Context: an optimization exercise on an open-source flow, tuned for small area. The choices shown serve that exercise and are no tape-out recipe.
At most, simulation tests tie the RTL to the original design; equivalence was not proved.
The series may have gaps, and a smaller design here may also do less where the tests do not look.
Only the layout flow was run in run 2; the RTL was not checked for function there.

==> run_1/route_heat.png <==
The die is cut into 30 by 30 equal tiles; white is low, dark blue is high, scaled to the fullest tile. Values are wire area over tile area, all layers added.
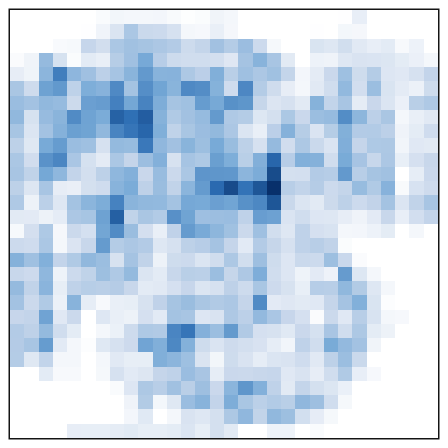
==> run_1/gates.png <==
The bar under the picture is 50 um long.
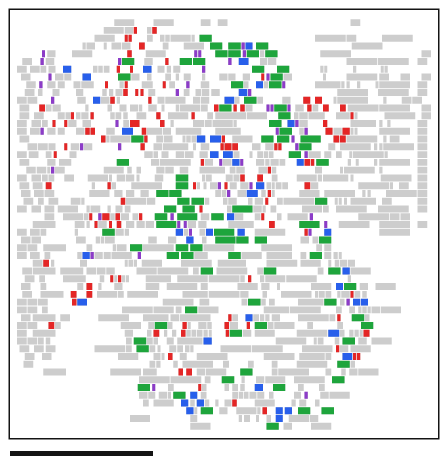
==> run_1/closeup.png <==
The bar under the picture is 5 um long. Window x 102 to 122, y 27 to 47 um. Cells in gray, sequential cells in the stronger gray; small squares are vias.
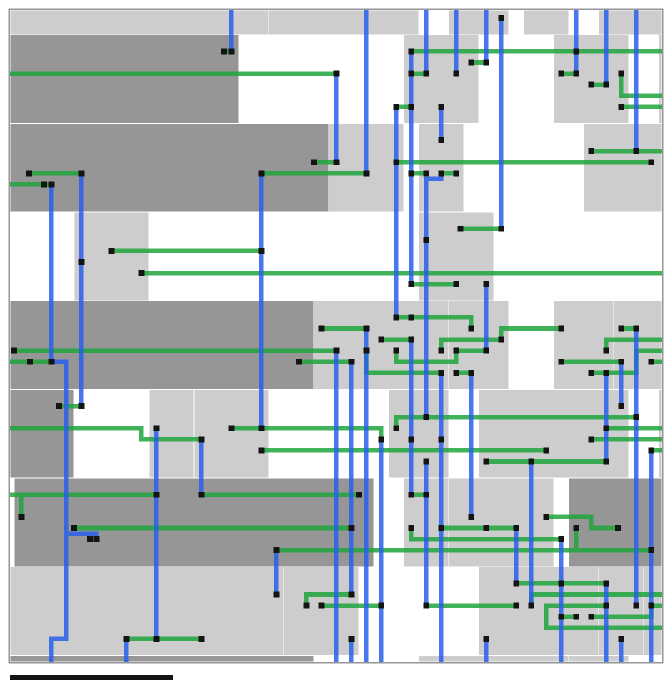
$ cat flow/design.v
module posit_mult_32_4 (
  input  wire        clk,
  input  wire [31:0] in1,
  input  wire [31:0] in2,
  input  wire        start,
  output wire [31:0] out,
  output wire        inf,
  output wire        zero,
  output wire        done
);
  reg [6:0] cnt;
  wire last = (cnt >= 7'd98);
  always @(posedge clk) cnt <= last ? 7'd0 : cnt + 7'd1;
  wire ph_fill = (cnt[6:5] == 2'b00);           
  wire ph_out  = (cnt >= 7'd65);                
  wire s1 = in1[31], s2 = in2[31];
  wire nz1 = |in1[30:0], nz2 = |in2[30:0];
  assign inf  = (s1 & ~nz1) | (s2 & ~nz2);
  assign zero = ~s1 & ~nz1 & ~s2 & ~nz2;
  assign done = start;
  wire special = inf | ~nz1 | ~nz2;
  wire ms = s1 ^ s2;
  reg  [4:0]  F1;       
  reg         A1;       
  reg         N1;       
  reg  [31:0] M1;       
  wire [31:0] v1 = {in1[30], in1[30:0]};
  wire [4:0]  idx1 = A1 ? F1 : ~cnt[4:0];
  wire        raw1 = v1[idx1];
  wire        term1 = ph_fill & ~A1 & (raw1 ^ in1[30]);
  wire        x1bit = A1 & (raw1 ^ (s1 & N1));
  always @(posedge clk) begin
    if (last) begin
      A1 <= 1'b0; F1 <= 5'd31; N1 <= 1'b0;
    end else begin
      if (term1) A1 <= 1'b1;
      if (ph_fill & (A1 | term1)) F1 <= F1 + 5'd1;
      if (ph_fill & A1) N1 <= N1 | raw1;
    end
    if (ph_fill) M1 <= {x1bit, M1[31:1]};
  end
  reg  [5:0]  J2;       
  reg         A2;
  reg         N2;
  reg  [3:0]  E2;       
  wire        frac2 = A2 & J2[5] & ~(&J2[5:2]) & (cnt <= 7'd63);
  wire [31:0] v2 = {in2[30], in2[30:0]};
  wire [4:0]  idx2 = frac2 ? J2[4:0] : ~cnt[4:0];
  wire        mux2 = v2[idx2];
  wire        raw2 = mux2 & (frac2 | ph_fill);
  wire        term2 = ~A2 & (cnt <= 7'd32) & (raw2 ^ in2[30]);
  wire        e2rd = A2 & (&J2[5:2]);
  wire        x2bit = mux2 ^ (s2 & N2);
  always @(posedge clk) begin
    if (last) begin
      A2 <= 1'b0; J2 <= 6'd60; N2 <= 1'b0;
    end else begin
      if (term2) A2 <= 1'b1;
      if (A2 & (cnt <= 7'd64)) J2 <= J2 + 6'd1;
      if (frac2) N2 <= N2 | mux2;
      if (e2rd) E2 <= {E2[2:0], raw2 ^ s2};
    end
  end
  wire        bq = frac2 ? x2bit : (cnt == 7'd64);
  reg  [28:0] acc;
  reg         S, D0, D1;
  wire [29:0] sum = {1'b0, acc} + (bq ? {2'b01, M1[27:0]} : 30'd0);
  reg         ovf;
  always @(posedge clk) if (cnt == 7'd65) ovf <= acc[28];
  wire        rc1 = in1[30] ^ s1, rc2 = in2[30] ^ s2;
  wire [6:0]  k1 = {2'b0, 5'd30 - F1};
  wire [6:0]  k2 = {2'b0, 5'd27 - J2[4:0]};        
  wire [6:0]  r1 = rc1 ? k1 - 7'd1 : 7'd0 - k1;
  wire [6:0]  r2 = rc2 ? k2 - 7'd1 : 7'd0 - k2;
  wire        c1 = s1 & ~N1, c2 = s2 & ~N2;
  wire [5:0]  esum = {2'b0, M1[31:28]} + {2'b0, E2} + {5'd0, c2} + {5'd0, ovf};
  wire [6:0]  Rp = r1 + r2 + {6'd0, c1} + {5'd0, esum[5:4]};
  wire [3:0]  e_o = esum[3:0];
  wire        sg = Rp[6];
  wire [6:0]  a = Rp ^ {7{sg}};
  wire [4:0]  bsh = (a >= 7'd31) ? 5'd31 : a[4:0] + 5'd1;
  wire        rnd_en = (a < 7'd25);
  wire [5:0]  t = cnt[5:0] - 6'd1;                 
  wire        esel = ph_out & (t >= {5'd0, ovf} + 6'd27);
  wire [5:0]  u = t - 6'd27 - {5'd0, ovf};
  wire        ebit = (u == 6'd0) ? e_o[0] : (u == 6'd1) ? e_o[1] :
                     (u == 6'd2) ? e_o[2] : (u == 6'd3) ? e_o[3] :
                     (u == 6'd4) ? sg : ~sg;
  wire        src = esel ? ebit : sum[0];
  always @(posedge clk) begin
    acc <= sum[29:1];
    D1 <= src;
    D0 <= D1;
    S  <= (cnt == 7'd33) ? 1'b0 : (S | D0);
  end
  wire [4:0]  oi = t[4:0] - 5'd1 - {4'd0, ovf} - bsh;
  wire        wen = ph_out & (t >= {5'd0, ovf} + 6'd1) & (t <= {5'd0, ovf} + 6'd32);
  reg         W, C;
  wire        L = src, G = D1, R = D0, St = S;
  wire        ulp = rnd_en & G & (L | R | St);
  wire        cin = (oi == 5'd0) ? ((G ^ ms) & (ulp ^ ms)) : C;
  wire        yv = (L ^ ms) ^ cin;
  wire        val = ~special & (W ? yv : (~sg ^ ms));
  reg  [30:0] outr;
  always @(posedge clk) begin
    W <= (cnt == 7'd65) ? 1'b0 : (W | (wen & (oi == 5'd31)));
    C <= (L ^ ms) & cin;
  end
  genvar gi;
  generate for (gi = 0; gi < 31; gi = gi + 1) begin : g_out
    always @(posedge clk) if (wen & (oi == gi)) outr[gi] <= val;
  end endgenerate
  assign out = {special ? inf : ms, outr};
endmodule
$ cat flow/run.sh
#!/bin/bash
# synth_recipe.tcl (not shown) runs the flow's synth.tcl, then flattens the netlist and writes it again
# the make line also repeats each setting of config.mk as NAME=value (left out here)
make -C /OpenROAD-flow-scripts/flow DESIGN_CONFIG=/design/flow/config.mk WORK_HOME=/design/flow/orfs CLKGATE_MAP_FILE= SYNTH_SCRIPT=/design/flow/synth_recipe.tcl finish
$ cat flow/config.mk
export PLATFORM = sky130hd
export DESIGN_NAME = posit_mult_32_4
export DESIGN_NICKNAME = posit_mult_32_4
export VERILOG_FILES = /design/flow/design.v
export SDC_FILE = /design/flow/constraint.sdc
export NUM_CORES = 4
export LEC_CHECK = 0
export CAP_MARGIN = 20
export CORE_MARGIN = 2
export CORE_UTILIZATION = 40
export SLEW_MARGIN = 20
$ cat flow/constraint.sdc
create_clock -name core_clock -period 10.0 [get_ports {clk}]
set_input_delay 2.0000 -clock core_clock [delete_from_list [all_inputs] [get_ports {clk}]]
set_output_delay 2.0000 -clock core_clock [all_outputs]
set_load 0.01 [all_outputs]
==> flow_summary.toml, run 1 <==
[status]
run_status = "timing/DRC/antenna clean"

[synth]
yosysMostFrequentCell = "nor2_1"
yosysSeqAreaShare_pct = 37.1
ys_ff_latch = 124
yosysTopAreaCell = "edfxtp_1"
synth_ff_type = "edfxtp_1"
synthArstFlopShare_pct = 0
syn_nets = 1040
syn-cell-area_um2 = 8520
ys_top_cells_by_area = "edfxtp_1 24%, dfxtp_1 13%, ha_1 11%"
netlist.area_leader.share_pct = 24.0
synth_cells = 889
synth_cell_types = 75
ys_warn_count = 1
postSynthAreaPerCell_um2 = 9.58
synth_commonest_cells = "92 x nor2_1, 78 x ha_1, 68 x edfxtp_1, 61 x xnor2_1, 56 x dfxtp_1"
synth_edf_count = 68

[finish]
final_util_pct = 49.7
area_delta_synth_final_pct = 22.1
drive_gt1_share_pct = 6.51
num_antenna_cells = 0
nFillCells = 2041
final_nets = 1137

[detailed_routing]
ant_nets = 0
dr.pass1.iters = 5
drc_errors = 0
viasPerCell = 5.27
drtIter0Drc = 313

[timing]
final-hold-violation-count = 0
rsz0062_at_grt = "false"
slew_headroom_pct = 46.3
slew_viol_final = 0
layout_setup_ws_ps = 676
finalSetupViolCount = 0
setup_tns_ps = 0
worst_pin_slew_ps = 799
fmax_mhz = 107
fin_skew_ps = 7.16
post-route-period-util_pct = 93.2
fin_crit_ps = 9320

[clock_network]
root_buffer = "clkbuf_16"
clk_pin_slew_ps = 50
clk_path_buf_depth = 2
cts_setup_buffers = 0
cts_max_level = 4
clkLatencyLatePin_ps = 410
cts_tree = "yes"
cts_sinks = 124
numCtsBuffers = 17

[global_routing]
grt_use_total_pct = 17.7
first_global_vias = 6658
overflow = 0
grt_max_degree = 37
grt_pass1_wl_um = 32100
antenna_found_initial = 0

[setup_path]
path_class = "in -> reg"
critPathLaunchType = "input pin"
cpMostUsedCell = "fa_1"
crit_fanout = 31
arrival_ps = 9450
critical_path_required_ps = 10130
cp-end-kind = "register"
crit_slowest_cell = "clkdlybuf4s50_1"
cp_slowest_stage_delay_ps = 510

[placement]
dp_hpwl_um = 14600
gp_congestion = 0.870
pre_cts_ws_ps = 33.2
io_buffers = 98

[hold_path]
worstHoldPathType = "reg -> reg"

[die]
fp.dieW_um = 150
core_um2 = 21000
initial_utilization_pct = 40.7
die-area_um2 = 22500
num_rows = 53
io_pins = 101
dieHeight_um = 150

[run]
cap_violations = 0
## Picture notes: route_heat.png
nearly empty tiles: 17%
emptiest ninth of the die: bottom right
mean over tiles: 0.13
densest ninth of the die: middle
fullest tile: 0.55
WL per Instance: 14.9 um
Vias: 6708
final wirelength: 19000 um

## Picture notes: gates.png
legend:
  green:
    family: fa/ha/maj cells
    cells: 85
  purple:
    family: inv cells
    cells: 49
  red:
    family: nand cells
    cells: 108
  blue:
    family: non-inverting ao/oa cells
    cells: 43
multi-input logic portion of the cell area: 48.5%
Finished Layout Cells: 1274
commonest non-fill, non-tap cell in the layout: clkdlybuf4s50_1

## Picture notes: closeup.png
legend:
  green:
    layer: M1
  blue:
    layer: M2
most frequent: edfxtp_1 (4), and2_1 (4), nand2_1 (3)
sequential cells in the window: 4
netlist names of flops here include: `M1` (4)
cells with their middle in the window: 25

-- run 1: state kept, by name, indices dropped and copies added (netlist names), 4 cells and up --
name,count
F1,5
J2,6
M1,32
outr,31
cnt,7
E2,4
acc,29
-- run 1: repair_timing --
| item | CTS | global route |
|---|---|---|
| endpoints found under the setup margin | 0 | 31 |
| resized for setup | 0 | 2 |
| hold buffers | 0 | 0 |
-- run 1: layer usage --
layer	vias to the layer above	part of all wire, %	global-route usage (%)
li1	3440	-	-
met1	3085	49	23.9
met2	163	46	29.1
met3	20	4.1	3.38
met4	0	1.2	5.05
met5	-	0	0
-- run 1: kinds of logic (layout without fill, tap and decap cells) --
family / count (synthesis) / count (layout) / share of synthesized area [%]
AO/OA/AOI/OAI: 190 / 190 / 15.5
AND/OR/NAND/NOR: 313 / 313 / 18.4
XOR/XNOR: 77 / 77 / 7.92
multiplexers: 23 / 23 / 4.04
flip-flops: 124 / 124 / 37.1
adder cells (fa/ha/maj): 85 / 85 / 13.1
buffers and inverters: 77 / 187 / 3.92
-- run 1: worst paths after layout --
kind | to | slack (ps) | start | depth (start not counted)
max reg2reg | outr[10] | 2350 | M1[28] | 31
max | outr[10] | 680 | in2[31] | 33
min reg2reg | D0 | 360 | D1 | 0
min | D0 | 360 | D1 | 0
-- run 1: placed cells by master, fill, tap and decap left out, types with 7 or more instances in the layout --
cell type and count:
nor2b_1 11, fa_1 7, nor2_1 91, and2_1 35
mux2i_1 13, a211oi_1 15, nand4_1 7, dfxtp_1 56
edfxtp_1 68, clkbuf_16 17, a311oi_1 10, a21o_1 16
buf_4 7, a21oi_1 40, clkdlybuf4s50_1 98, xnor2_1 60
xor2_1 16, mux4_2 9, o21ai_0 32, nor3_1 18
ha_1 78, nor4_1 16, o31ai_1 10, o21a_1 9
nand3_1 27, nand2b_1 12, or3_1 7, inv_1 49
nand2_1 54
-- run 1: stage by stage --
step                instance area (um2)  hold WS, ps  std cells
finish                            10400          363       1274
global route                      10400          375       1274
CTS                               10400          369       1273
detailed placement                 9760          365       1241
global placement                   9760          358       1241
floorplan                          8520          344        889
-- run 1: layout make-up --
| type | instances | area, um2 | share of cell area, % |
|---|---|---|---|
| Multi-Input combinational cell | 688 | 5050 | 48.5 |
| Sequential cell | 124 | 3160 | 30.4 |
| Timing Repair Buffer | 106 | 1060 | 10.2 |
| Clock buffer | 24 | 492 | 4.73 |
| Tap cell | 275 | 344 | 3.31 |
| Inverter | 49 | 184 | 1.77 |
| Clock inverter | 8 | 115 | 1.11 |
-- run 1: worst max-delay path: cells and delay by family --
| kind | cells | cell delay (ps) |
|---|---|---|
| adders and majority gates | 9 | 3000 |
| buffers and inverters | 5 | 950 |
| and+or+nand+nor | 5 | 1000 |
| AOI/OAI and AO/OA | 11 | 1940 |
| xor gates and xnor gates | 3 | 570 |
--- run 2 (changed files replaced; the others as in run 1) ---
==> flow/design.v <==
module posit_mult_32_4 (
  input  wire        clk,
  input  wire [31:0] in1,
  input  wire [31:0] in2,
  input  wire        start,
  output wire [31:0] out,
  output wire        inf,
  output wire        zero,
  output wire        done
);
  reg  [6:0] cnt;
  wire [6:0] cnt_inc;
  pm_inc #(7) u_cinc (.a(cnt), .s(cnt_inc));
  wire c_lo_0  = (cnt[4:0] == 5'd0);
  wire ph_fill = ~cnt[6] & ~cnt[5];                   
  wire ph_wr   = cnt[6] & cnt[5];                     
  wire at64    = cnt[6] & ~cnt[5] & c_lo_0;           
  wire at65    = cnt[6] & ~cnt[5] & (cnt[4:0] == 5'd1);
  wire last    = ph_wr & (&cnt[4:0]);                 
  reg  [28:0] acc;
  always @(posedge clk)
    cnt <= at65 ? (acc[28] ? 7'd65 : 7'd96) : cnt_inc;
  wire s1 = in1[31], s2 = in2[31];
  wire nz1 = |in1[30:0], nz2 = |in2[30:0];
  assign inf  = (s1 & ~nz1) | (s2 & ~nz2);
  assign zero = ~s1 & ~nz1 & ~s2 & ~nz2;
  assign done = start;
  wire special = inf | ~nz1 | ~nz2;
  wire ms = s1 ^ s2;
  reg  [4:0]  F1;       
  reg         A1;       
  reg         N1;       
  reg  [31:0] M1;       
  wire [4:0]  F1_inc;
  pm_inc #(5) u_finc (.a(F1), .s(F1_inc));
  wire [31:0] v1 = {in1[30], in1[30:0]};
  wire [4:0]  idx1 = A1 ? F1 : ~cnt[4:0];
  wire        raw1 = v1[idx1];
  wire        term1 = ph_fill & ~A1 & (raw1 ^ in1[30]);
  wire        x1bit = A1 & (raw1 ^ (s1 & N1));
  always @(posedge clk) begin
    if (last) begin
      A1 <= 1'b0; F1 <= 5'd31; N1 <= 1'b0;
    end else if (ph_fill) begin
      if (term1) A1 <= 1'b1;
      if (A1 | term1) F1 <= F1_inc;
      if (A1) N1 <= N1 | raw1;
    end
    if (ph_fill) M1 <= {x1bit, M1[31:1]};
  end
  reg  [5:0]  J2;       
  reg         A2;
  reg         N2;
  reg  [3:0]  E2;       
  wire [5:0]  J2_inc;
  pm_inc #(6) u_jinc (.a(J2), .s(J2_inc));
  wire        e2rd  = A2 & (&J2[5:2]);                
  wire        frac2 = A2 & J2[5] & ~(&J2[5:2]) & ~cnt[6];
  wire        scan2 = ph_fill | (~cnt[6] & cnt[5] & c_lo_0);    
  wire [31:0] v2 = {in2[30], in2[30:0]};
  wire [4:0]  idx2 = frac2 ? J2[4:0] : ~cnt[4:0];
  wire        mux2 = v2[idx2];
  wire        raw2 = mux2 & (frac2 | ph_fill);
  wire        term2 = ~A2 & scan2 & (raw2 ^ in2[30]);
  wire        x2bit = mux2 ^ (s2 & N2);
  always @(posedge clk) begin
    if (last) begin
      A2 <= 1'b0; J2 <= 6'd60; N2 <= 1'b0;
    end else begin
      if (term2) A2 <= 1'b1;
      if (A2 & (~cnt[6] | at64)) J2 <= J2_inc;
      if (frac2) N2 <= N2 | mux2;
      if (e2rd) E2 <= {E2[2:0], raw2 ^ s2};
    end
  end
  wire        bq = frac2 ? x2bit : at64;
  reg         S, D0, D1;
  wire [28:0] addend = {bq, M1[27:0] & {28{bq}}};
  wire [28:0] sum;
  wire        sum_co;
  pm_add #(29) u_acc (.a(acc), .b(addend), .ci(1'b0), .s(sum), .co(sum_co));
  reg         ovf;
  always @(posedge clk) if (at64) ovf <= sum_co;
  wire        rc1 = in1[30] ^ s1, rc2 = in2[30] ^ s2;
  wire        c1 = s1 & ~N1, c2 = s2 & ~N2;
  wire [4:0]  es;
  wire        es_co;
  pm_add #(4) u_es (.a(M1[31:28]), .b(E2), .ci(c2), .s(es[3:0]), .co(es_co));
  wire [3:0]  e_o;
  wire        eo_co;
  pm_inc1 #(4) u_eo (.a(es[3:0]), .ci(ovf), .s(e_o), .co(eo_co));
  wire        f_neg = &F1;
  wire [6:0]  opA = {f_neg, f_neg, F1} ^ {7{rc1}};
  wire [6:0]  opB = {1'b0, J2} ^ {7{rc2}};
  wire        w0 = c1 ^ es_co ^ eo_co;
  wire        w1 = (c1 & es_co) | (eo_co & (c1 ^ es_co));
  reg  [6:0]  kk;       
  always @(*) begin
    case ({rc1, rc2, w1, w0})
      4'b1100: kk = 7'd89;  4'b1101: kk = 7'd90;  4'b1110: kk = 7'd91;  4'b1111: kk = 7'd92;
      4'b1000: kk = 7'd99;  4'b1001: kk = 7'd100; 4'b1010: kk = 7'd101; 4'b1011: kk = 7'd102;
      4'b0100: kk = 7'd29;  4'b0101: kk = 7'd30;  4'b0110: kk = 7'd31;  4'b0111: kk = 7'd32;
      4'b0000: kk = 7'd39;  4'b0001: kk = 7'd40;  4'b0010: kk = 7'd41;  default: kk = 7'd42;
    endcase
  end
  wire [6:0]  cs_s, cs_c;
  pm_csa #(7) u_csa (.a(opA), .b(opB), .c(kk), .s(cs_s), .cy(cs_c));
  wire [6:0]  Rp;
  wire        rp_co;
  pm_add #(7) u_rp (.a(cs_s), .b({cs_c[5:0], 1'b0}), .ci(1'b0), .s(Rp), .co(rp_co));
  wire        sg = Rp[6];
  wire [6:0]  am = Rp ^ {7{sg}};                      
  wire        big = am[6] | am[5] | (&am[4:1]);        
  wire [4:0]  bsh_m1 = big ? 5'd30 : am[4:0];           
  wire        rnd_en = ~am[6] & ~am[5] & ~(am[4] & am[3] & (|am[2:0]));    
  wire [4:0]  cl = cnt[4:0];
  wire        esel = ph_wr & cl[4] & cl[3] & (cl[2:1] != 2'b00);    
  wire        ebit = cl[2] ? (cl[1] ? (cl[0] ? ~sg : sg) : (cl[0] ? e_o[3] : e_o[2]))
                           : (cl[0] ? e_o[1] : e_o[0]);
  wire        src = esel ? ebit : sum[0];
  always @(posedge clk) begin
    acc <= {sum_co, sum[28:1]};
    D1 <= src;
    D0 <= D1;
    S  <= ~ph_fill & (S | D0);
  end
  wire [4:0]  oi;
  wire        oi_co;
  pm_add #(5) u_oi (.a(cl), .b(~bsh_m1), .ci(1'b0), .s(oi), .co(oi_co));
  reg         C;
  wire        L = src, G = D1, R = D0, St = S;
  wire        ulp = rnd_en & G & (L | R | St);
  wire        first = (oi == 5'd0);
  wire        cin = first ? ((G ^ ms) & (ulp ^ ms)) : C;
  wire        yv = (L ^ ms) ^ cin;
  wire        val = ~special & (oi_co ? yv : (~sg ^ ms));
  reg  [30:0] outr;
  always @(posedge clk) C <= (L ^ ms) & cin;
  genvar gi;
  generate for (gi = 0; gi < 31; gi = gi + 1) begin : g_out
    always @(posedge clk) if (ph_wr & (oi == gi)) outr[gi] <= val;
  end endgenerate
  assign out = {special ? inf : ms, outr};
endmodule
module pm_add #(parameter W = 4) (
  input  wire [W-1:0] a, b,
  input  wire         ci,
  output wire [W-1:0] s,
  output wire         co
);
  wire [W:0] c;
  assign c[0] = ci;
  genvar i;
  generate for (i = 0; i < W; i = i + 1) begin : g
    assign s[i] = a[i] ^ b[i] ^ c[i];
    assign c[i+1] = (a[i] & b[i]) | (c[i] & (a[i] ^ b[i]));
  end endgenerate
  assign co = c[W];
endmodule
module pm_csa #(parameter W = 4) (
  input  wire [W-1:0] a, b, c,
  output wire [W-1:0] s, cy
);
  assign s  = a ^ b ^ c;
  assign cy = (a & b) | (c & (a ^ b));
endmodule
module pm_inc #(parameter W = 4) (
  input  wire [W-1:0] a,
  output wire [W-1:0] s
);
  wire [W:0] c;
  assign c[0] = 1'b1;
  genvar i;
  generate for (i = 0; i < W; i = i + 1) begin : g
    assign s[i] = a[i] ^ c[i];
    assign c[i+1] = a[i] & c[i];
  end endgenerate
endmodule
module pm_inc1 #(parameter W = 4) (
  input  wire [W-1:0] a,
  input  wire         ci,
  output wire [W-1:0] s,
  output wire         co
);
  wire [W:0] c;
  assign c[0] = ci;
  genvar i;
  generate for (i = 0; i < W; i = i + 1) begin : g
    assign s[i] = a[i] ^ c[i];
    assign c[i+1] = a[i] & c[i];
  end endgenerate
  assign co = c[W];
endmodule
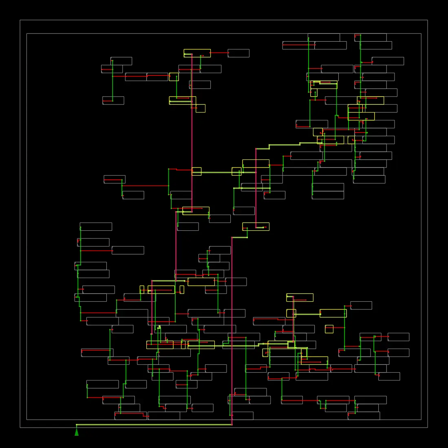
(run_2/clock_nets.png)
clkbuf count: 19

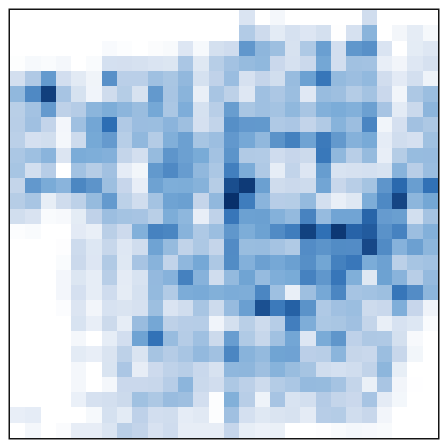
(run_2/route_heat.png)
The die is cut into 28 by 28 equal tiles; white is low, dark blue is high, scaled to the fullest tile. Values are wire area over tile area, all layers added.
emptiest ninth of the die: bottom left
nearly empty tiles: 16%
fullest tile: 0.54
mean over tiles: 0.15
GRT Total Usage: 20.2%
WL per Instance: 17.3 um
final wirelength: 19400 um
Vias: 5954

==> flow_summary.toml, run 2 <==
[timing]
final-hold-violation-count = 0
fin_hold_ws_ps = 373
slew_viol_final = 0
fin_skew_ps = 10.8
fmax_mhz = 78.4
rsz0062_at_grt = "true"
layout_setup_ws_ps = -2750
finalSetupViolCount = 50
setup_tns_ps = -43180
slew_headroom_pct = 43.6
worst_pin_slew_ps = 822
fin_crit_ps = 12750
post-route-period-util_pct = 128

[finish]
top_regs = "M1: 32 flops, outr: 31 flops, acc: 29 flops"
nFillCells = 1506
final_util_pct = 57.8
drive_gt1_share_pct = 37.1
largest_reg_flops = 32
regMostFlops = "M1"
final_common_cell = "buf_4"
seqCellArea_um2 = 3140
final_cell_mix = "110 x buf_4, 70 x clkdlybuf4s50_1, 68 x edfxtp_1"
final_nets = 1017
multiInputGateArea_um2 = 4410
num_antenna_cells = 0
area_delta_synth_final_pct = 40.4

[detailed_routing]
ant_nets = 0
viasPerCell = 5.31
drc_errors = 0
drtIter0Drc = 329
dr.pass1.iters = 5

[synth]
ys_top_cells_by_area = "edfxtp_1 27%, dfxtp_1 15%, fa_1 13%"
synth_cells = 669
syn_nets = 807
ys_ff_latch = 123
synthArstFlopShare_pct = 0
yosysMostFrequentCell = "nor2_1"
synth_ff_type = "edfxtp_1"
muxShareOfSynthArea_pct = 4.17
synth_fa_ha_area_share_pct = 16.8
synth_commonest_cells = "69 x nor2_1, 68 x edfxtp_1, 55 x dfxtp_1, 47 x fa_1, 46 x inv_1"
ys_warn_count = 1
synthSimpleGateAreaFrac_pct = 15.0
synth_top_family_by_area = "adder cells"
synth_xor_area_share_pct = 3.28
synth_edf_count = 68
yosysSeqAreaShare_pct = 42.1
syn-cell-area_um2 = 7470
synth_compound_area_share_pct = 13.6
postSynthAreaPerCell_um2 = 11.2
netlist.area_leader.share_pct = 27.3
yosysTopAreaCell = "edfxtp_1"
synth_cell_types = 74

[placement]
gp_congestion = 0.900
dp_hpwl_um = 14600
io_buffers = 98

[setup_path]
cpMostUsedCell = "fa_2"
cp_slowest_stage_delay_ps = 350
startpoint = "in2[24]"
cp-end-kind = "register"
crit_fanout = 4
critPathLaunchType = "input pin"
timing.reg2reg.setup_slack_ps = -2140
regToRegStartpoint = "A2"
arrival_ps = 12920
critical_path_required_ps = 10170
crit_slowest_cell = "o311a_1"
path_class = "in -> reg"

[hold_path]
worstHoldStart = "D1"
worstHoldPathType = "reg -> reg"

[global_routing]
antenna_found_initial = 0
first_global_vias = 6214
grt_max_degree = 37
grt_pass1_wl_um = 31600
overflow = 0

[die]
io_pins = 101
fp.dieW_um = 141
num_rows = 49
initial_utilization_pct = 41.2
dieHeight_um = 141
die-area_um2 = 19800
core_um2 = 18100

[clock_network]
cts_sinks = 123
root_buffer = "clkbuf_16"
clkLatencyLatePin_ps = 420
clk_pin_slew_ps = 60
cts_max_level = 4
cts_tree = "yes"
hold_buffers = 0
clk_path_buf_depth = 2
numCtsBuffers = 17

[run]
cap_violations = 0

[status]
run_status = "complete, but fails checks"
so.violations = "negative setup slack"
[run 2: cell type report]
class | count | share of cell area, %
well taps | 229 | 2.73
multi-input cells | 471 | 42.1
inverters | 46 | 1.65
flip-flops and latches | 123 | 30.0
clock buffers | 19 | 4.22
repair buffers | 220 | 18.5
clock inverters | 13 | 0.859
[run 2: critical path: cells and delay by family]
family / cells / cell delay (ps)
fa+ha+maj: 29 / 9340
simple gates: 1 / 280
buf+inv: 5 / 460
compound gates: 5 / 830
[run 2: timing repair]
action,CTS,global route
pin swaps,35,5
setup endpoints to repair,75,74
buffers inserted,13,4
gates cloned,2,1
gates resized for setup,122,32
[run 2: layer usage]
layer	vias to the layer above	track usage (%)	routed length, um
met4	0	5.63	294
met2	209	34.2	9480
li1	2814	-	-
met5	-	0	0
met1	2908	26.4	8630
met3	23	4.28	1030
[run 2: metrics by stage]
| stage | instances | cell area (um2) | worst slack (ps) |
|---|---|---|---|
| 2_1_floorplan | 669 | 7700 | -2870 |
| 3_3_place_gp | 1069 | 9530 | -3500 |
| 3_5_place_dp | 1069 | 9530 | -3700 |
| 4_1_cts | 1116 | 10300 | -2760 |
| 5_1_grt | 1121 | 10500 | -3060 |
| 6_report | 1121 | 10500 | -2750 |
[run 2: cells by family (layout without fill, tap and decap cells)]
group	after synthesis	in the layout
AND/OR/NAND/NOR	221	222
AO/OA/AOI/OAI	126	126
flip-flops	123	123
buffers and inverters	76	298
adder cells (fa/ha/maj)	72	72
XOR/XNOR	28	28
multiplexers	23	23
[run 2: final timing paths]
| path | endpoint | depth (start not counted) |
|---|---|---|
| min | D0 | 0 |
| max reg2reg | ovf | 42 |
| min reg2reg | D0 | 0 |
| max | ovf | 40 |
--- run 3 (changed files replaced; the others as in run 2) ---
==> flow/design.v <==
module posit_mult_32_4 (
  input  wire        clk,
  input  wire [31:0] in1,
  input  wire [31:0] in2,
  input  wire        start,
  output wire [31:0] out,
  output wire        inf,
  output wire        zero,
  output wire        done
);
  reg  [6:0] cnt;
  wire [6:0] cnt_inc;
  pm_inc #(7) u_cinc (.a(cnt), .s(cnt_inc));
  wire c_lo_0  = (cnt[4:0] == 5'd0);
  wire ph_fill = ~cnt[6] & ~cnt[5];                   
  wire ph_wr   = cnt[6] & cnt[5];                     
  wire ph_b    = cnt[6] & ~cnt[5];                    
  wire at32    = ~cnt[6] & cnt[5] & c_lo_0;
  wire at64    = ph_b & c_lo_0;                       
  wire at65    = ph_b & (cnt[4:0] == 5'd1);           
  wire at66    = ph_b & (cnt[4:0] == 5'd2);           
  wire last    = ph_wr & (&cnt[4:0]);                 
  reg  [28:0] acc;
  always @(posedge clk)
    cnt <= at66 ? (acc[28] ? 7'd66 : 7'd96) : cnt_inc;
  wire s1 = in1[31], s2 = in2[31];
  wire nz1 = |in1[30:0], nz2 = |in2[30:0];
  assign inf  = (s1 & ~nz1) | (s2 & ~nz2);
  assign zero = ~s1 & ~nz1 & ~s2 & ~nz2;
  assign done = start;
  wire special = inf | ~nz1 | ~nz2;
  wire ms = s1 ^ s2;
  wire rc1 = in1[30] ^ s1, rc2 = in2[30] ^ s2;
  reg  [4:0]  F1;       
  reg         A1;       
  reg         N1;       
  reg  [31:0] M1;       
  wire [4:0]  F1_inc;
  pm_inc #(5) u_finc (.a(F1), .s(F1_inc));
  wire [31:0] v1 = {in1[30], in1[30:0]};
  wire [4:0]  idx1 = A1 ? F1 : ~cnt[4:0];
  wire        raw1 = v1[idx1];
  wire        term1 = ph_fill & ~A1 & (raw1 ^ in1[30]);
  wire        run1 = ph_fill & ~A1 & ~term1 & ~c_lo_0;     
  wire        x1bit = A1 & (raw1 ^ (s1 & N1));
  always @(posedge clk) begin
    if (last) begin
      A1 <= 1'b0; F1 <= 5'd0; N1 <= 1'b0;
    end else if (ph_fill) begin
      if (term1) A1 <= 1'b1;
      if (A1) F1 <= F1_inc;
      if (A1) N1 <= N1 | raw1;
    end
    if (ph_fill) M1 <= {x1bit, M1[31:1]};
  end
  reg  [5:0]  J2;       
  reg         A2;
  reg         N2;
  reg  [3:0]  E2;       
  wire [5:0]  J2_inc;
  pm_inc #(6) u_jinc (.a(J2), .s(J2_inc));
  wire        e2rd  = A2 & (&J2[5:2]);                
  wire        frac2 = A2 & J2[5] & ~(&J2[5:2]) & ~cnt[6];
  wire        scan2 = ph_fill | at32;                 
  wire [31:0] v2 = {in2[30], in2[30:0]};
  wire [4:0]  idx2 = frac2 ? J2[4:0] : ~cnt[4:0];
  wire        mux2 = v2[idx2];
  wire        raw2 = mux2 & (frac2 | ph_fill);
  wire        term2 = ~A2 & scan2 & (raw2 ^ in2[30]);
  wire        run2 = ~A2 & scan2 & ~term2 & ~c_lo_0;
  wire        x2bit = mux2 ^ (s2 & N2);
  always @(posedge clk) begin
    if (last) begin
      A2 <= 1'b0; J2 <= 6'd60; N2 <= 1'b0;
    end else begin
      if (term2) A2 <= 1'b1;
      if (A2 & (~cnt[6] | at64)) J2 <= J2_inc;
      if (frac2) N2 <= N2 | mux2;
      if (e2rd) E2 <= {E2[2:0], raw2 ^ s2};
    end
  end
  reg         bq;       
  always @(posedge clk) bq <= frac2 ? x2bit : at64;
  reg         S, D0, D1;
  wire [28:0] addend = {bq, M1[27:0] & {28{bq}}};
  wire [20:0] sum_lo;
  wire        c21;
  pm_add #(21) u_lo (.a(acc[20:0]), .b(addend[20:0]), .ci(1'b0), .s(sum_lo), .co(c21));
  wire [7:0]  hi0, hi1;
  wire        co0, co1;
  pm_add #(8) u_hi (.a(acc[28:21]), .b(addend[28:21]), .ci(1'b0), .s(hi0), .co(co0));
  pm_inc1 #(8) u_hi1 (.a(hi0), .ci(1'b1), .s(hi1), .co(co1));
  wire [28:0] sum = {c21 ? hi1 : hi0, sum_lo};
  wire        sum_co = c21 ? (co0 | co1) : co0;
  reg         ovf;
  always @(posedge clk) if (at65) ovf <= sum_co;
  wire        c1 = s1 & ~N1, c2 = s2 & ~N2;
  wire [3:0]  es;
  wire        es_co;
  pm_add #(4) u_es (.a(M1[31:28]), .b(E2), .ci(c2), .s(es), .co(es_co));
  wire [3:0]  e_o;
  wire        eo_co;
  pm_inc1 #(4) u_eo (.a(es), .ci(ovf), .s(e_o), .co(eo_co));
  reg  [6:0]  RA;
  reg         sgr;      
  reg         W;        
  wire        fin = at66 & ~acc[28];                  
  wire        big = RA[6] ? (~RA[5] | (RA[4:1] == 4'd0)) : (RA[5] | (&RA[4:1]));
  wire [6:0]  ra_clamp = big ? (RA[6] ? 7'b1100001 : 7'b0011110) : RA;
  wire        u1 = (run1 & rc1) | (at32 & c1) | (at64 & es_co) | (at66 & acc[28] & eo_co)
                 | (ph_wr & sgr);
  wire        n1 = (run1 & ~rc1) | (ph_wr & ~sgr);
  wire        u2 = run2 & rc2, n2 = run2 & ~rc2;
  wire        d0 = (u1 | n1) ^ (u2 | n2);
  wire        dneg = (n1 & ~u2) | (n2 & ~u1);
  wire        d1 = (u1 & u2) | dneg;
  wire [6:0]  ra_sum;
  wire        ra_co;
  pm_add #(7) u_ra (.a(RA), .b({{5{dneg}}, d1, d0}), .ci(1'b0), .s(ra_sum), .co(ra_co));
  always @(posedge clk) begin
    if (last) RA <= (rc1 & rc2) ? 7'b1111110 : ((rc1 | rc2) ? 7'b1111111 : 7'b0000000);
    else if (fin) RA <= ra_clamp;
    else RA <= ra_sum;
    if (fin) sgr <= RA[6];
    W <= at66 ? 1'b0 : (W | (ph_wr & (oi == 5'd31)));
  end
  wire [4:0]  oi = RA[4:0] ^ {5{~sgr}};
  wire [4:0]  cl = cnt[4:0];
  wire        esel = ph_wr & cl[4] & cl[3] & (cl[2:1] != 2'b00);    
  wire        ebit = cl[2] ? (cl[1] ? (cl[0] ? ~sgr : sgr) : (cl[0] ? e_o[3] : e_o[2]))
                           : (cl[0] ? e_o[1] : e_o[0]);
  wire        src = esel ? ebit : sum[0];
  always @(posedge clk) begin
    acc <= {sum_co, sum[28:1]};
    D1 <= src;
    D0 <= D1;
    S  <= ~ph_fill & (S | D0);
  end
  reg         C;
  wire        L = src, G = D1, R = D0, St = S;
  wire        first = (oi == 5'd0);
  wire        rnd_en = ~(cl[4] & cl[3] & (cl[2:1] != 2'b00));       
  wire        ulp = rnd_en & G & (L | R | St);
  wire        cin = first ? ((G ^ ms) & (ulp ^ ms)) : C;
  wire        yv = (L ^ ms) ^ cin;
  wire        val = ~special & (W ? yv : (~sgr ^ ms));
  reg  [30:0] outr;
  always @(posedge clk) C <= (L ^ ms) & cin;
  genvar gi;
  generate for (gi = 0; gi < 31; gi = gi + 1) begin : g_out
    always @(posedge clk) if (ph_wr & (oi == gi)) outr[gi] <= val;
  end endgenerate
  assign out = {special ? inf : ms, outr};
endmodule
module pm_add #(parameter W = 4) (
  input  wire [W-1:0] a, b,
  input  wire         ci,
  output wire [W-1:0] s,
  output wire         co
);
  wire [W:0] c;
  assign c[0] = ci;
  genvar i;
  generate for (i = 0; i < W; i = i + 1) begin : g
    assign s[i] = a[i] ^ b[i] ^ c[i];
    assign c[i+1] = (a[i] & b[i]) | (c[i] & (a[i] ^ b[i]));
  end endgenerate
  assign co = c[W];
endmodule
module pm_inc #(parameter W = 4) (
  input  wire [W-1:0] a,
  output wire [W-1:0] s
);
  wire [W:0] c;
  assign c[0] = 1'b1;
  genvar i;
  generate for (i = 0; i < W; i = i + 1) begin : g
    assign s[i] = a[i] ^ c[i];
    assign c[i+1] = a[i] & c[i];
  end endgenerate
endmodule
module pm_inc1 #(parameter W = 4) (
  input  wire [W-1:0] a,
  input  wire         ci,
  output wire [W-1:0] s,
  output wire         co
);
  wire [W:0] c;
  assign c[0] = ci;
  genvar i;
  generate for (i = 0; i < W; i = i + 1) begin : g
    assign s[i] = a[i] ^ c[i];
    assign c[i+1] = a[i] & c[i];
  end endgenerate
  assign co = c[W];
endmodule
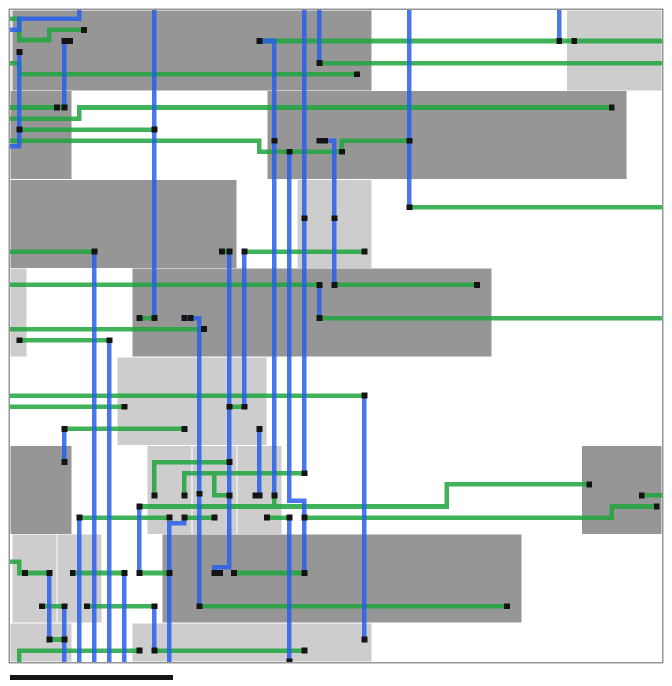
(run_3/closeup.png)
The bar under the picture is 5 um long. Window x 97 to 117, y 26 to 46 um. Cells in gray, sequential cells in the stronger gray; small squares are vias.
legend:
  blue:
    layer: M2
  green:
    layer: M1
netlist names of flops here include: `M1` (5)
cells with their middle in the window: 12
most frequent: edfxtp_1 (5), inv_1 (3), nand2_1 (2)
sequential cells in the window: 5

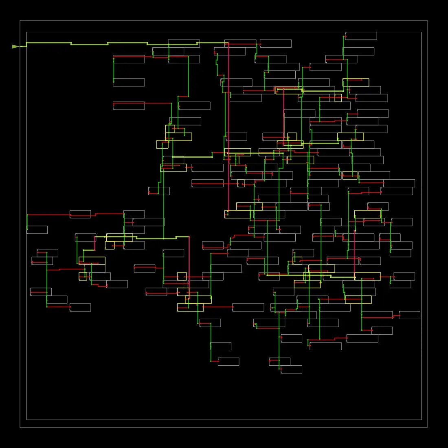
(run_3/clock_nets.png)
skew final: 13.3 ps
sequential cells: 133
clkbuf count: 20

==> flow_summary.toml, run 3 <==
[synth]
ys_top_cells_by_area = "edfxtp_1 30%, dfxtp_1 15%, fa_1 9.4%"
yosysSeqAreaShare_pct = 44.4
yosysMostFrequentCell = "nand2_1"
yosysTopAreaCell = "edfxtp_1"
synth_edf_count = 76
ys_warn_count = 1
netlist.area_leader.share_pct = 29.6
synth_ff_type = "edfxtp_1"
syn-cell-area_um2 = 7710
postSynthAreaPerCell_um2 = 10.3
synth_cells = 747
ys_ff_latch = 133
synth_cell_types = 69
synthArstFlopShare_pct = 0
synth_commonest_cells = "81 x nand2_1, 78 x nor2_1, 76 x edfxtp_1, 57 x dfxtp_1, 54 x inv_1"
syn_nets = 880

[clock_network]
clk_pin_slew_ps = 60
clkLatencyLatePin_ps = 420
numCtsBuffers = 17
root_buffer = "clkbuf_16"
cts_sinks = 133
cts_tree = "yes"
cts_resized = 0
cts_setup_buffers = 0
hold_buffers = 0
cts_max_level = 4
clk_path_buf_depth = 2

[setup_path]
crit_fanout = 15
arrival_ps = 9160
path_class = "reg -> reg"
critical_path_required_ps = 10310
cp-end-kind = "register"
critPathLaunchType = "register"

[die]
initial_utilization_pct = 40.9
io_pins = 101
fp.dieW_um = 143
dieHeight_um = 143
core_um2 = 18800
num_rows = 50
die-area_um2 = 20400

[finish]
num_antenna_cells = 0
final_nets = 969
area_delta_synth_final_pct = 22.9
final_common_cell = "clkdlybuf4s50_1"
top_regs = "M1: 32 flops, outr: 31 flops, acc: 29 flops"
final_cell_mix = "98 x clkdlybuf4s50_1, 81 x nand2_1, 77 x nor2_1"
largest_reg_flops = 32
stdcell_area_um2 = 9470
nFillCells = 1718
regMostFlops = "M1"
drive_gt1_share_pct = 6.01

[global_routing]
grt_pass1_wl_um = 29000
overflow = 0
first_global_vias = 5811
grt_max_degree = 41
grt_use_total_pct = 18.2
antenna_found_initial = 0

[timing]
setup_tns_ps = 0
rsz0062_at_grt = "false"
slew_headroom_pct = 45.4
post-route-period-util_pct = 88.5
worst_pin_slew_ps = 796
final-hold-violation-count = 0
slew_viol_final = 0
fmax_mhz = 113
finalSetupViolCount = 0
fin_crit_ps = 8850

[detailed_routing]
viasPerCell = 5.28
ant_nets = 0
num_vias = 5854
drtIter0Drc = 473
routedWlPerCell_um = 15.8
wirelength_um = 17500
dr.pass1.iters = 5
drc_errors = 0

[placement]
io_buffers = 98
dp_hpwl_um = 13100
place_area_um2 = 8880
gp_congestion = 0.892

[status]
run_status = "timing/DRC/antenna clean"

[hold_path]
worstHoldPathType = "reg -> reg"

[run]
cap_violations = 0
run 3: worst max-delay path: stages, from the launching register on:
cell and delay [ps]:
dfxtp_1 430, and2_1 200, ha_1 170, inv_1 60
fa_1 180, fa_1 160, inv_1 50, fa_1 380
fa_1 390, fa_1 410, fa_1 400, fa_1 400
fa_1 400, fa_1 410, fa_1 390, fa_1 390
fa_1 390, fa_1 390, fa_1 380, fa_1 400
fa_1 390, fa_1 370, inv_1 80, fa_1 170
inv_1 50, fa_1 370, fa_1 580, mux2_2 340
run 3: cell families after synthesis:
logic type / count (synthesis) / share of synthesized area, %
flops: 133 / 44.4
simple gates: 301 / 19.2
xor+xnor: 18 / 2.05
fa+ha+maj: 67 / 14.4
mux: 27 / 4.79
buf+inv: 85 / 4.71
compound gates: 116 / 10.5
run 3: metrics by stage:
stage	utilization, %	worst slack, ps	hold slack [ps]	instances
detailed placement	47.2	1040	379	1077
global placement	47.2	1290	362	1077
CTS	50.3	1070	388	1109
global route	50.3	677	402	1109
floorplan	-	1540	352	747
finish	50.3	1150	383	1109
run 3: path summary, 6_finish.rpt:
path                            startpoint       to  slack (ps)  depth (start not counted)
worst min-delay path                    D1       D0         380                          0
worst min register to register          D1       D0         380                          0
worst max register to register          bq  acc[23]        1150                         27
worst max-delay path                    bq  acc[23]        1150                         27
run 3: final cells by class:
cell class,count,area (um2),share of cell area (%)
repair buffers,101,1000,10.6
multi-input cells,529,3930,41.5
clock buffers,20,489,5.16
flip-flops and latches,133,3420,36.1
inverters,54,203,2.14
clock inverters,12,101,1.07
well taps,260,325,3.43
run 3: layer usage:
metal | track usage [%] | routed length (um)
met5 | 0 | 0
met4 | 6.62 | 380
met3 | 4.16 | 838
met2 | 30.1 | 8570
met1 | 23.4 | 7740
--- run 4 (diff from run 3) ---
--- a/flow/design.v
+++ b/flow/design.v
@@ -24,7 +24,7 @@
   always @(posedge clk)
     cnt <= at66 ? (acc[28] ? 7'd66 : 7'd96) : cnt_inc;
   wire s1 = in1[31], s2 = in2[31];
-  wire nz1 = |in1[30:0], nz2 = |in2[30:0];
+  reg  nz1, nz2;        
   assign inf  = (s1 & ~nz1) | (s2 & ~nz2);
   assign zero = ~s1 & ~nz1 & ~s2 & ~nz2;
   assign done = start;
@@ -34,7 +34,7 @@
   reg  [4:0]  F1;       
   reg         A1;       
   reg         N1;       
-  reg  [31:0] M1;       
+  reg  [31:3] M1;       
   wire [4:0]  F1_inc;
   pm_inc #(5) u_finc (.a(F1), .s(F1_inc));
   wire [31:0] v1 = {in1[30], in1[30:0]};
@@ -51,7 +51,8 @@
       if (A1) F1 <= F1_inc;
       if (A1) N1 <= N1 | raw1;
     end
-    if (ph_fill) M1 <= {x1bit, M1[31:1]};
+    if (ph_fill) M1 <= {x1bit, M1[31:4]};
+    if (ph_fill & (&cnt[4:0])) nz1 <= in1[30] | A1 | term1;
   end
   reg  [5:0]  J2;       
   reg         A2;
@@ -77,21 +78,22 @@
       if (A2 & (~cnt[6] | at64)) J2 <= J2_inc;
       if (frac2) N2 <= N2 | mux2;
       if (e2rd) E2 <= {E2[2:0], raw2 ^ s2};
+      if (at32) nz2 <= in2[30] | A2 | term2;
     end
   end
   reg         bq;       
   always @(posedge clk) bq <= frac2 ? x2bit : at64;
   reg         S, D0, D1;
-  wire [28:0] addend = {bq, M1[27:0] & {28{bq}}};
-  wire [20:0] sum_lo;
-  wire        c21;
-  pm_add #(21) u_lo (.a(acc[20:0]), .b(addend[20:0]), .ci(1'b0), .s(sum_lo), .co(c21));
-  wire [7:0]  hi0, hi1;
+  wire [28:0] addend = {bq, M1[27:3] & {25{bq}}, 3'b000};
+  wire [21:3] sum_lo;
+  wire        chi;
+  pm_add #(19) u_lo (.a(acc[21:3]), .b(addend[21:3]), .ci(1'b0), .s(sum_lo), .co(chi));
+  wire [6:0]  hi0, hi1;
   wire        co0, co1;
-  pm_add #(8) u_hi (.a(acc[28:21]), .b(addend[28:21]), .ci(1'b0), .s(hi0), .co(co0));
-  pm_inc1 #(8) u_hi1 (.a(hi0), .ci(1'b1), .s(hi1), .co(co1));
-  wire [28:0] sum = {c21 ? hi1 : hi0, sum_lo};
-  wire        sum_co = c21 ? (co0 | co1) : co0;
+  pm_add #(7) u_hi (.a(acc[28:22]), .b(addend[28:22]), .ci(1'b0), .s(hi0), .co(co0));
+  pm_inc1 #(7) u_hi1 (.a(hi0), .ci(1'b1), .s(hi1), .co(co1));
+  wire [28:0] sum = {chi ? hi1 : hi0, sum_lo, acc[2:0]};
+  wire        sum_co = chi ? (co0 | co1) : co0;
   reg         ovf;
   always @(posedge clk) if (at65) ovf <= sum_co;
   wire        c1 = s1 & ~N1, c2 = s2 & ~N2;
@@ -108,8 +110,8 @@
   wire        big = RA[6] ? (~RA[5] | (RA[4:1] == 4'd0)) : (RA[5] | (&RA[4:1]));
   wire [6:0]  ra_clamp = big ? (RA[6] ? 7'b1100001 : 7'b0011110) : RA;
   wire        u1 = (run1 & rc1) | (at32 & c1) | (at64 & es_co) | (at66 & acc[28] & eo_co)
-                 | (ph_wr & sgr);
-  wire        n1 = (run1 & ~rc1) | (ph_wr & ~sgr);
+                 | ph_wr;
+  wire        n1 = run1 & ~rc1;
   wire        u2 = run2 & rc2, n2 = run2 & ~rc2;
   wire        d0 = (u1 | n1) ^ (u2 | n2);
   wire        dneg = (n1 & ~u2) | (n2 & ~u1);
@@ -119,12 +121,12 @@
   pm_add #(7) u_ra (.a(RA), .b({{5{dneg}}, d1, d0}), .ci(1'b0), .s(ra_sum), .co(ra_co));
   always @(posedge clk) begin
     if (last) RA <= (rc1 & rc2) ? 7'b1111110 : ((rc1 | rc2) ? 7'b1111111 : 7'b0000000);
-    else if (fin) RA <= ra_clamp;
+    else if (fin) RA <= ra_clamp ^ {7{~RA[6]}};     
     else RA <= ra_sum;
     if (fin) sgr <= RA[6];
     W <= at66 ? 1'b0 : (W | (ph_wr & (oi == 5'd31)));
   end
-  wire [4:0]  oi = RA[4:0] ^ {5{~sgr}};
+  wire [4:0]  oi = RA[4:0];
   wire [4:0]  cl = cnt[4:0];
   wire        esel = ph_wr & cl[4] & cl[3] & (cl[2:1] != 2'b00);    
   wire        ebit = cl[2] ? (cl[1] ? (cl[0] ? ~sgr : sgr) : (cl[0] ? e_o[3] : e_o[2]))
==> flow/flow/run.sh (new file) <==
#!/bin/bash
# Layout flow: the standard layout (standard.sh) with three changes.
#  - Synthesis: flow/synth.tcl, the standard synthesis script with ABC run
#    on an area-oriented script (flow/area.abc).
#  - Port buffers: buffer_ports uses sky130_fd_sc_hd__buf_1 instead of the
#    clkdlybuf4s50_1 delay cell it picks by default; every port still gets
#    its own buffer.
#  - Clock tree: clkbuf_4 buffers and no dummy loads.
# make's full output goes to flow_make.log in this folder; the ORFS step logs
# stay under orfs/logs/.
set -euo pipefail
export AREA_ABC_SCRIPT="$PWD/flow/area.abc"
bash standard.sh \
  "SYNTH_SCRIPT=$PWD/flow/synth.tcl" \
  "BUFFER_PORTS_ARGS=-buffer_cell sky130_fd_sc_hd__buf_1" \
  "CTS_ARGS=-sink_clustering_enable -repair_clock_nets -buf_list sky130_fd_sc_hd__clkbuf_4 -dont_use_dummy_load" \
  finish > flow_make.log 2>&1
==> flow/flow/area.abc (new file) <==
strash
dch
map -a
mfs2
strash
dch
map -a
topo
stime -c
buffer -c
upsize -c
dnsize -c
==> flow/flow/synth.tcl (new file) <==
# The standard synthesis (synth_recipe.tcl), with one change: ABC maps the
# logic with an area-oriented script (area.abc, beside this file) instead of
# ORFS's delay-oriented one. Registers are made before ABC runs, so their
# names and cells are those of the standard synthesis.
proc synth {args} { yosys synth -nofsm -noshare {*}$args }
proc abc {args} {
  set i [lsearch -exact $args -script]
  if {$i >= 0} { lset args [expr {$i+1}] $::env(AREA_ABC_SCRIPT) }
  yosys abc {*}$args
}
source $::env(SCRIPTS_DIR)/synth.tcl
# left out here: clear keep_hierarchy, flatten, clean up, hide names made inside functions, write 1_2_yosys.v
==> flow/standard.sh (new file) <==
#!/bin/bash
# synth_recipe.tcl (not shown) runs the flow's synth.tcl, then flattens the netlist and writes it again
# the make line also repeats each setting of config.mk as NAME=value (left out here)
make -C /OpenROAD-flow-scripts/flow DESIGN_CONFIG=/design/flow/config.mk WORK_HOME=/design/flow/orfs CLKGATE_MAP_FILE= SYNTH_SCRIPT=/design/flow/synth_recipe.tcl "${@:-finish}"
removed: flow/run.sh
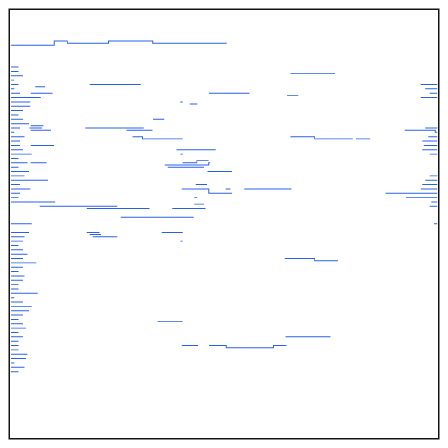
(run_4/m3.png)
longest straight run: 23.9 um
share of all routed wire: 6.2%
wire length on this layer: 817 um
main direction: horizontal
Vias: 4858
final wirelength: 13200 um
met3 global-route usage: 4.27%

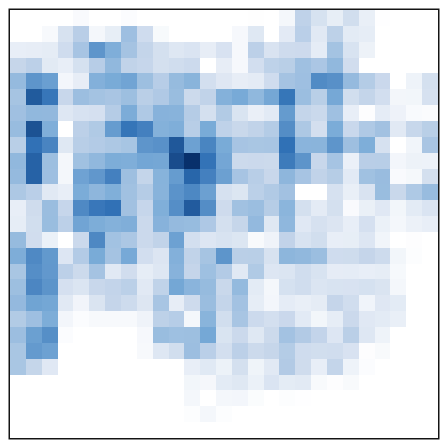
(run_4/route_heat.png)
The die is cut into 27 by 27 equal tiles; white is low, dark blue is high, scaled to the fullest tile. Values are wire area over tile area, all layers added.
nearly empty tiles: 25%
tiles over half the peak: 9.9%
mean over tiles: 0.12
fullest tile: 0.55
emptiest ninth of the die: bottom right
GRT Total Usage: 15.7%
WL per Instance: 13.0 um

==> flow_summary.toml, run 4 <==
[finish]
area_delta_synth_final_pct = 10.5
final_nets = 929
largest_reg_flops = 31
regMostFlops = "outr"
final_util_pct = 45.1
layout.cells.non_filler = 1018
top_regs = "outr: 31 flops, M1: 29 flops, acc: 29 flops"
final_cell_mix = "107 x inv_1, 107 x nor2_1, 98 x buf_1"

[hold_path]
worstHoldStart = "acc[1]"
worstHoldPathType = "reg -> reg"
hold_depth = 0

[die]
io_pins = 101
die-area_um2 = 17900
num_rows = 47
dieHeight_um = 134
initial_utilization_pct = 40.8
fp.dieW_um = 134
core_um2 = 16500

[timing]
setup_tns_ps = 0
rsz0062_at_grt = "false"
fin_crit_ps = 8070
final-hold-violation-count = 0
fmax_mhz = 124
worst_pin_slew_ps = 999
layout_setup_ws_ps = 1930
fin_skew_ps = 35.7
finalSetupViolCount = 0
slew_headroom_pct = 33.3
post-route-period-util_pct = 80.7

[setup_path]
worstSetupEndpoint = "acc[25]"
worst-r2r-cell-count = 26
cp_slowest_stage_delay_ps = 550
timing.reg2reg.setup_slack_ps = 1930
startpoint = "bq"
cpMostUsedCell = "fa_1"
critPathBufInv = 5
r2r-end = "acc[25]"
critical_path_required_ps = 10420
crit_fanout = 19
arrival_ps = 8490
path_class = "reg -> reg"
regToRegStartpoint = "bq"
path_depth = 26
critPathLaunchType = "register"

[status]
run_status = "timing/DRC/antenna clean"

[detailed_routing]
viasPerCell = 4.77
ant_nets = 0
drtIter0Drc = 247
dr.pass1.iters = 6
drc_errors = 0

[synth]
synthArstFlopShare_pct = 0
yosysTopAreaCell = "edfxtp_1"
yosysMostFrequentCell = "nor2_1"
postSynthAreaPerCell_um2 = 9.68
syn-cell-area_um2 = 6740
synth_fa_ha_area_share_pct = 15.4
synth_commonest_cells = "108 x nor2_1, 107 x inv_1, 81 x nand2_1, 68 x edfxtp_1, 64 x dfxtp_1"
ys_ff_latch = 132
synth_compound_area_share_pct = 11.1
muxShareOfSynthArea_pct = 0.167
synth_cells = 696
synth_edf_count = 68
yosysSeqAreaShare_pct = 49.3
synth_top_family_by_area = "adder cells"
synth_cell_types = 45
ys_top_cells_by_area = "edfxtp_1 30%, dfxtp_1 19%, fa_1 9.8%"
synth_ff_type = "edfxtp_1"
synth_xor_area_share_pct = 1.80
ys_warn_count = 1

[clock_network]
clk_path_buf_depth = 2
hold_buffers = 0
clkLatencyLatePin_ps = 540
cts_setup_buffers = 0
cts_sinks = 132
cts_tree = "yes"
numCtsBuffers = 17
clk_pin_slew_ps = 110
cts_max_level = 4
root_buffer = "clkbuf_4"

[global_routing]
first_global_vias = 4684
grt_pass1_wl_um = 22200
antenna_found_initial = 0
overflow = 0

[run]
cap_violations = 0

[placement]
pre_cts_ws_ps = 1850
io_buffers = 98
dp_hpwl_um = 9950
dp.cells = 1001
gp_congestion = 0.819
run 4: cell count changes after synthesis, moves of 9 or more:
cell and change:
o21ai_0 +17, o21ai_1 +15, mux2i_1 -17, nor2_1 +30, o221ai_1 +9, clkbuf_1 -12
inv_1 +53, nand2b_1 -19, and2_1 -27, nor4_1 -14, nand3_1 -11
run 4: cell families (layout without fill, tap and decap cells):
family	Yosys count	count (layout)
simple gates	236	236
flops	132	132
buf+inv	131	233
compound gates	120	120
fa+ha+maj	63	63
xor+xnor	13	13
mux	1	1
run 4: final cells by class:
class                           count  area (um2)
Clock buffer                       17         128
Fill cell                        1643        9080
Inverter                          116         435
Multi-Input combinational cell    433        2900
Sequential cell                   132        3320
Tap cell                          220         275
Timing Repair Buffer              100         383
run 4: through the flow:
| step | instance area [um2] | hold slack (ps) |
|---|---|---|
| floorplan | 6740 | 310 |
| global placement | 7320 | 316 |
| detailed placement | 7320 | 314 |
| CTS | 7450 | 338 |
| global route | 7450 | 357 |
| finish | 7450 | 339 |
run 4: layer usage:
metal | wire length [um] | up-vias | part of all wire [%] | track usage, %
li1 | - | 2486 | - | -
met1 | 6450 | 2188 | 49 | 22.0
met2 | 5750 | 167 | 43 | 23.9
met3 | 816 | 17 | 6.2 | 4.27
met4 | 208 | 0 | 1.6 | 4.96
met5 | 0 | - | 0 | 0
run 4: worst min path at each step:
stage | end | slack, ps
2_1_floorplan | acc[0] | 310
3_3_place_gp | acc[0] | 320
3_5_place_dp | acc[1] | 310
4_1_cts | acc[0] | 340
5_1_grt | acc[0] | 360
6_report | acc[0] | 340
run 4: worst reg2reg max path: cells and delay by family, from the launching register on:
family	cells	cell delay [ps]
mux	1	330
simple gates	1	100
buf+inv	5	550
fa+ha+maj	19	6560
flops	1	390
--- run 5 (diff from run 4) ---
--- a/flow/design.v
+++ b/flow/design.v
@@ -85,13 +85,13 @@
   always @(posedge clk) bq <= frac2 ? x2bit : at64;
   reg         S, D0, D1;
   wire [28:0] addend = {bq, M1[27:3] & {25{bq}}, 3'b000};
-  wire [21:3] sum_lo;
+  wire [24:3] sum_lo;
   wire        chi;
-  pm_add #(19) u_lo (.a(acc[21:3]), .b(addend[21:3]), .ci(1'b0), .s(sum_lo), .co(chi));
-  wire [6:0]  hi0, hi1;
+  pm_add #(22) u_lo (.a(acc[24:3]), .b(addend[24:3]), .ci(1'b0), .s(sum_lo), .co(chi));
+  wire [3:0]  hi0, hi1;
   wire        co0, co1;
-  pm_add #(7) u_hi (.a(acc[28:22]), .b(addend[28:22]), .ci(1'b0), .s(hi0), .co(co0));
-  pm_inc1 #(7) u_hi1 (.a(hi0), .ci(1'b1), .s(hi1), .co(co1));
+  pm_add #(4) u_hi (.a(acc[28:25]), .b(addend[28:25]), .ci(1'b0), .s(hi0), .co(co0));
+  pm_inc1 #(4) u_hi1 (.a(hi0), .ci(1'b1), .s(hi1), .co(co1));
   wire [28:0] sum = {chi ? hi1 : hi0, sum_lo, acc[2:0]};
   wire        sum_co = chi ? (co0 | co1) : co0;
   reg         ovf;
==> flow/flow/area.abc (replaced) <==
strash
dch
amap
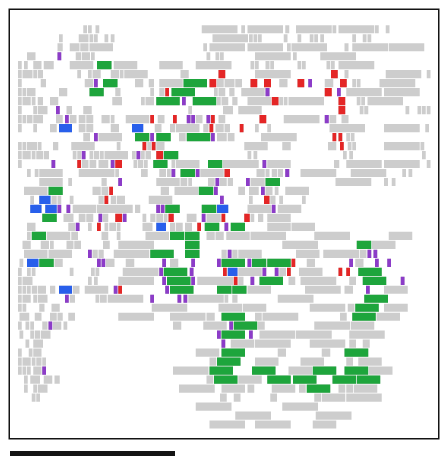
(run_5/gates.png)
The bar under the picture is 50 um long.
legend:
  green:
    family: fa/ha/maj cells
    cells: 60
  blue:
    family: non-inverting ao/oa cells
    cells: 10
  purple:
    family: inv cells
    cells: 73
  red:
    family: nand cells
    cells: 43
commonest non-fill, non-tap cell in the layout: buf_1
Finished Layout Cells: 900

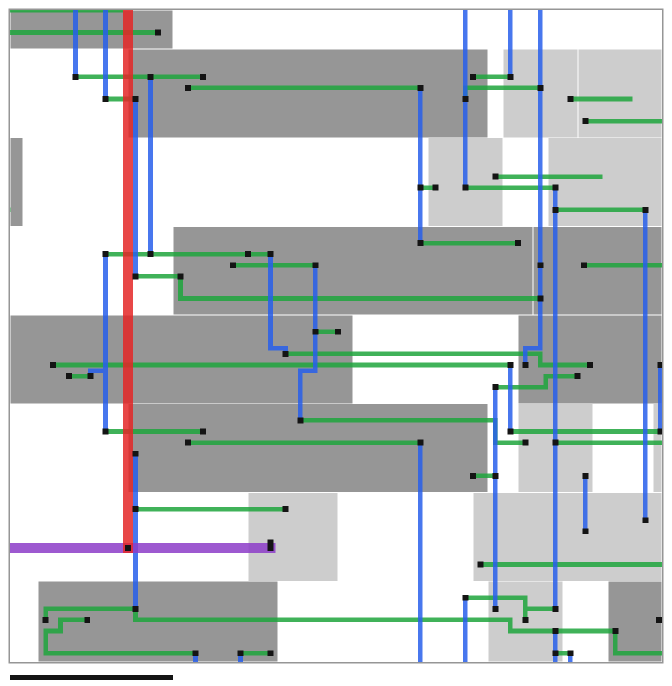
(run_5/closeup.png)
The bar under the picture is 5 um long. Window x 87 to 107, y 22 to 42 um. Cells in gray, sequential cells in the stronger gray; small squares are vias.
legend:
  green:
    layer: M1
  red:
    layer: M4
  purple:
    layer: M3
  blue:
    layer: M2
cells with their middle in the window: 12
sequential cells in the window: 6
most frequent: edfxtp_1 (4), nor2b_1 (4), dfxtp_1 (2)
netlist names of flops here include: `M1` (4), `acc` (2)

==> flow_summary.toml, run 5 <==
[hold_path]
worstHoldPathType = "reg -> reg"

[synth]
synthArstFlopShare_pct = 0
postSynthAreaPerCell_um2 = 11.1
synth_cells = 569
syn_nets = 695
synth_edf_count = 68
synth_ff_type = "edfxtp_1"
synth_cell_types = 38
syn-cell-area_um2 = 6310
yosysTopAreaCell = "edfxtp_1"
synth_top_family_by_area = "adder cells"
synthSimpleGateAreaFrac_pct = 12.0
muxShareOfSynthArea_pct = 0
ys_top_cells_by_area = "edfxtp_1 32%, dfxtp_1 20%, fa_1 10%"
synth_commonest_cells = "79 x nor2_1, 73 x clkinv_1, 68 x edfxtp_1, 64 x dfxtp_1, 33 x fa_1"
synth_fa_ha_area_share_pct = 15.8
ys_warn_count = 1
netlist.area_leader.share_pct = 32.4
synth_xor_area_share_pct = 0
ys_ff_latch = 132
yosysSeqAreaShare_pct = 52.7
synth_compound_area_share_pct = 15.1
yosysMostFrequentCell = "nor2_1"

[global_routing]
first_global_vias = 4466
grt_pass1_wl_um = 21300
overflow = 0
antenna_found_initial = 1
grt_use_total_pct = 16.2
grt_max_degree = 35

[finish]
final_nets = 816
area_delta_synth_final_pct = 12.8
top_regs = "outr: 31 flops, M1: 29 flops, acc: 29 flops"
final_cell_mix = "98 x buf_1, 77 x nor2_1, 73 x clkinv_1"
nFillCells = 1458
seqCellArea_um2 = 3320
regMostFlops = "outr"
largest_reg_flops = 31
multiInputGateArea_um2 = 2720
drive_gt1_share_pct = 3.78

[die]
initial_utilization_pct = 41.2
fp.dieW_um = 130
dieHeight_um = 130
io_pins = 101
die-area_um2 = 16800
core_um2 = 15300
num_rows = 45

[setup_path]
path_class = "reg -> reg"
critical_path_required_ps = 10260
crit_fanout = 8
crit_family = "adder cells"
arrival_ps = 9220
cp-end-kind = "register"
crit_slowest_cell = "fa_1"
cp_slowest_stage_delay_ps = 490
cpMostUsedCell = "fa_1"
critPathLaunchType = "register"
critPathBufInv = 5

[detailed_routing]
wirelength_um = 13000
viasPerCell = 5.23
dr.pass1.iters = 5
drtIter0Drc = 305
num_vias = 4711
routedWlPerCell_um = 14.4
ant_nets = 0
drc_errors = 0

[status]
run_status = "timing/DRC/antenna clean"

[placement]
dp_hpwl_um = 9450
io_buffers = 98
gp_congestion = 0.866

[timing]
fmax_mhz = 112
rsz0062_at_grt = "false"
finalSetupViolCount = 0
fin_skew_ps = 41.3
final-hold-violation-count = 0
fin_crit_ps = 8960
setup_tns_ps = 0
post-route-period-util_pct = 89.6
worst_pin_slew_ps = 982
slew_headroom_pct = 34.5
slew_viol_final = 0

[clock_network]
root_buffer = "clkbuf_4"
clk_path_buf_depth = 2
cts_resized = 0
cts_max_level = 4
clkLatencyLatePin_ps = 530
clk_pin_slew_ps = 100
cts_tree = "yes"
cts_sinks = 132
hold_buffers = 0
cts_setup_buffers = 0
numCtsBuffers = 17

[run]
cap_violations = 0
-- run 5: changes by cell type after synthesis, sizes merged, moves of 16 or more --
cell	before	now
a21oi	34	12
a22oi	1	23
clkinv	2	73
inv	114	0
nand2	82	24
nor2	108	79
nor2b	0	25
nor3	21	5
o21ai	55	32
o22ai	1	32
-- run 5: layer usage --
metal | routed length, um | GRT usage, %
met4 | 156 | 5.31
met5 | 0 | 0
met1 | 6160 | 22.9
met3 | 871 | 4.67
met2 | 5790 | 24.2
-- run 5: kinds of logic (layout without fill, tap and decap cells) --
group	Yosys count	in the layout
compound gates	140	140
fa+ha+maj	60	60
buf+inv	74	193
flops	132	132
other cells	0	1
simple gates	163	163
-- run 5: cell type report --
cell class / instances / area share (%)
clock buffer: 17 / 1.79
multi-input combinational: 363 / 38.2
tap: 211 / 3.71
antenna: 1 / 0.0352
timing repair buffer: 103 / 5.70
sequential: 132 / 46.7
inverter: 73 / 3.85
-- run 5: through the flow --
step	utilization [%]	setup WS, ps	area [um2]	hold slack [ps]	instances
3_5_place_dp	45.6	1040	6980	312	882
3_3_place_gp	45.6	1140	6980	319	882
5_1_grt	46.5	624	7120	362	900
6_report	46.5	1040	7120	352	900
2_1_floorplan	-	1130	6310	310	569
4_1_cts	46.4	1010	7110	353	899
-- run 5: path summary, 6_finish.rpt --
kind	start	end	slack (ps)	cells after the start
setup / recovery	M1[3]	ovf	1040	29
hold / removal	acc[2]	acc[1]	350	0
setup reg to reg	M1[3]	ovf	1040	29
hold reg to reg	acc[2]	acc[1]	350	0
--- run 6 (diff from run 5) ---
--- a/flow/design.v
+++ b/flow/design.v
@@ -105,7 +105,6 @@
   pm_inc1 #(4) u_eo (.a(es), .ci(ovf), .s(e_o), .co(eo_co));
   reg  [6:0]  RA;
   reg         sgr;      
-  reg         W;        
   wire        fin = at66 & ~acc[28];                  
   wire        big = RA[6] ? (~RA[5] | (RA[4:1] == 4'd0)) : (RA[5] | (&RA[4:1]));
   wire [6:0]  ra_clamp = big ? (RA[6] ? 7'b1100001 : 7'b0011110) : RA;
@@ -124,9 +123,9 @@
     else if (fin) RA <= ra_clamp ^ {7{~RA[6]}};     
     else RA <= ra_sum;
     if (fin) sgr <= RA[6];
-    W <= at66 ? 1'b0 : (W | (ph_wr & (oi == 5'd31)));
   end
   wire [4:0]  oi = RA[4:0];
+  wire        W = ~RA[6];                             
   wire [4:0]  cl = cnt[4:0];
   wire        esel = ph_wr & cl[4] & cl[3] & (cl[2:1] != 2'b00);    
   wire        ebit = cl[2] ? (cl[1] ? (cl[0] ? ~sgr : sgr) : (cl[0] ? e_o[3] : e_o[2]))
==> flow/flow/area.abc (replaced) <==
&get -n
&st
&syn2
&dch
&put
amap
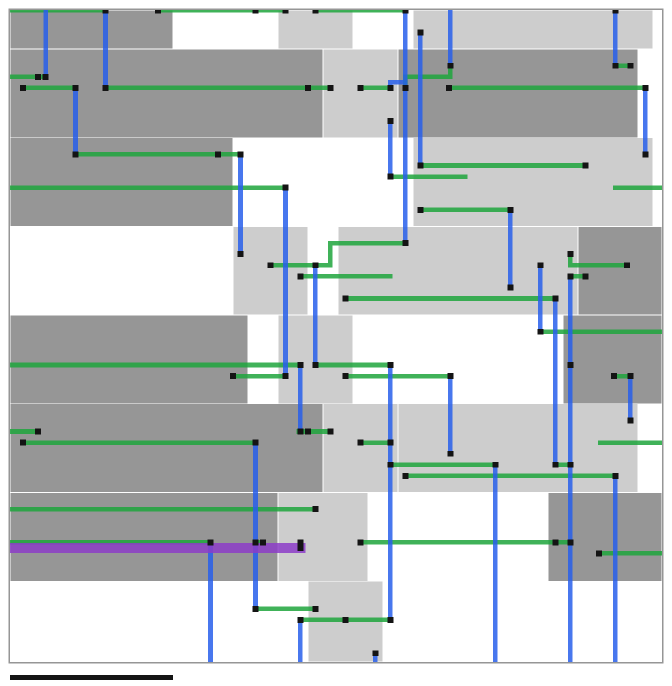
(run_6/closeup.png)
The bar under the picture is 5 um long. Window x 87 to 107, y 22 to 42 um. Cells in gray, sequential cells in the stronger gray; small squares are vias.
legend:
  green:
    layer: M1
  purple:
    layer: M3
  blue:
    layer: M2
most frequent: edfxtp_1 (5), nor2b_1 (5), fa_1 (3)
cells with their middle in the window: 15
netlist names of flops here include: `M1` (5), `acc` (1)
sequential cells in the window: 6

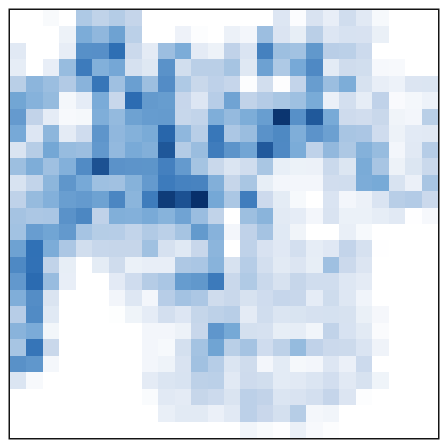
(run_6/route_heat.png)
The die is cut into 26 by 26 equal tiles; white is low, dark blue is high, scaled to the fullest tile. Values are wire area over tile area, all layers added.
fullest tile: 0.53
nearly empty tiles: 24%
tiles over half the peak: 14%
mean over tiles: 0.12
densest ninth of the die: left middle
Vias: 4619
WL per Instance: 14.3 um
final wirelength: 12800 um
GRT Total Usage: 16.6%

==> flow_summary.toml, run 6 <==
[synth]
yosysTopAreaCell = "edfxtp_1"
postSynthAreaPerCell_um2 = 11.1
synth_commonest_cells = "81 x nor2_1, 70 x clkinv_1, 68 x edfxtp_1, 63 x dfxtp_1, 33 x fa_1"
ys_warn_count = 1
netlist.area_leader.share_pct = 32.7
syn_nets = 688
synth_cell_types = 36
synth_edf_count = 68
ys_top_cells_by_area = "edfxtp_1 33%, dfxtp_1 20%, fa_1 11%"
yosysMostFrequentCell = "nor2_1"
synthSimpleGateAreaFrac_pct = 12.5
synth_compound_area_share_pct = 14.3
yosysSeqAreaShare_pct = 52.9
ys_ff_latch = 131
synth_xor_area_share_pct = 0
synth_ff_type = "edfxtp_1"
muxShareOfSynthArea_pct = 0
syn-cell-area_um2 = 6250
synth_cells = 562
synth_top_family_by_area = "adder cells"
synth_fa_ha_area_share_pct = 16.0

[die]
fp.dieW_um = 129
die-area_um2 = 16600
core_um2 = 15300
num_rows = 45
dieHeight_um = 129
initial_utilization_pct = 40.9
io_pins = 101

[detailed_routing]
wl_met3_um = 757
top_layer_used = "met4"
viasPerCell = 5.16
wl_met2_um = 6040
drc_errors = 0
ant_nets = 0
dr.pass1.iters = 7

[placement]
gp_congestion = 0.847
io_buffers = 98
pre_cts_ws_ps = 984
dp_hpwl_um = 9640
place_area_um2 = 6930

[finish]
seqCellArea_um2 = 3300
stdcell_area_um2 = 7060
top_regs = "outr: 31 flops, M1: 29 flops, acc: 29 flops"
final_cell_mix = "98 x buf_1, 80 x nor2_1, 70 x clkinv_1"
nFillCells = 1408
regMostFlops = "outr"
largest_reg_flops = 31
multiInputGateArea_um2 = 2680
final_common_cell = "buf_1"
drive_gt1_share_pct = 3.81
area_delta_synth_final_pct = 13.0
final_nets = 811

[timing]
post-route-period-util_pct = 90.1
rsz0062_at_grt = "false"
slew_viol_final = 0
slew_headroom_pct = 38.1
fmax_mhz = 111
final-hold-violation-count = 0
setup_tns_ps = 0
worst_pin_slew_ps = 928
finalSetupViolCount = 0
fin_crit_ps = 9010
layout_setup_ws_ps = 993
fin_skew_ps = 49.4

[global_routing]
antenna_found_initial = 1
first_global_vias = 4488
grt_max_degree = 35
overflow = 0
grt_pass1_wl_um = 21600

[clock_network]
cts_sinks = 131
cts_setup_buffers = 0
numCtsBuffers = 17
hold_buffers = 0
cts_tree = "yes"
root_buffer = "clkbuf_4"
clkLatencyLatePin_ps = 540
clk_pin_slew_ps = 110
cts_resized = 0
clk_path_buf_depth = 2

[setup_path]
arrival_ps = 9260
cp-end-kind = "register"
crit_slowest_cell = "fa_1"
crit_fanout = 6
critPathLaunchType = "register"
cp_slowest_stage_delay_ps = 460
critical_path_required_ps = 10260
timing.reg2reg.setup_slack_ps = 990
cpMostUsedCell = "fa_1"
path_class = "reg -> reg"

[run]
cap_violations = 0

[status]
run_status = "timing/DRC/antenna clean"

[hold_path]
worstHoldPathType = "reg -> reg"
run 6: cell count changes after synthesis, moves of 4 or more:
cell | before | now
o22ai_1 | 32 | 17
o21ai_0 | 32 | 11
a22oi_1 | 23 | 9
a21oi_1 | 12 | 30
nand2_1 | 24 | 30
or2_0 | 1 | 6
a221oi_1 | 1 | 12
nor3_1 | 5 | 10
nand4_1 | 15 | 11
run 6: final timing paths:
kind              depth (start not counted)      to    from
hold / removal                            0  acc[1]  acc[2]
setup reg to reg                         29     ovf   M1[3]
hold reg to reg                           0  acc[1]  acc[2]
setup / recovery                         29     ovf   M1[3]
run 6: cell type report:
cell class | instances | area share (%)
Antenna cell | 1 | 0.0354
Clock buffer | 17 | 1.81
Sequential cell | 131 | 46.8
Multi-Input combinational cell | 360 | 38.0
Inverter | 70 | 3.72
Timing Repair Buffer | 105 | 5.95
Tap cell | 211 | 3.74
run 6: metrics by stage:
stage / hold WS, ps / std cells / utilization (%)
after floorplan: 310 / 562 / -
after global placement: 321 / 877 / 45.4
after detailed placement: 315 / 877 / 45.4
after CTS: 341 / 894 / 46.3
after global routing: 356 / 895 / 46.3
final: 338 / 895 / 46.3
run 6: worst max-delay path: cells and delay by family, from the launching register on:
kind,cells,cell delay [ps]
buffers and inverters,5,370
AO/OA/AOI/OAI,1,120
adder cells (fa/ha/maj),22,7730
AND/OR/NAND/NOR,1,140
flip-flops,1,370
run 6: cells by family after synthesis:
family	Yosys count
adder cells (fa/ha/maj)	60
buffers and inverters	71
AND/OR/NAND/NOR	172
AO/OA/AOI/OAI	128
flip-flops	131
run 6: metal layers:
metal  vias to the layer above  GRT usage (%)
met5                         -              0
met3                         9           5.11
li1                       2275              -
met1                      2191           22.3
met4                         0           4.86
met2                       144           26.1
--- run 7 (diff from run 6) ---
==> flow/flow/run.sh (replaced) <==
#!/bin/bash
# Layout flow: the standard layout (standard.sh) with three changes.
#  - Synthesis: flow/synth.tcl, the standard synthesis script with ABC run
#    on an area-oriented script (flow/area.abc).
#  - Port buffers: buffer_ports uses sky130_fd_sc_hd__buf_1 instead of the
#    clkdlybuf4s50_1 delay cell it picks by default; every port still gets
#    its own buffer.
#  - Clock tree: clkbuf_4 buffers, at most 10 sinks a cluster, no dummy
#    loads.
# make's full output goes to flow_make.log in this folder; the ORFS step logs
# stay under orfs/logs/.
set -euo pipefail
export AREA_ABC_SCRIPT="$PWD/flow/area.abc"
bash standard.sh \
  "SYNTH_SCRIPT=$PWD/flow/synth.tcl" \
  "BUFFER_PORTS_ARGS=-buffer_cell sky130_fd_sc_hd__buf_1" \
  "CTS_ARGS=-sink_clustering_enable -repair_clock_nets -buf_list sky130_fd_sc_hd__clkbuf_4 -sink_clustering_size 10 -dont_use_dummy_load" \
  finish > flow_make.log 2>&1
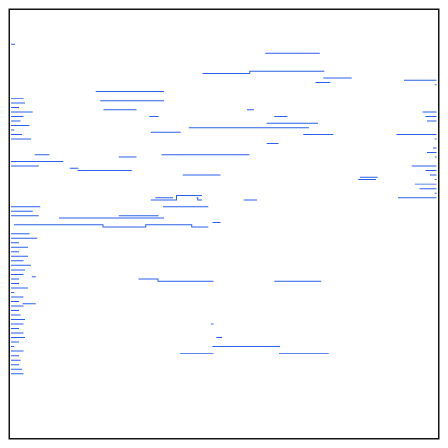
(run_7/m3.png)
main direction: horizontal
share of all routed wire: 5.9%
nets with wire on the layer: 90
met3 global-route usage: 5.11%

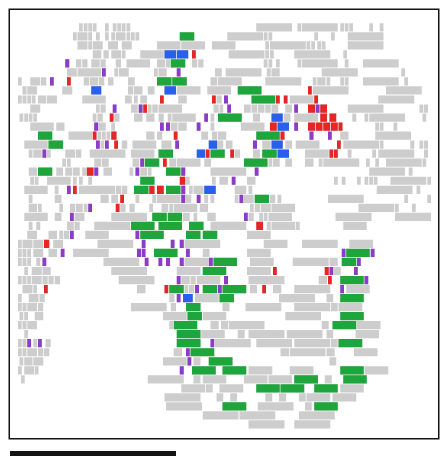
(run_7/gates.png)
The bar under the picture is 50 um long.
legend:
  red:
    family: nand cells
    cells: 46
  green:
    family: fa/ha/maj cells
    cells: 60
  purple:
    family: inv cells
    cells: 70
  blue:
    family: non-inverting ao/oa cells
    cells: 12
Finished Layout Cells: 895
multi-input logic portion of the cell area: 38.0%

==> flow_summary.toml, run 7 <==
[status]
run_status = "timing/DRC/antenna clean"

[placement]
gp_congestion = 0.847
pre_cts_ws_ps = 984
dp.cells = 877
io_buffers = 98
place_area_um2 = 6930
dp_hpwl_um = 9640

[detailed_routing]
ant_nets = 0
viasPerCell = 5.16
drtIter0Drc = 337
num_vias = 4619
routedWlPerCell_um = 14.3
wirelength_um = 12800
dr.pass1.iters = 7
drc_errors = 0

[synth]
postSynthAreaPerCell_um2 = 11.1
syn-cell-area_um2 = 6250
synth_cell_types = 36
ys_ff_latch = 131
yosysMostFrequentCell = "nor2_1"
netlist.area_leader.share_pct = 32.7
synth_commonest_cells = "81 x nor2_1, 70 x clkinv_1, 68 x edfxtp_1, 63 x dfxtp_1, 33 x fa_1"
synth_edf_count = 68
synthArstFlopShare_pct = 0
ys_top_cells_by_area = "edfxtp_1 33%, dfxtp_1 20%, fa_1 11%"
yosysTopAreaCell = "edfxtp_1"
synth_cells = 562
yosysSeqAreaShare_pct = 52.9
synth_ff_type = "edfxtp_1"
ys_warn_count = 1
syn_nets = 688

[finish]
top_regs = "outr: 31 flops, M1: 29 flops, acc: 29 flops"
final_common_cell = "buf_1"
nFillCells = 1408
drive_gt1_share_pct = 3.81
stdcell_area_um2 = 7060
final_cell_mix = "98 x buf_1, 80 x nor2_1, 70 x clkinv_1"
regMostFlops = "outr"
final_nets = 811
area_delta_synth_final_pct = 13.0
largest_reg_flops = 31

[timing]
layout_setup_ws_ps = 993
rsz0062_at_grt = "false"
fin_crit_ps = 9010
post-route-period-util_pct = 90.1
fin_skew_ps = 49.4
slew_viol_final = 0
final-hold-violation-count = 0
fmax_mhz = 111
slew_headroom_pct = 38.1
setup_tns_ps = 0
finalSetupViolCount = 0
worst_pin_slew_ps = 928

[clock_network]
clkLatencyLatePin_ps = 540
cts_tree = "yes"
numCtsBuffers = 17
hold_buffers = 0
cts_sinks = 131
cts_setup_buffers = 0
clk_pin_slew_ps = 110
cts_max_level = 4
cts_resized = 0
clk_path_buf_depth = 2
root_buffer = "clkbuf_4"

[global_routing]
grt_pass1_wl_um = 21600
overflow = 0
grt_use_total_pct = 16.6
grt_max_degree = 35
first_global_vias = 4488
antenna_found_initial = 1

[setup_path]
timing.reg2reg.setup_slack_ps = 990
cp-end-kind = "register"
crit_slowest_cell = "fa_1"
r2r-end = "ovf"
critPathLaunchType = "register"
crit_fanout = 6
path_class = "reg -> reg"
regToRegStartpoint = "M1[3]"
worstSetupEndpoint = "ovf"
arrival_ps = 9260
cp_slowest_stage_delay_ps = 460
critical_path_required_ps = 10260
worst-r2r-cell-count = 29
startpoint = "M1[3]"
cpMostUsedCell = "fa_1"

[die]
die-area_um2 = 16600
dieHeight_um = 129
initial_utilization_pct = 40.9
num_rows = 45
io_pins = 101
core_um2 = 15300
fp.dieW_um = 129

[hold_path]
worstHoldPathType = "reg -> reg"

[run]
cap_violations = 0
==> run 7: cell counts in the layout (fill, tap and decap cells not counted) <==
No cell type changed its count.
==> run 7: cells by family after synthesis <==
| logic type | count (synthesis) | synth area share, % |
|---|---|---|
| buffers and inverters | 71 | 4.33 |
| AO/OA/AOI/OAI | 128 | 14.3 |
| flip-flops | 131 | 52.9 |
| AND/OR/NAND/NOR | 172 | 12.5 |
| adder cells (fa/ha/maj) | 60 | 16.0 |
==> run 7: metrics by stage <==
stage,util (%),hold WS (ps)
6_report,46.3,338
5_1_grt,46.3,356
4_1_cts,46.3,341
3_5_place_dp,45.4,315
3_3_place_gp,45.4,321
2_1_floorplan,-,310
==> run 7: worst min path at each step <==
stage / to / slack (ps) / startpoint / cells after the start
3_5_place_dp: acc[0] / 310 / acc[1] / 0
2_1_floorplan: acc[0] / 310 / acc[1] / 0
6_report: acc[1] / 340 / acc[2] / 0
3_3_place_gp: acc[1] / 320 / acc[2] / 0
5_1_grt: acc[1] / 360 / acc[2] / 0
4_1_cts: acc[1] / 340 / acc[2] / 0
==> run 7: layer usage <==
layer  track usage (%)  share of wire [%]  routed length, um
met3              5.11                5.9                757
met5                 0                  0                  0
met2              26.1                 47               6040
met4              4.86               0.96                123
met1              22.3                 46               5890
==> run 7: layout make-up <==
cell class	instances	area, um2	share of cell area (%)
well taps	211	264	3.74
repair buffers	105	420	5.95
inverters	70	263	3.72
multi-input cells	360	2680	38.0
flip-flops and latches	131	3300	46.8
clock buffers	17	128	1.81
diodes	1	2.50	0.0354
==> run 7: worst max-delay path, delay by kind of cell (launching register included) <==
| family | cells | cell delay, ps |
|---|---|---|
| DFF | 1 | 370 |
| and+or+nand+nor | 1 | 140 |
| AOI/OAI and AO/OA | 1 | 120 |
| adders and majority gates | 22 | 7730 |
| buffers and inverters | 5 | 370 |
--- run 8 (diff from run 7) ---
--- a/flow/design.v
+++ b/flow/design.v
@@ -85,13 +85,13 @@
   always @(posedge clk) bq <= frac2 ? x2bit : at64;
   reg         S, D0, D1;
   wire [28:0] addend = {bq, M1[27:3] & {25{bq}}, 3'b000};
-  wire [24:3] sum_lo;
+  wire [25:3] sum_lo;
   wire        chi;
-  pm_add #(22) u_lo (.a(acc[24:3]), .b(addend[24:3]), .ci(1'b0), .s(sum_lo), .co(chi));
-  wire [3:0]  hi0, hi1;
+  pm_add #(23) u_lo (.a(acc[25:3]), .b(addend[25:3]), .ci(1'b0), .s(sum_lo), .co(chi));
+  wire [2:0]  hi0, hi1;
   wire        co0, co1;
-  pm_add #(4) u_hi (.a(acc[28:25]), .b(addend[28:25]), .ci(1'b0), .s(hi0), .co(co0));
-  pm_inc1 #(4) u_hi1 (.a(hi0), .ci(1'b1), .s(hi1), .co(co1));
+  pm_add #(3) u_hi (.a(acc[28:26]), .b(addend[28:26]), .ci(1'b0), .s(hi0), .co(co0));
+  pm_inc1 #(3) u_hi1 (.a(hi0), .ci(1'b1), .s(hi1), .co(co1));
   wire [28:0] sum = {chi ? hi1 : hi0, sum_lo, acc[2:0]};
   wire        sum_co = chi ? (co0 | co1) : co0;
   reg         ovf;
==> flow/flow/run.sh (replaced) <==
#!/bin/bash
# Layout flow: the standard layout (standard.sh) with three changes.
#  - Synthesis: flow/synth.tcl, the standard synthesis script with ABC run
#    on an area-oriented script (flow/area.abc).
#  - Port buffers: buffer_ports uses sky130_fd_sc_hd__buf_1 instead of the
#    clkdlybuf4s50_1 delay cell it picks by default; every port still gets
#    its own buffer.
#  - Clock tree: clkbuf_4 buffers and no dummy loads.
# make's full output goes to flow_make.log in this folder; the ORFS step logs
# stay under orfs/logs/.
set -euo pipefail
export AREA_ABC_SCRIPT="$PWD/flow/area.abc"
bash standard.sh \
  "SYNTH_SCRIPT=$PWD/flow/synth.tcl" \
  "BUFFER_PORTS_ARGS=-buffer_cell sky130_fd_sc_hd__buf_1" \
  "CTS_ARGS=-sink_clustering_enable -repair_clock_nets -buf_list sky130_fd_sc_hd__clkbuf_4 -dont_use_dummy_load" \
  finish > flow_make.log 2>&1
--- a/flow/config.mk
+++ b/flow/config.mk
@@ -7,5 +7,5 @@
 export LEC_CHECK = 0
 export CAP_MARGIN = 20
 export CORE_MARGIN = 2
-export CORE_UTILIZATION = 40
+export CORE_UTILIZATION = 60
 export SLEW_MARGIN = 20
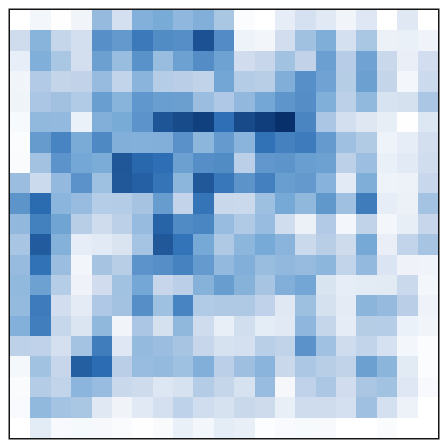
(run_8/route_heat.png)
The die is cut into 21 by 21 equal tiles; white is low, dark blue is high, scaled to the fullest tile. Values are wire area over tile area, all layers added.
fullest tile: 0.52
mean over tiles: 0.18
emptiest ninth of the die: bottom right
tiles over half the peak: 23%
nearly empty tiles: 3.6%
Vias: 4565
final wirelength: 12500 um
GRT Total Usage: 24.0%
WL per Instance: 15.4 um

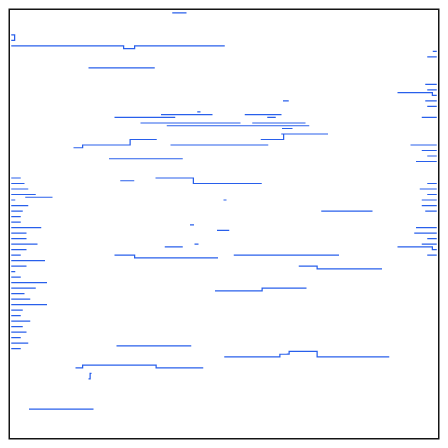
(run_8/m3.png)
main direction: horizontal
wire length on this layer: 743 um
longest straight run: 35.0 um
share of all routed wire: 5.9%
met3 global-route usage: 7.48%

==> flow_summary.toml, run 8 <==
[status]
run_status = "timing/DRC/antenna clean"

[setup_path]
cp_slowest_stage_delay_ps = 470
critical_path_required_ps = 10260
arrival_ps = 9630
path_class = "reg -> reg"
worstSetupEndpoint = "ovf"
critPathLaunchType = "register"
worst-r2r-cell-count = 30
cpMostUsedCell = "fa_1"
crit_slowest_cell = "fa_1"
startpoint = "M1[3]"
regToRegStartpoint = "M1[3]"
timing.reg2reg.setup_slack_ps = 630
r2r-end = "ovf"
cp-end-kind = "register"
crit_fanout = 6

[die]
initial_utilization_pct = 61.0
die-area_um2 = 11200
num_rows = 37
dieHeight_um = 106
io_pins = 101
core_um2 = 10200
fp.dieW_um = 106

[synth]
muxShareOfSynthArea_pct = 0
ys_warn_count = 1
syn_nets = 679
ys_ff_latch = 131
syn-cell-area_um2 = 6220
synth_commonest_cells = "74 x nor2_1, 68 x edfxtp_1, 66 x clkinv_1, 63 x dfxtp_1, 33 x fa_1"
synth_cell_types = 36
netlist.area_leader.share_pct = 32.9
synth_ff_type = "edfxtp_1"
yosysSeqAreaShare_pct = 53.1
ys_top_cells_by_area = "edfxtp_1 33%, dfxtp_1 20%, fa_1 11%"
yosysTopAreaCell = "edfxtp_1"
synth_edf_count = 68
synth_xor_area_share_pct = 0
synthArstFlopShare_pct = 0
synth_compound_area_share_pct = 14.5
postSynthAreaPerCell_um2 = 11.2
yosysMostFrequentCell = "nor2_1"
synthSimpleGateAreaFrac_pct = 12.4
synth_fa_ha_area_share_pct = 15.9
synth_top_family_by_area = "adder cells"
synth_cells = 554

[clock_network]
cts_max_level = 4
hold_buffers = 0
clk_pin_slew_ps = 100
cts_tree = "yes"
cts_resized = 0
cts_sinks = 131
cts_setup_buffers = 0
clk_path_buf_depth = 2
numCtsBuffers = 17
root_buffer = "clkbuf_4"
clkLatencyLatePin_ps = 550

[detailed_routing]
drtIter0Drc = 240
drc_errors = 0
viasPerCell = 5.64
dr.pass1.iters = 8
ant_nets = 0

[timing]
fin_skew_ps = 57.6
setup_tns_ps = 0
slew_headroom_pct = 40.7
layout_setup_ws_ps = 630
post-route-period-util_pct = 93.7
fin_crit_ps = 9370
worst_pin_slew_ps = 889
finalSetupViolCount = 0
fmax_mhz = 107
slew_viol_final = 0
rsz0062_at_grt = "false"
final-hold-violation-count = 0

[global_routing]
overflow = 0
first_global_vias = 4375
antenna_found_initial = 0
grt_max_degree = 35
grt_pass1_wl_um = 20700

[finish]
largest_reg_flops = 31
final_cell_mix = "98 x buf_1, 73 x nor2_1, 68 x edfxtp_1"
num_antenna_cells = 0
top_regs = "outr: 31 flops, M1: 29 flops, acc: 29 flops"
nFillCells = 805
final_nets = 801
drive_gt1_share_pct = 3.86
regMostFlops = "outr"
final_common_cell = "buf_1"
area_delta_synth_final_pct = 11.5

[placement]
pre_cts_ws_ps = 603
dp_hpwl_um = 9470
gp_congestion = 0.849
io_buffers = 98

[run]
cap_violations = 0

[hold_path]
worstHoldPathType = "reg -> reg"
[run 8: per-layer routing]
layer / share of wire [%] / up-vias / GRT usage (%)
met1: 43 / 2173 / 31.6
met2: 50 / 125 / 38.9
met4: 1.1 / 0 / 6.20
met3: 5.9 / 13 / 7.48
li1: - / 2254 / -
met5: 0 / - / 0
[run 8: how the worst min path moves through the flow]
stage                start  endpoint  slack, ps  depth (start not counted)
floorplan           acc[1]    acc[0]        310                          0
global placement    acc[2]    acc[1]        320                          0
detailed placement  acc[2]    acc[1]        320                          0
CTS                 acc[2]    acc[1]        350                          0
global route        acc[2]    acc[1]        350                          0
finish              acc[2]    acc[1]        340                          0
[run 8: area by class of cell]
class,count,area (um2),share of cell area (%)
timing repair buffer,104,410,5.92
inverter,66,248,3.57
sequential,131,3300,47.7
clock buffer,17,128,1.84
multi-input combinational,356,2670,38.5
tap,136,170,2.46
[run 8: kinds of logic after synthesis]
family / count (synthesis)
DFF: 131
and+or+nand+nor: 168
adders and majority gates: 59
buffers and inverters: 67
AOI/OAI and AO/OA: 129
[run 8: metrics by stage]
stage	instances	util, %	hold slack (ps)	instance area, um2
after floorplan	554	-	310	6220
final	810	68.0	340	6930
after global placement	792	66.7	319	6790
after CTS	810	68.0	346	6920
after global routing	810	68.0	355	6930
after detailed placement	793	66.7	318	6800
[run 8: worst max-delay path, delay by kind of cell, from the launching register on]
family          cells  cell delay (ps)
compound gates      1              130
buf+inv             5              350
flops               1              360
fa+ha+maj          23             8120
simple gates        1              130
--- run 9 (diff from run 8) ---
--- a/flow/design.v
+++ b/flow/design.v
@@ -20,6 +20,8 @@
   wire at65    = ph_b & (cnt[4:0] == 5'd1);           
   wire at66    = ph_b & (cnt[4:0] == 5'd2);           
   wire last    = ph_wr & (&cnt[4:0]);                 
+  wire e1add   = ph_fill & cnt[4] & cnt[3] & cnt[2];       
+  wire e2add   = ~cnt[6] & cnt[5] & ~cnt[4] & cnt[3] & ~cnt[2];   
   reg  [28:0] acc;
   always @(posedge clk)
     cnt <= at66 ? (acc[28] ? 7'd66 : 7'd96) : cnt_inc;
@@ -34,7 +36,7 @@
   reg  [4:0]  F1;       
   reg         A1;       
   reg         N1;       
-  reg  [31:3] M1;       
+  reg  [27:3] M1;       
   wire [4:0]  F1_inc;
   pm_inc #(5) u_finc (.a(F1), .s(F1_inc));
   wire [31:0] v1 = {in1[30], in1[30:0]};
@@ -51,7 +53,7 @@
       if (A1) F1 <= F1_inc;
       if (A1) N1 <= N1 | raw1;
     end
-    if (ph_fill) M1 <= {x1bit, M1[31:4]};
+    if (ph_fill & ~e1add) M1 <= {x1bit, M1[27:4]};
     if (ph_fill & (&cnt[4:0])) nz1 <= in1[30] | A1 | term1;
   end
   reg  [5:0]  J2;       
@@ -77,7 +79,7 @@
       if (term2) A2 <= 1'b1;
       if (A2 & (~cnt[6] | at64)) J2 <= J2_inc;
       if (frac2) N2 <= N2 | mux2;
-      if (e2rd) E2 <= {E2[2:0], raw2 ^ s2};
+      if (e2rd | e2add) E2 <= {E2[2:0], e2rd & (raw2 ^ s2)};
       if (at32) nz2 <= in2[30] | A2 | term2;
     end
   end
@@ -97,33 +99,36 @@
   reg         ovf;
   always @(posedge clk) if (at65) ovf <= sum_co;
   wire        c1 = s1 & ~N1, c2 = s2 & ~N2;
-  wire [3:0]  es;
-  wire        es_co;
-  pm_add #(4) u_es (.a(M1[31:28]), .b(E2), .ci(c2), .s(es), .co(es_co));
-  wire [3:0]  e_o;
-  wire        eo_co;
-  pm_inc1 #(4) u_eo (.a(es), .ci(ovf), .s(e_o), .co(eo_co));
   reg  [6:0]  RA;
+  reg  [3:0]  RL;
   reg         sgr;      
   wire        fin = at66 & ~acc[28];                  
   wire        big = RA[6] ? (~RA[5] | (RA[4:1] == 4'd0)) : (RA[5] | (&RA[4:1]));
   wire [6:0]  ra_clamp = big ? (RA[6] ? 7'b1100001 : 7'b0011110) : RA;
-  wire        u1 = (run1 & rc1) | (at32 & c1) | (at64 & es_co) | (at66 & acc[28] & eo_co)
-                 | ph_wr;
+  wire        u1 = (run1 & rc1) | (at32 & c1) | ph_wr;
   wire        n1 = run1 & ~rc1;
   wire        u2 = run2 & rc2, n2 = run2 & ~rc2;
   wire        d0 = (u1 | n1) ^ (u2 | n2);
   wire        dneg = (n1 & ~u2) | (n2 & ~u1);
   wire        d1 = (u1 & u2) | dneg;
-  wire [6:0]  ra_sum;
-  wire        ra_co;
-  pm_add #(7) u_ra (.a(RA), .b({{5{dneg}}, d1, d0}), .ci(1'b0), .s(ra_sum), .co(ra_co));
-  always @(posedge clk) begin
-    if (last) RA <= (rc1 & rc2) ? 7'b1111110 : ((rc1 | rc2) ? 7'b1111111 : 7'b0000000);
-    else if (fin) RA <= ra_clamp ^ {7{~RA[6]}};     
-    else RA <= ra_sum;
+  wire        ebt = (e1add & x1bit) | (e2add & E2[3]);
+  wire [1:0]  epos = e1add ? cnt[1:0] : ~cnt[1:0];
+  wire        plus1 = (at64 & c2) | (at66 & acc[28]);
+  wire [3:0]  lo_add = ({3'b000, plus1})
+                     | ({4{ebt}} & {epos == 2'd3, epos == 2'd2, epos == 2'd1, epos == 2'd0});
+  wire [10:0] ex_sum;
+  wire        ex_co;
+  pm_add #(11) u_ex (.a({RA, RL}), .b({{5{dneg}}, d1, d0, lo_add}), .ci(1'b0),
+                     .s(ex_sum), .co(ex_co));
+  always @(posedge clk) begin
+    if (last) begin
+      RA <= (rc1 & rc2) ? 7'b1111110 : ((rc1 | rc2) ? 7'b1111111 : 7'b0000000);
+      RL <= 4'd0;
+    end else if (fin) RA <= ra_clamp ^ {7{~RA[6]}};     
+    else {RA, RL} <= ex_sum;
     if (fin) sgr <= RA[6];
   end
+  wire [3:0]  e_o = RL;
   wire [4:0]  oi = RA[4:0];
   wire        W = ~RA[6];                             
   wire [4:0]  cl = cnt[4:0];
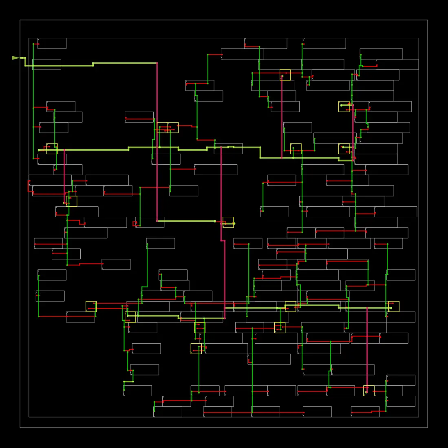
(run_9/clock_nets.png)
number of buffers created by CTS: 17
clock latency on the worst-skew pair: 550 ps
skew final: 45.5 ps

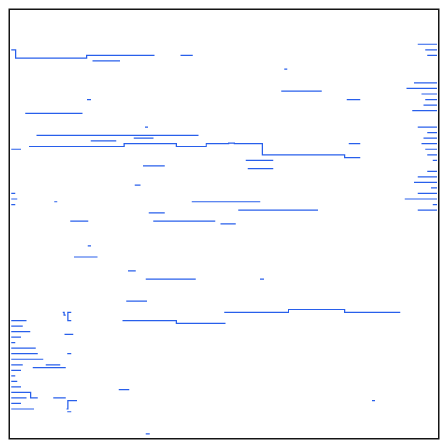
(run_9/m3.png)
share of all routed wire: 4.5%
longest straight run: 39.6 um
wire length on this layer: 568 um
main direction: horizontal
nets with wire on the layer: 74
met3 global-route usage: 5.88%
final wirelength: 12500 um
Vias: 4609

==> flow_summary.toml, run 9 <==
[status]
run_status = "timing/DRC/antenna clean"

[clock_network]
cts_max_level = 4
root_buffer = "clkbuf_4"
cts_resized = 0
cts_tree = "yes"
clk_pin_slew_ps = 120
cts_setup_buffers = 0
clk_path_buf_depth = 2
hold_buffers = 0
cts_sinks = 130

[placement]
dp_hpwl_um = 9420
gp_congestion = 0.890
io_buffers = 98

[synth]
ys_warn_count = 1
synth_cell_types = 36
postSynthAreaPerCell_um2 = 11.0
synth_ff_type = "dfxtp_1"
syn-cell-area_um2 = 6160
synth_commonest_cells = "82 x nor2_1, 67 x clkinv_1, 67 x dfxtp_1, 63 x edfxtp_1, 33 x fa_1"
yosysTopAreaCell = "edfxtp_1"
synth_edf_count = 63
netlist.area_leader.share_pct = 30.7
ys_top_cells_by_area = "edfxtp_1 31%, dfxtp_1 22%, fa_1 11%"
yosysSeqAreaShare_pct = 52.5
ys_ff_latch = 130
yosysMostFrequentCell = "nor2_1"
syn_nets = 679
synth_cells = 559
synthArstFlopShare_pct = 0

[setup_path]
path_class = "reg -> reg"
crit_fanout = 6
critPathLaunchType = "register"
crit_slowest_cell = "fa_1"
cp_slowest_stage_delay_ps = 460
cp-end-kind = "register"
critical_path_required_ps = 10400
arrival_ps = 9760
cpMostUsedCell = "fa_1"

[detailed_routing]
dr.pass1.iters = 5
ant_nets = 0
routedWlPerCell_um = 15.5
viasPerCell = 5.70
drtIter0Drc = 172
drc_errors = 0

[finish]
largest_reg_flops = 31
num_antenna_cells = 0
area_delta_synth_final_pct = 11.5
final_common_cell = "buf_1"
regMostFlops = "outr"
drive_gt1_share_pct = 3.70
top_regs = "outr: 31 flops, acc: 29 flops, M1: 25 flops"
nFillCells = 762
final_cell_mix = "98 x buf_1, 81 x nor2_1, 67 x dfxtp_1, 67 x clkinv_1, 63 x edfxtp_1"
final_nets = 798

[global_routing]
first_global_vias = 4516
grt_max_degree = 32
antenna_found_initial = 1
grt_use_total_pct = 24.1
grt_pass1_wl_um = 21000
overflow = 0

[timing]
setup_tns_ps = 0
fmax_mhz = 107
fin_crit_ps = 9360
slew_headroom_pct = 30.1
worst_pin_slew_ps = 1040
post-route-period-util_pct = 93.6
finalSetupViolCount = 0
rsz0062_at_grt = "false"
slew_viol_final = 0
final-hold-violation-count = 0

[die]
io_pins = 101
dieHeight_um = 105
initial_utilization_pct = 62.5
core_um2 = 9860
num_rows = 36
fp.dieW_um = 105
die-area_um2 = 11100

[hold_path]
worstHoldPathType = "reg -> reg"

[run]
cap_violations = 0
==> run 9: cell types whose count changed in the layout (fill, tap and decap cells not counted), sizes merged, moves of 3 or more <==
cell	previous run	this run
nand4	3	13
nor2	74	82
nand2	29	23
or3	8	2
edfxtp	68	63
ha	26	21
dfxtp	63	67
nand3	7	3
a22oi	9	12
buf	104	101
nor3	12	9
nor4	0	3
==> run 9: worst paths after layout <==
check	from	end	slack (ps)	depth (start not counted)
max	M1[3]	acc[26]	640	29
min	acc[2]	acc[1]	340	0
max reg2reg	M1[3]	acc[26]	640	29
min reg2reg	acc[2]	acc[1]	340	0
==> run 9: cell type report <==
type / count / area, um2 / area share, %
Multi-Input combinational cell: 361 / 2700 / 39.3
Inverter: 67 / 251 / 3.66
Tap cell: 133 / 166 / 2.42
Clock buffer: 17 / 128 / 1.86
Sequential cell: 130 / 3230 / 47.1
Timing Repair Buffer: 101 / 390 / 5.68
==> run 9: routing by layer <==
metal / routed length [um] / global-route usage [%] / up-vias
met2: 6040 / 38.7 / 118
met5: 16 / 0 / -
li1: - / - / 2273
met1: 5590 / 31.5 / 2189
met4: 298 / 10.3 / 2
met3: 568 / 5.88 / 27
==> run 9: stage by stage <==
stage               setup slack [ps]  instance area, um2  cells  util [%]  hold slack (ps)
floorplan                        849                6160    559         -              310
global placement                 937                6720    792      68.2              315
detailed placement               683                6720    792      68.2              313
CTS                              596                6850    809      69.4              342
global route                     233                6870    809      69.6              345
finish                           640                6870    809      69.6              340
==> run 9: cell families (layout without fill, tap and decap cells) <==
logic type	after synthesis	in the layout	share of synthesized area, %
AND/OR/NAND/NOR	173	173	13.1
flip-flops	130	130	52.5
buffers and inverters	68	185	4.20
AO/OA/AOI/OAI	134	134	15.3
adder cells (fa/ha/maj)	54	54	15.0
==> run 9: critical path, delay by kind of cell, from the launching register on <==
family                   cells  cell delay, ps
AO/OA/AOI/OAI                1             270
adder cells (fa/ha/maj)     23            8140
buffers and inverters        4             260
AND/OR/NAND/NOR              1             130
flip-flops                   1             370
--- run 10 (diff from run 9) ---
--- a/flow/design.v
+++ b/flow/design.v
@@ -21,7 +21,6 @@
   wire at66    = ph_b & (cnt[4:0] == 5'd2);           
   wire last    = ph_wr & (&cnt[4:0]);                 
   wire e1add   = ph_fill & cnt[4] & cnt[3] & cnt[2];       
-  wire e2add   = ~cnt[6] & cnt[5] & ~cnt[4] & cnt[3] & ~cnt[2];   
   reg  [28:0] acc;
   always @(posedge clk)
     cnt <= at66 ? (acc[28] ? 7'd66 : 7'd96) : cnt_inc;
@@ -59,7 +58,6 @@
   reg  [5:0]  J2;       
   reg         A2;
   reg         N2;
-  reg  [3:0]  E2;       
   wire [5:0]  J2_inc;
   pm_inc #(6) u_jinc (.a(J2), .s(J2_inc));
   wire        e2rd  = A2 & (&J2[5:2]);                
@@ -79,7 +77,6 @@
       if (term2) A2 <= 1'b1;
       if (A2 & (~cnt[6] | at64)) J2 <= J2_inc;
       if (frac2) N2 <= N2 | mux2;
-      if (e2rd | e2add) E2 <= {E2[2:0], e2rd & (raw2 ^ s2)};
       if (at32) nz2 <= in2[30] | A2 | term2;
     end
   end
@@ -105,17 +102,21 @@
   wire        fin = at66 & ~acc[28];                  
   wire        big = RA[6] ? (~RA[5] | (RA[4:1] == 4'd0)) : (RA[5] | (&RA[4:1]));
   wire [6:0]  ra_clamp = big ? (RA[6] ? 7'b1100001 : 7'b0011110) : RA;
+  wire        eb1 = e1add & x1bit;
+  wire        eb2 = e2rd & (raw2 ^ s2);
+  wire [1:0]  ep1 = cnt[1:0], ep2 = ~J2[1:0];
+  wire [3:0]  oh1 = {4{eb1}} & {ep1 == 2'd3, ep1 == 2'd2, ep1 == 2'd1, ep1 == 2'd0};
+  wire [3:0]  oh2 = {4{eb2}} & {ep2 == 2'd3, ep2 == 2'd2, ep2 == 2'd1, ep2 == 2'd0};
+  wire        same = |(oh1 & oh2);
+  wire        plus1 = (at64 & c2) | (at66 & acc[28]);
+  wire [3:0]  lo_add = same ? {oh1[2:0], 1'b0} : (oh1 | oh2 | {3'b000, plus1});
+  wire        lo_c   = same & oh1[3];
   wire        u1 = (run1 & rc1) | (at32 & c1) | ph_wr;
   wire        n1 = run1 & ~rc1;
   wire        u2 = run2 & rc2, n2 = run2 & ~rc2;
-  wire        d0 = (u1 | n1) ^ (u2 | n2);
+  wire        d0 = ((u1 | n1) ^ (u2 | n2)) | lo_c;      
   wire        dneg = (n1 & ~u2) | (n2 & ~u1);
   wire        d1 = (u1 & u2) | dneg;
-  wire        ebt = (e1add & x1bit) | (e2add & E2[3]);
-  wire [1:0]  epos = e1add ? cnt[1:0] : ~cnt[1:0];
-  wire        plus1 = (at64 & c2) | (at66 & acc[28]);
-  wire [3:0]  lo_add = ({3'b000, plus1})
-                     | ({4{ebt}} & {epos == 2'd3, epos == 2'd2, epos == 2'd1, epos == 2'd0});
   wire [10:0] ex_sum;
   wire        ex_co;
   pm_add #(11) u_ex (.a({RA, RL}), .b({{5{dneg}}, d1, d0, lo_add}), .ci(1'b0),
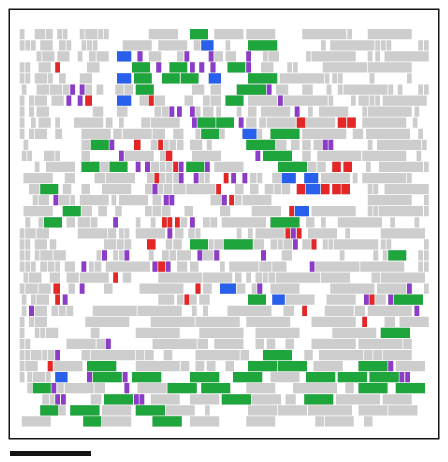
(run_10/gates.png)
The bar under the picture is 20 um long.
legend:
  purple:
    family: inv cells
    cells: 74
    where: all over the die
  red:
    family: nand cells
    cells: 38
  blue:
    family: non-inverting ao/oa cells
    cells: 13
  green:
    family: fa/ha/maj cells
    cells: 58
    where: all over the die
Finished Layout Cells: 820
multi-input logic portion of the cell area: 40.4%

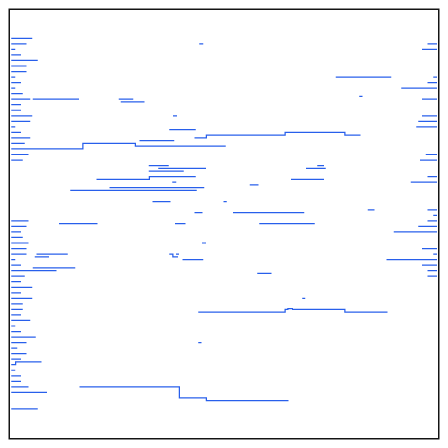
(run_10/m3.png)
wire length on this layer: 719 um
main direction: horizontal
Vias: 4735
final wirelength: 12700 um
met3 global-route usage: 7.11%

==> flow_summary.toml, run 10 <==
[detailed_routing]
routedWlPerCell_um = 15.5
drc_errors = 0
drtIter0Drc = 225
dr.pass1.iters = 4
ant_nets = 0
viasPerCell = 5.77

[die]
io_pins = 101
dieHeight_um = 105
die-area_um2 = 11100
core_um2 = 9860
fp.dieW_um = 105
num_rows = 36
initial_utilization_pct = 62.3

[finish]
num_antenna_cells = 0
drive_gt1_share_pct = 3.64
largest_reg_flops = 31
top_regs = "outr: 31 flops, acc: 29 flops, M1: 25 flops"
final_common_cell = "buf_1"
final_cell_mix = "98 x buf_1, 75 x nor2_1, 74 x clkinv_1"
regMostFlops = "outr"
area_delta_synth_final_pct = 11.5
final_nets = 813

[timing]
slew_headroom_pct = 41.3
post-route-period-util_pct = 92.2
slew_viol_final = 0
fin_skew_ps = 46.4
fmax_mhz = 108
worst_pin_slew_ps = 874
setup_tns_ps = 0
final-hold-violation-count = 0
finalSetupViolCount = 0
rsz0062_at_grt = "false"
fin_crit_ps = 9220

[clock_network]
root_buffer = "clkbuf_4"
cts_resized = 0
clk_path_buf_depth = 2
hold_buffers = 0
cts_setup_buffers = 0
cts_tree = "yes"
cts_sinks = 126
cts_max_level = 4
numCtsBuffers = 17
clkLatencyLatePin_ps = 540
clk_pin_slew_ps = 90

[setup_path]
arrival_ps = 9620
path_class = "reg -> reg"
critical_path_required_ps = 10400
critPathLaunchType = "register"
cp_slowest_stage_delay_ps = 460
cp-end-kind = "register"
cpMostUsedCell = "fa_1"
crit_fanout = 6
crit_slowest_cell = "fa_1"

[synth]
synth_commonest_cells = "76 x nor2_1, 74 x clkinv_1, 67 x dfxtp_1, 59 x edfxtp_1, 33 x fa_1"
yosysMostFrequentCell = "nor2_1"
synth_ff_type = "dfxtp_1"
synth_edf_count = 59
syn-cell-area_um2 = 6150
ys_top_cells_by_area = "edfxtp_1 29%, dfxtp_1 22%, fa_1 11%"
netlist.area_leader.share_pct = 28.8
yosysSeqAreaShare_pct = 50.6
synthArstFlopShare_pct = 0
syn_nets = 692
ys_ff_latch = 126
yosysTopAreaCell = "edfxtp_1"
synth_cells = 568
postSynthAreaPerCell_um2 = 10.8
ys_warn_count = 1
synth_cell_types = 36

[placement]
dp_hpwl_um = 9580
io_buffers = 98
gp_congestion = 0.866

[global_routing]
grt_use_total_pct = 25.2
grt_pass1_wl_um = 22200
first_global_vias = 4704
grt_max_degree = 32
overflow = 0
antenna_found_initial = 0

[hold_path]
worstHoldPathType = "reg -> reg"

[status]
run_status = "timing/DRC/antenna clean"

[run]
cap_violations = 0
-- run 10: cell count changes in the layout (fill, tap and decap cells not counted), sizes merged, moves of 2 or more --
cell    change
o22a        +2
o21ai       +3
a221oi      +3
nand3       +2
ha          +4
nor2        -6
or3         -2
edfxtp      -4
nand4       -3
buf         +2
clkinv      +7
nor3        +3
-- run 10: layout make-up --
class / instances / area (um2)
Sequential cell: 126 / 3110
Inverter: 74 / 278
Fill cell: 801 / 3010
Multi-Input combinational cell: 367 / 2770
Clock buffer: 17 / 128
Tap cell: 133 / 166
Timing Repair Buffer: 103 / 405
-- run 10: cell families after synthesis --
logic type,synth area share (%)
compound gates,16.3
fa+ha+maj,15.8
buf+inv,4.64
flops,50.6
simple gates,12.6
-- run 10: path summary, 6_finish.rpt --
| kind | start | endpoint | cells after the start | slack (ps) |
|---|---|---|---|---|
| min reg2reg | acc[2] | acc[1] | 0 | 340 |
| max | M1[3] | acc[26] | 29 | 780 |
| min | acc[2] | acc[1] | 0 | 340 |
| max reg2reg | M1[3] | acc[26] | 29 | 780 |
-- run 10: routing by layer --
layer / GRT usage (%) / share of wire [%]
met4: 6.48 / 1.7
met5: 0 / 0
met1: 33.0 / 44
met3: 7.11 / 5.6
met2: 41.6 / 49
-- run 10: stage by stage --
stage | instance area, um2 | util, % | instances | hold WS, ps | setup WS, ps
CTS | 6850 | 69.5 | 820 | 345 | 730
finish | 6860 | 69.5 | 820 | 343 | 782
detailed placement | 6730 | 68.2 | 803 | 315 | 752
global route | 6860 | 69.5 | 820 | 351 | 266
floorplan | 6150 | - | 568 | 310 | 849
global placement | 6730 | 68.2 | 803 | 318 | 967
-- run 10: critical path: cells and delay by family (launching register included) --
family / cells / cell delay, ps
AND/OR/NAND/NOR: 1 / 140
buffers and inverters: 4 / 260
adder cells (fa/ha/maj): 23 / 8060
flip-flops: 1 / 370
AO/OA/AOI/OAI: 1 / 260
--- run 11 (diff from run 10) ---
--- a/flow/design.v
+++ b/flow/design.v
@@ -34,7 +34,6 @@
   wire rc1 = in1[30] ^ s1, rc2 = in2[30] ^ s2;
   reg  [4:0]  F1;       
   reg         A1;       
-  reg         N1;       
   reg  [27:3] M1;       
   wire [4:0]  F1_inc;
   pm_inc #(5) u_finc (.a(F1), .s(F1_inc));
@@ -43,14 +42,13 @@
   wire        raw1 = v1[idx1];
   wire        term1 = ph_fill & ~A1 & (raw1 ^ in1[30]);
   wire        run1 = ph_fill & ~A1 & ~term1 & ~c_lo_0;     
-  wire        x1bit = A1 & (raw1 ^ (s1 & N1));
+  wire        x1bit = A1 ? (raw1 ^ s1) : s1;
   always @(posedge clk) begin
     if (last) begin
-      A1 <= 1'b0; F1 <= 5'd0; N1 <= 1'b0;
+      A1 <= 1'b0; F1 <= 5'd0;
     end else if (ph_fill) begin
       if (term1) A1 <= 1'b1;
       if (A1) F1 <= F1_inc;
-      if (A1) N1 <= N1 | raw1;
     end
     if (ph_fill & ~e1add) M1 <= {x1bit, M1[27:4]};
     if (ph_fill & (&cnt[4:0])) nz1 <= in1[30] | A1 | term1;
@@ -86,7 +84,7 @@
   wire [28:0] addend = {bq, M1[27:3] & {25{bq}}, 3'b000};
   wire [25:3] sum_lo;
   wire        chi;
-  pm_add #(23) u_lo (.a(acc[25:3]), .b(addend[25:3]), .ci(1'b0), .s(sum_lo), .co(chi));
+  pm_add #(23) u_lo (.a(acc[25:3]), .b(addend[25:3]), .ci(bq & s1), .s(sum_lo), .co(chi));
   wire [2:0]  hi0, hi1;
   wire        co0, co1;
   pm_add #(3) u_hi (.a(acc[28:26]), .b(addend[28:26]), .ci(1'b0), .s(hi0), .co(co0));
@@ -95,7 +93,7 @@
   wire        sum_co = chi ? (co0 | co1) : co0;
   reg         ovf;
   always @(posedge clk) if (at65) ovf <= sum_co;
-  wire        c1 = s1 & ~N1, c2 = s2 & ~N2;
+  wire        c2 = s2 & ~N2;
   reg  [6:0]  RA;
   reg  [3:0]  RL;
   reg         sgr;      
@@ -111,10 +109,10 @@
   wire        plus1 = (at64 & c2) | (at66 & acc[28]);
   wire [3:0]  lo_add = same ? {oh1[2:0], 1'b0} : (oh1 | oh2 | {3'b000, plus1});
   wire        lo_c   = same & oh1[3];
-  wire        u1 = (run1 & rc1) | (at32 & c1) | ph_wr;
+  wire        u1 = (run1 & rc1) | ph_wr;
   wire        n1 = run1 & ~rc1;
-  wire        u2 = run2 & rc2, n2 = run2 & ~rc2;
-  wire        d0 = ((u1 | n1) ^ (u2 | n2)) | lo_c;      
+  wire        u2 = (run2 & rc2) | lo_c, n2 = run2 & ~rc2;
+  wire        d0 = (u1 | n1) ^ (u2 | n2);
   wire        dneg = (n1 & ~u2) | (n2 & ~u1);
   wire        d1 = (u1 & u2) | dneg;
   wire [10:0] ex_sum;
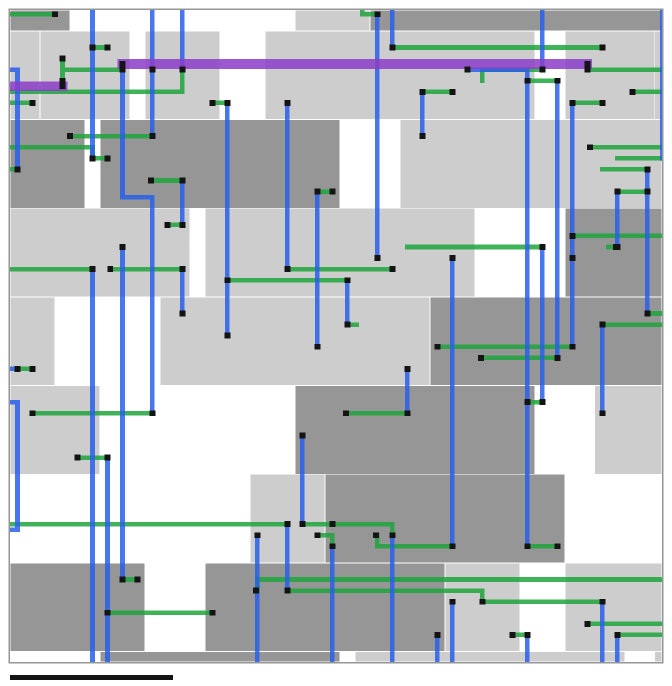
(run_11/closeup.png)
The bar under the picture is 5 um long. Window x 69 to 89, y 16 to 36 um. Cells in gray, sequential cells in the stronger gray; small squares are vias.
legend:
  blue:
    layer: M2
  purple:
    layer: M3
  green:
    layer: M1
most frequent: dfxtp_1 (6), fa_2 (5)
cells with their middle in the window: 17
netlist names of flops here include: `acc` (6)
sequential cells in the window: 6

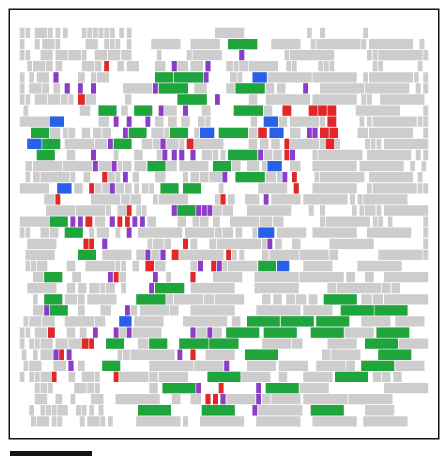
(run_11/gates.png)
The bar under the picture is 20 um long.
legend:
  red:
    family: nand cells
    cells: 43
  green:
    family: fa/ha/maj cells
    cells: 58
    where: all over the die
  blue:
    family: non-inverting ao/oa cells
    cells: 11
  purple:
    family: inv cells
    cells: 71
Finished Layout Cells: 817
multi-input logic portion of the cell area: 40.7%

==> flow_summary.toml, run 11 <==
[status]
run_status = "timing/DRC/antenna clean"

[detailed_routing]
num_vias = 4729
wl_met3_um = 647
ant_nets = 0
viasPerCell = 5.79
routedWlPerCell_um = 15.3
drc_errors = 0
dr.pass1.iters = 5
wl_met2_um = 6280
drtIter0Drc = 267

[global_routing]
grt_use_total_pct = 24.3
overflow = 0
antenna_found_initial = 0
grt_pass1_wl_um = 21400

[placement]
place_area_um2 = 6750
dp.cells = 800
dp_hpwl_um = 9370
gp_congestion = 0.904

[synth]
synth_edf_count = 59
postSynthAreaPerCell_um2 = 10.9
synth_commonest_cells = "76 x nor2_1, 71 x clkinv_1, 66 x dfxtp_1, 59 x edfxtp_1, 34 x fa_1"
synth_cells = 562
synthArstFlopShare_pct = 0
syn_nets = 686
netlist.area_leader.share_pct = 29.0
yosysMostFrequentCell = "nor2_1"
ys_top_cells_by_area = "edfxtp_1 29%, dfxtp_1 22%, fa_1 11%"
ys_ff_latch = 125
yosysTopAreaCell = "edfxtp_1"
synth_cell_types = 36
syn-cell-area_um2 = 6110
ys_warn_count = 1
yosysSeqAreaShare_pct = 50.6

[finish]
drive_gt1_share_pct = 7.16
final_common_cell = "buf_1"
final_nets = 810
area_delta_synth_final_pct = 12.7
final_util_pct = 70.1
num_antenna_cells = 0
regMostFlops = "outr"

[die]
fp.dieW_um = 105
die-area_um2 = 11000
initial_utilization_pct = 62.2
num_rows = 36

[setup_path]
cp_slowest_stage_delay_ps = 390
critPathLaunchType = "input pin"
cpMostUsedCell = "fa_2"
cp-end-kind = "register"
worst-r2r-cell-count = 33
crit_slowest_cell = "fa_2"

[timing]
fin_crit_ps = 9810
rsz0062_at_grt = "true"
slew_headroom_pct = 33.3
post-route-period-util_pct = 98.1
fin_skew_ps = 45.3
slew_viol_final = 0

[hold_path]
worstHoldPathType = "reg -> reg"

[clock_network]
cts_sinks = 125
clk_path_buf_depth = 2
cts_max_level = 4
clkLatencyLatePin_ps = 510
cts_setup_buffers = 0
-- run 11: layout make-up --
class	count	area (um2)
sequential	125	3090
fill	772	2940
multi-input combinational	365	2800
timing repair buffer	106	428
inverter	71	267
tap	133	166
clock buffer	17	128
-- run 11: metal layers --
layer | global-route usage, % | vias up
met4 | 7.52 | 0
met5 | 0 | -
li1 | - | 2299
met2 | 40.4 | 151
met3 | 5.93 | 22
met1 | 31.7 | 2257
-- run 11: cells by family after synthesis --
family	synth area share, %
DFF	50.6
and+or+nand+nor	12.9
adders and majority gates	16.1
buffers and inverters	4.49
AOI/OAI and AO/OA	15.9
-- run 11: critical path: cells and delay by family --
family | cells | cell delay, ps
simple gates | 1 | 80
buf+inv | 4 | 260
fa+ha+maj | 23 | 7560
compound gates | 1 | 240
-- run 11: what timing repair did --
item / CTS / global route
hold buffers: 0 / 0
resized for setup: 0 / 3
endpoints found under the setup margin: 0 / 4
-- run 11: path summary, 6_finish.rpt --
path / slack (ps) / from / endpoint
setup / recovery: 190 / in1[31] / acc[26]
hold / removal: 340 / acc[2] / acc[1]
setup reg to reg: 1110 / J2[3] / RA[6]
hold reg to reg: 340 / acc[2] / acc[1]

==> screenshots <==
Wiring heat map.
Plate I
The die is cut into 21 by 21 equal tiles; white is low, dark blue is high, scaled to the fullest tile. Values are wire area over tile area, all layers added.
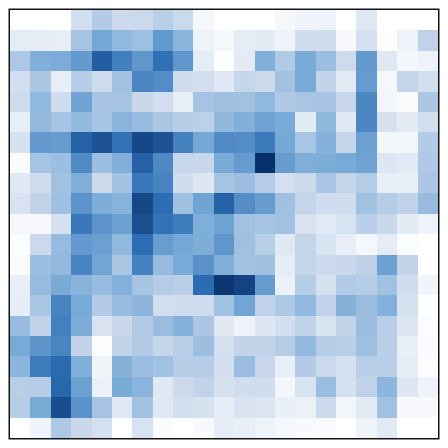
Plate II
The die is cut into 29 by 29 equal tiles; white is low, dark blue is high, scaled to the fullest tile. Values are wire area over tile area, all layers added.
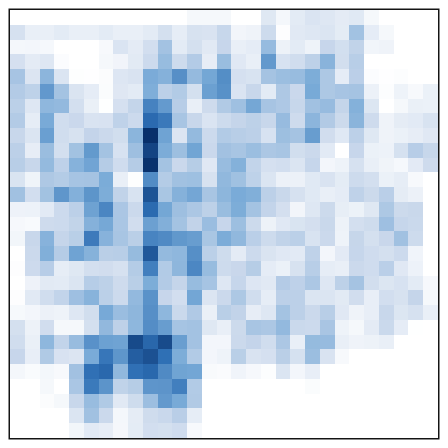
Plate III
The die is cut into 26 by 26 equal tiles; white is low, dark blue is high, scaled to the fullest tile. Values are wire area over tile area, all layers added.
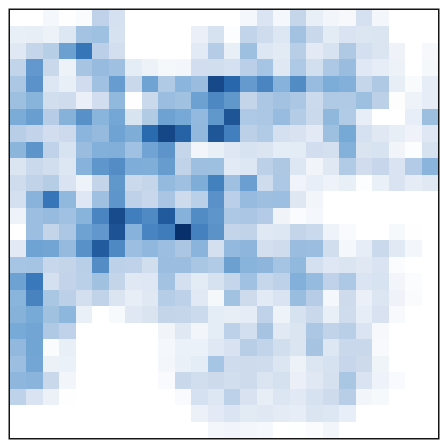
Plate IV
The die is cut into 21 by 21 equal tiles; white is low, dark blue is high, scaled to the fullest tile. Values are wire area over tile area, all layers added.
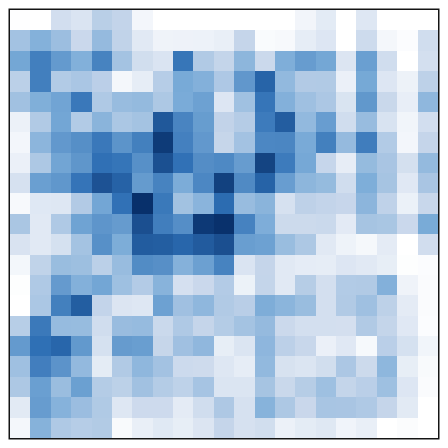
run 5: Plate III
run 11: Plate IV
run 3: Plate II
run 9: Plate I

Key to Plate IV:
mean over tiles: 0.18
nearly empty tiles: 5.9%
tiles over half the peak: 24%
fullest tile: 0.53
densest ninth of the die: middle


==> gallery <==
Layout detail.
panel A
The bar under the picture is 5 um long. Window x 69 to 89, y 16 to 36 um. Cells in gray, sequential cells in the stronger gray; small squares are vias.
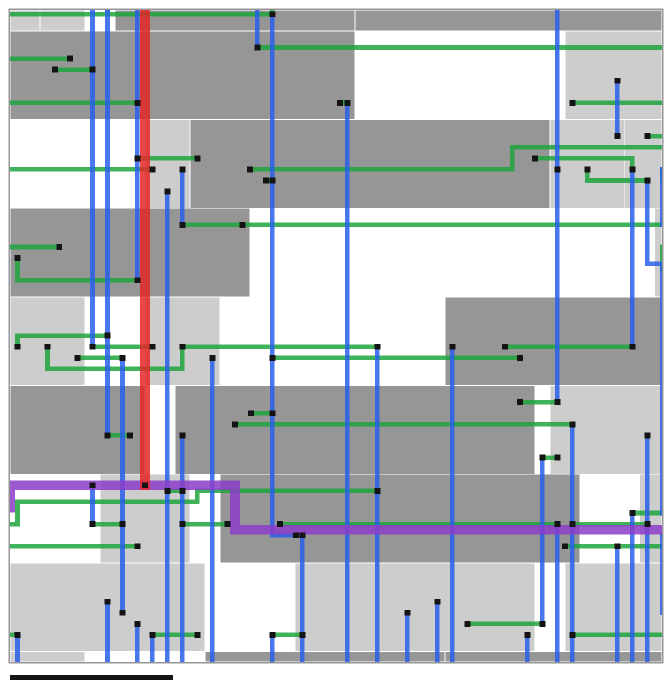
panel B
The bar under the picture is 5 um long. Window x 90 to 110, y 23 to 43 um. Cells in gray, sequential cells in the stronger gray; small squares are vias.
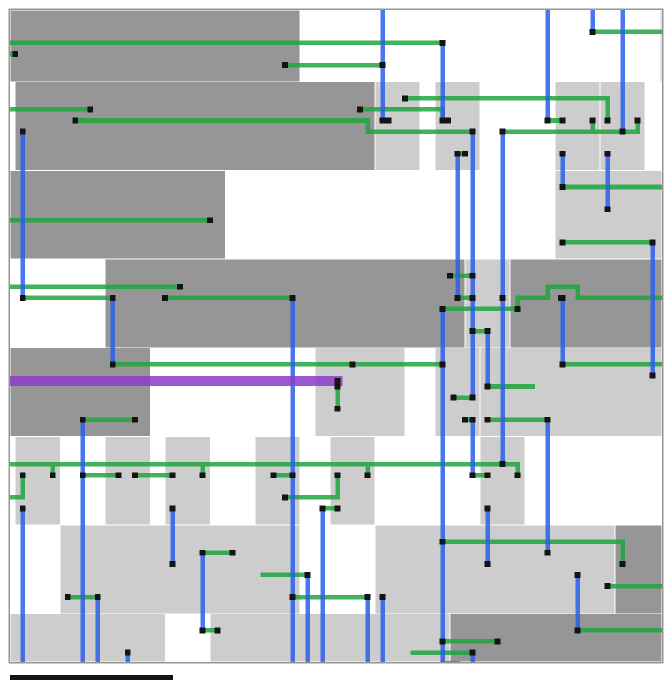
panel C
The bar under the picture is 5 um long. Window x 69 to 89, y 16 to 36 um. Cells in gray, sequential cells in the stronger gray; small squares are vias.
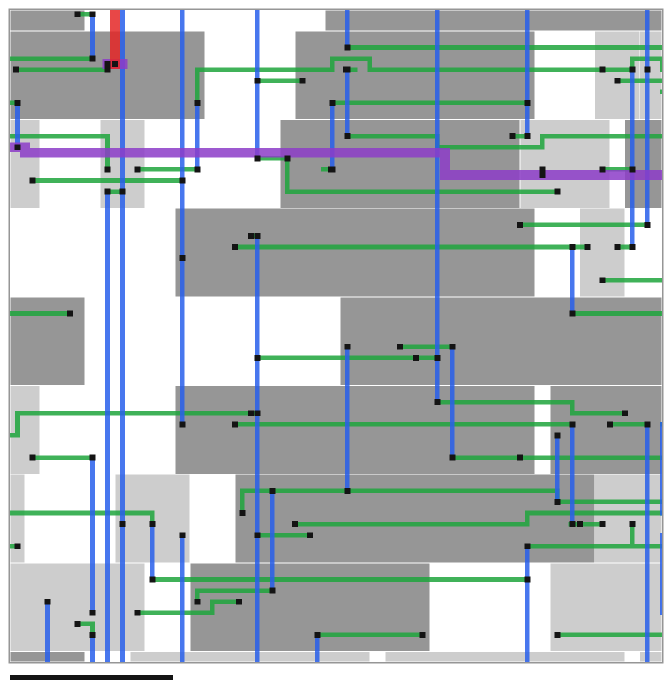
- largest die: panel B
| from | picture |
|---|---|
| run 10 | panel C |
| run 4 | panel B |
| run 8 | panel A |

Key to panel C:
legend:
  green:
    layer: M1
  blue:
    layer: M2
  red:
    layer: M4
  purple:
    layer: M3
cells with their middle in the window: 15
sequential cells in the window: 8
netlist names of flops here include: `M1` (4), `acc` (3)
most frequent: edfxtp_1 (4), dfxtp_1 (4)

[re-timing with driven ports]
No port has a modelled driver above. Below, the same layouts with a new extraction and two added sets of constraints.
Step 1 sets driving cells, clkbuf_16 on the clock port and buf_2 on the other inputs (assumed; they add their load-dependent delay and slew).
Step 2 times the ports against the registers' clock, not the clock port: input delays grow and output delays shrink by t, the midpoint of the rising clock arrivals with the driver on.
a / b / c = ideal ports / drivers / drivers and shift; a / b = the first two.
run | t, ns | slack for setup (ns) | worst register clock-pin slew, ns | cell pins on the clock port's net
run 1 | 0.450 | 0.676 / 0.688 / 0.239 | 0.06 / 0.06 | 1
run 2 | 0.459 | -2.752 / -2.746 / -3.204 | 0.06 / 0.06 | 1
run 3 | 0.462 | 1.150 / 1.150 / 1.023 | 0.06 / 0.06 | 1
run 4 | 0.558 | 1.932 / 1.932 / 1.932 | 0.12 / 0.12 | 1
run 5 | 0.548 | 1.036 / 1.036 / 1.036 | 0.12 / 0.12 | 1
run 6 | 0.547 | 0.993 / 0.993 / 0.993 | 0.12 / 0.12 | 1
run 7 | 0.547 | 0.993 / 0.993 / 0.993 | 0.12 / 0.12 | 1
run 8 | 0.554 | 0.630 / 0.630 / 0.630 | 0.12 / 0.12 | 1
run 9 | 0.560 | 0.640 / 0.640 / 0.640 | 0.12 / 0.12 | 1
run 10 | 0.547 | 0.782 / 0.782 / 0.782 | 0.12 / 0.12 | 1
run 11 | 0.520 | 0.189 / 0.200 / -0.320 | 0.11 / 0.11 | 1
Met with ideal ports but missed after step 2: setup timing in run 11. For run 11, which loses most, drivers alone change the setup slack by +0.011 ns; drivers and shift together by -0.509 ns.
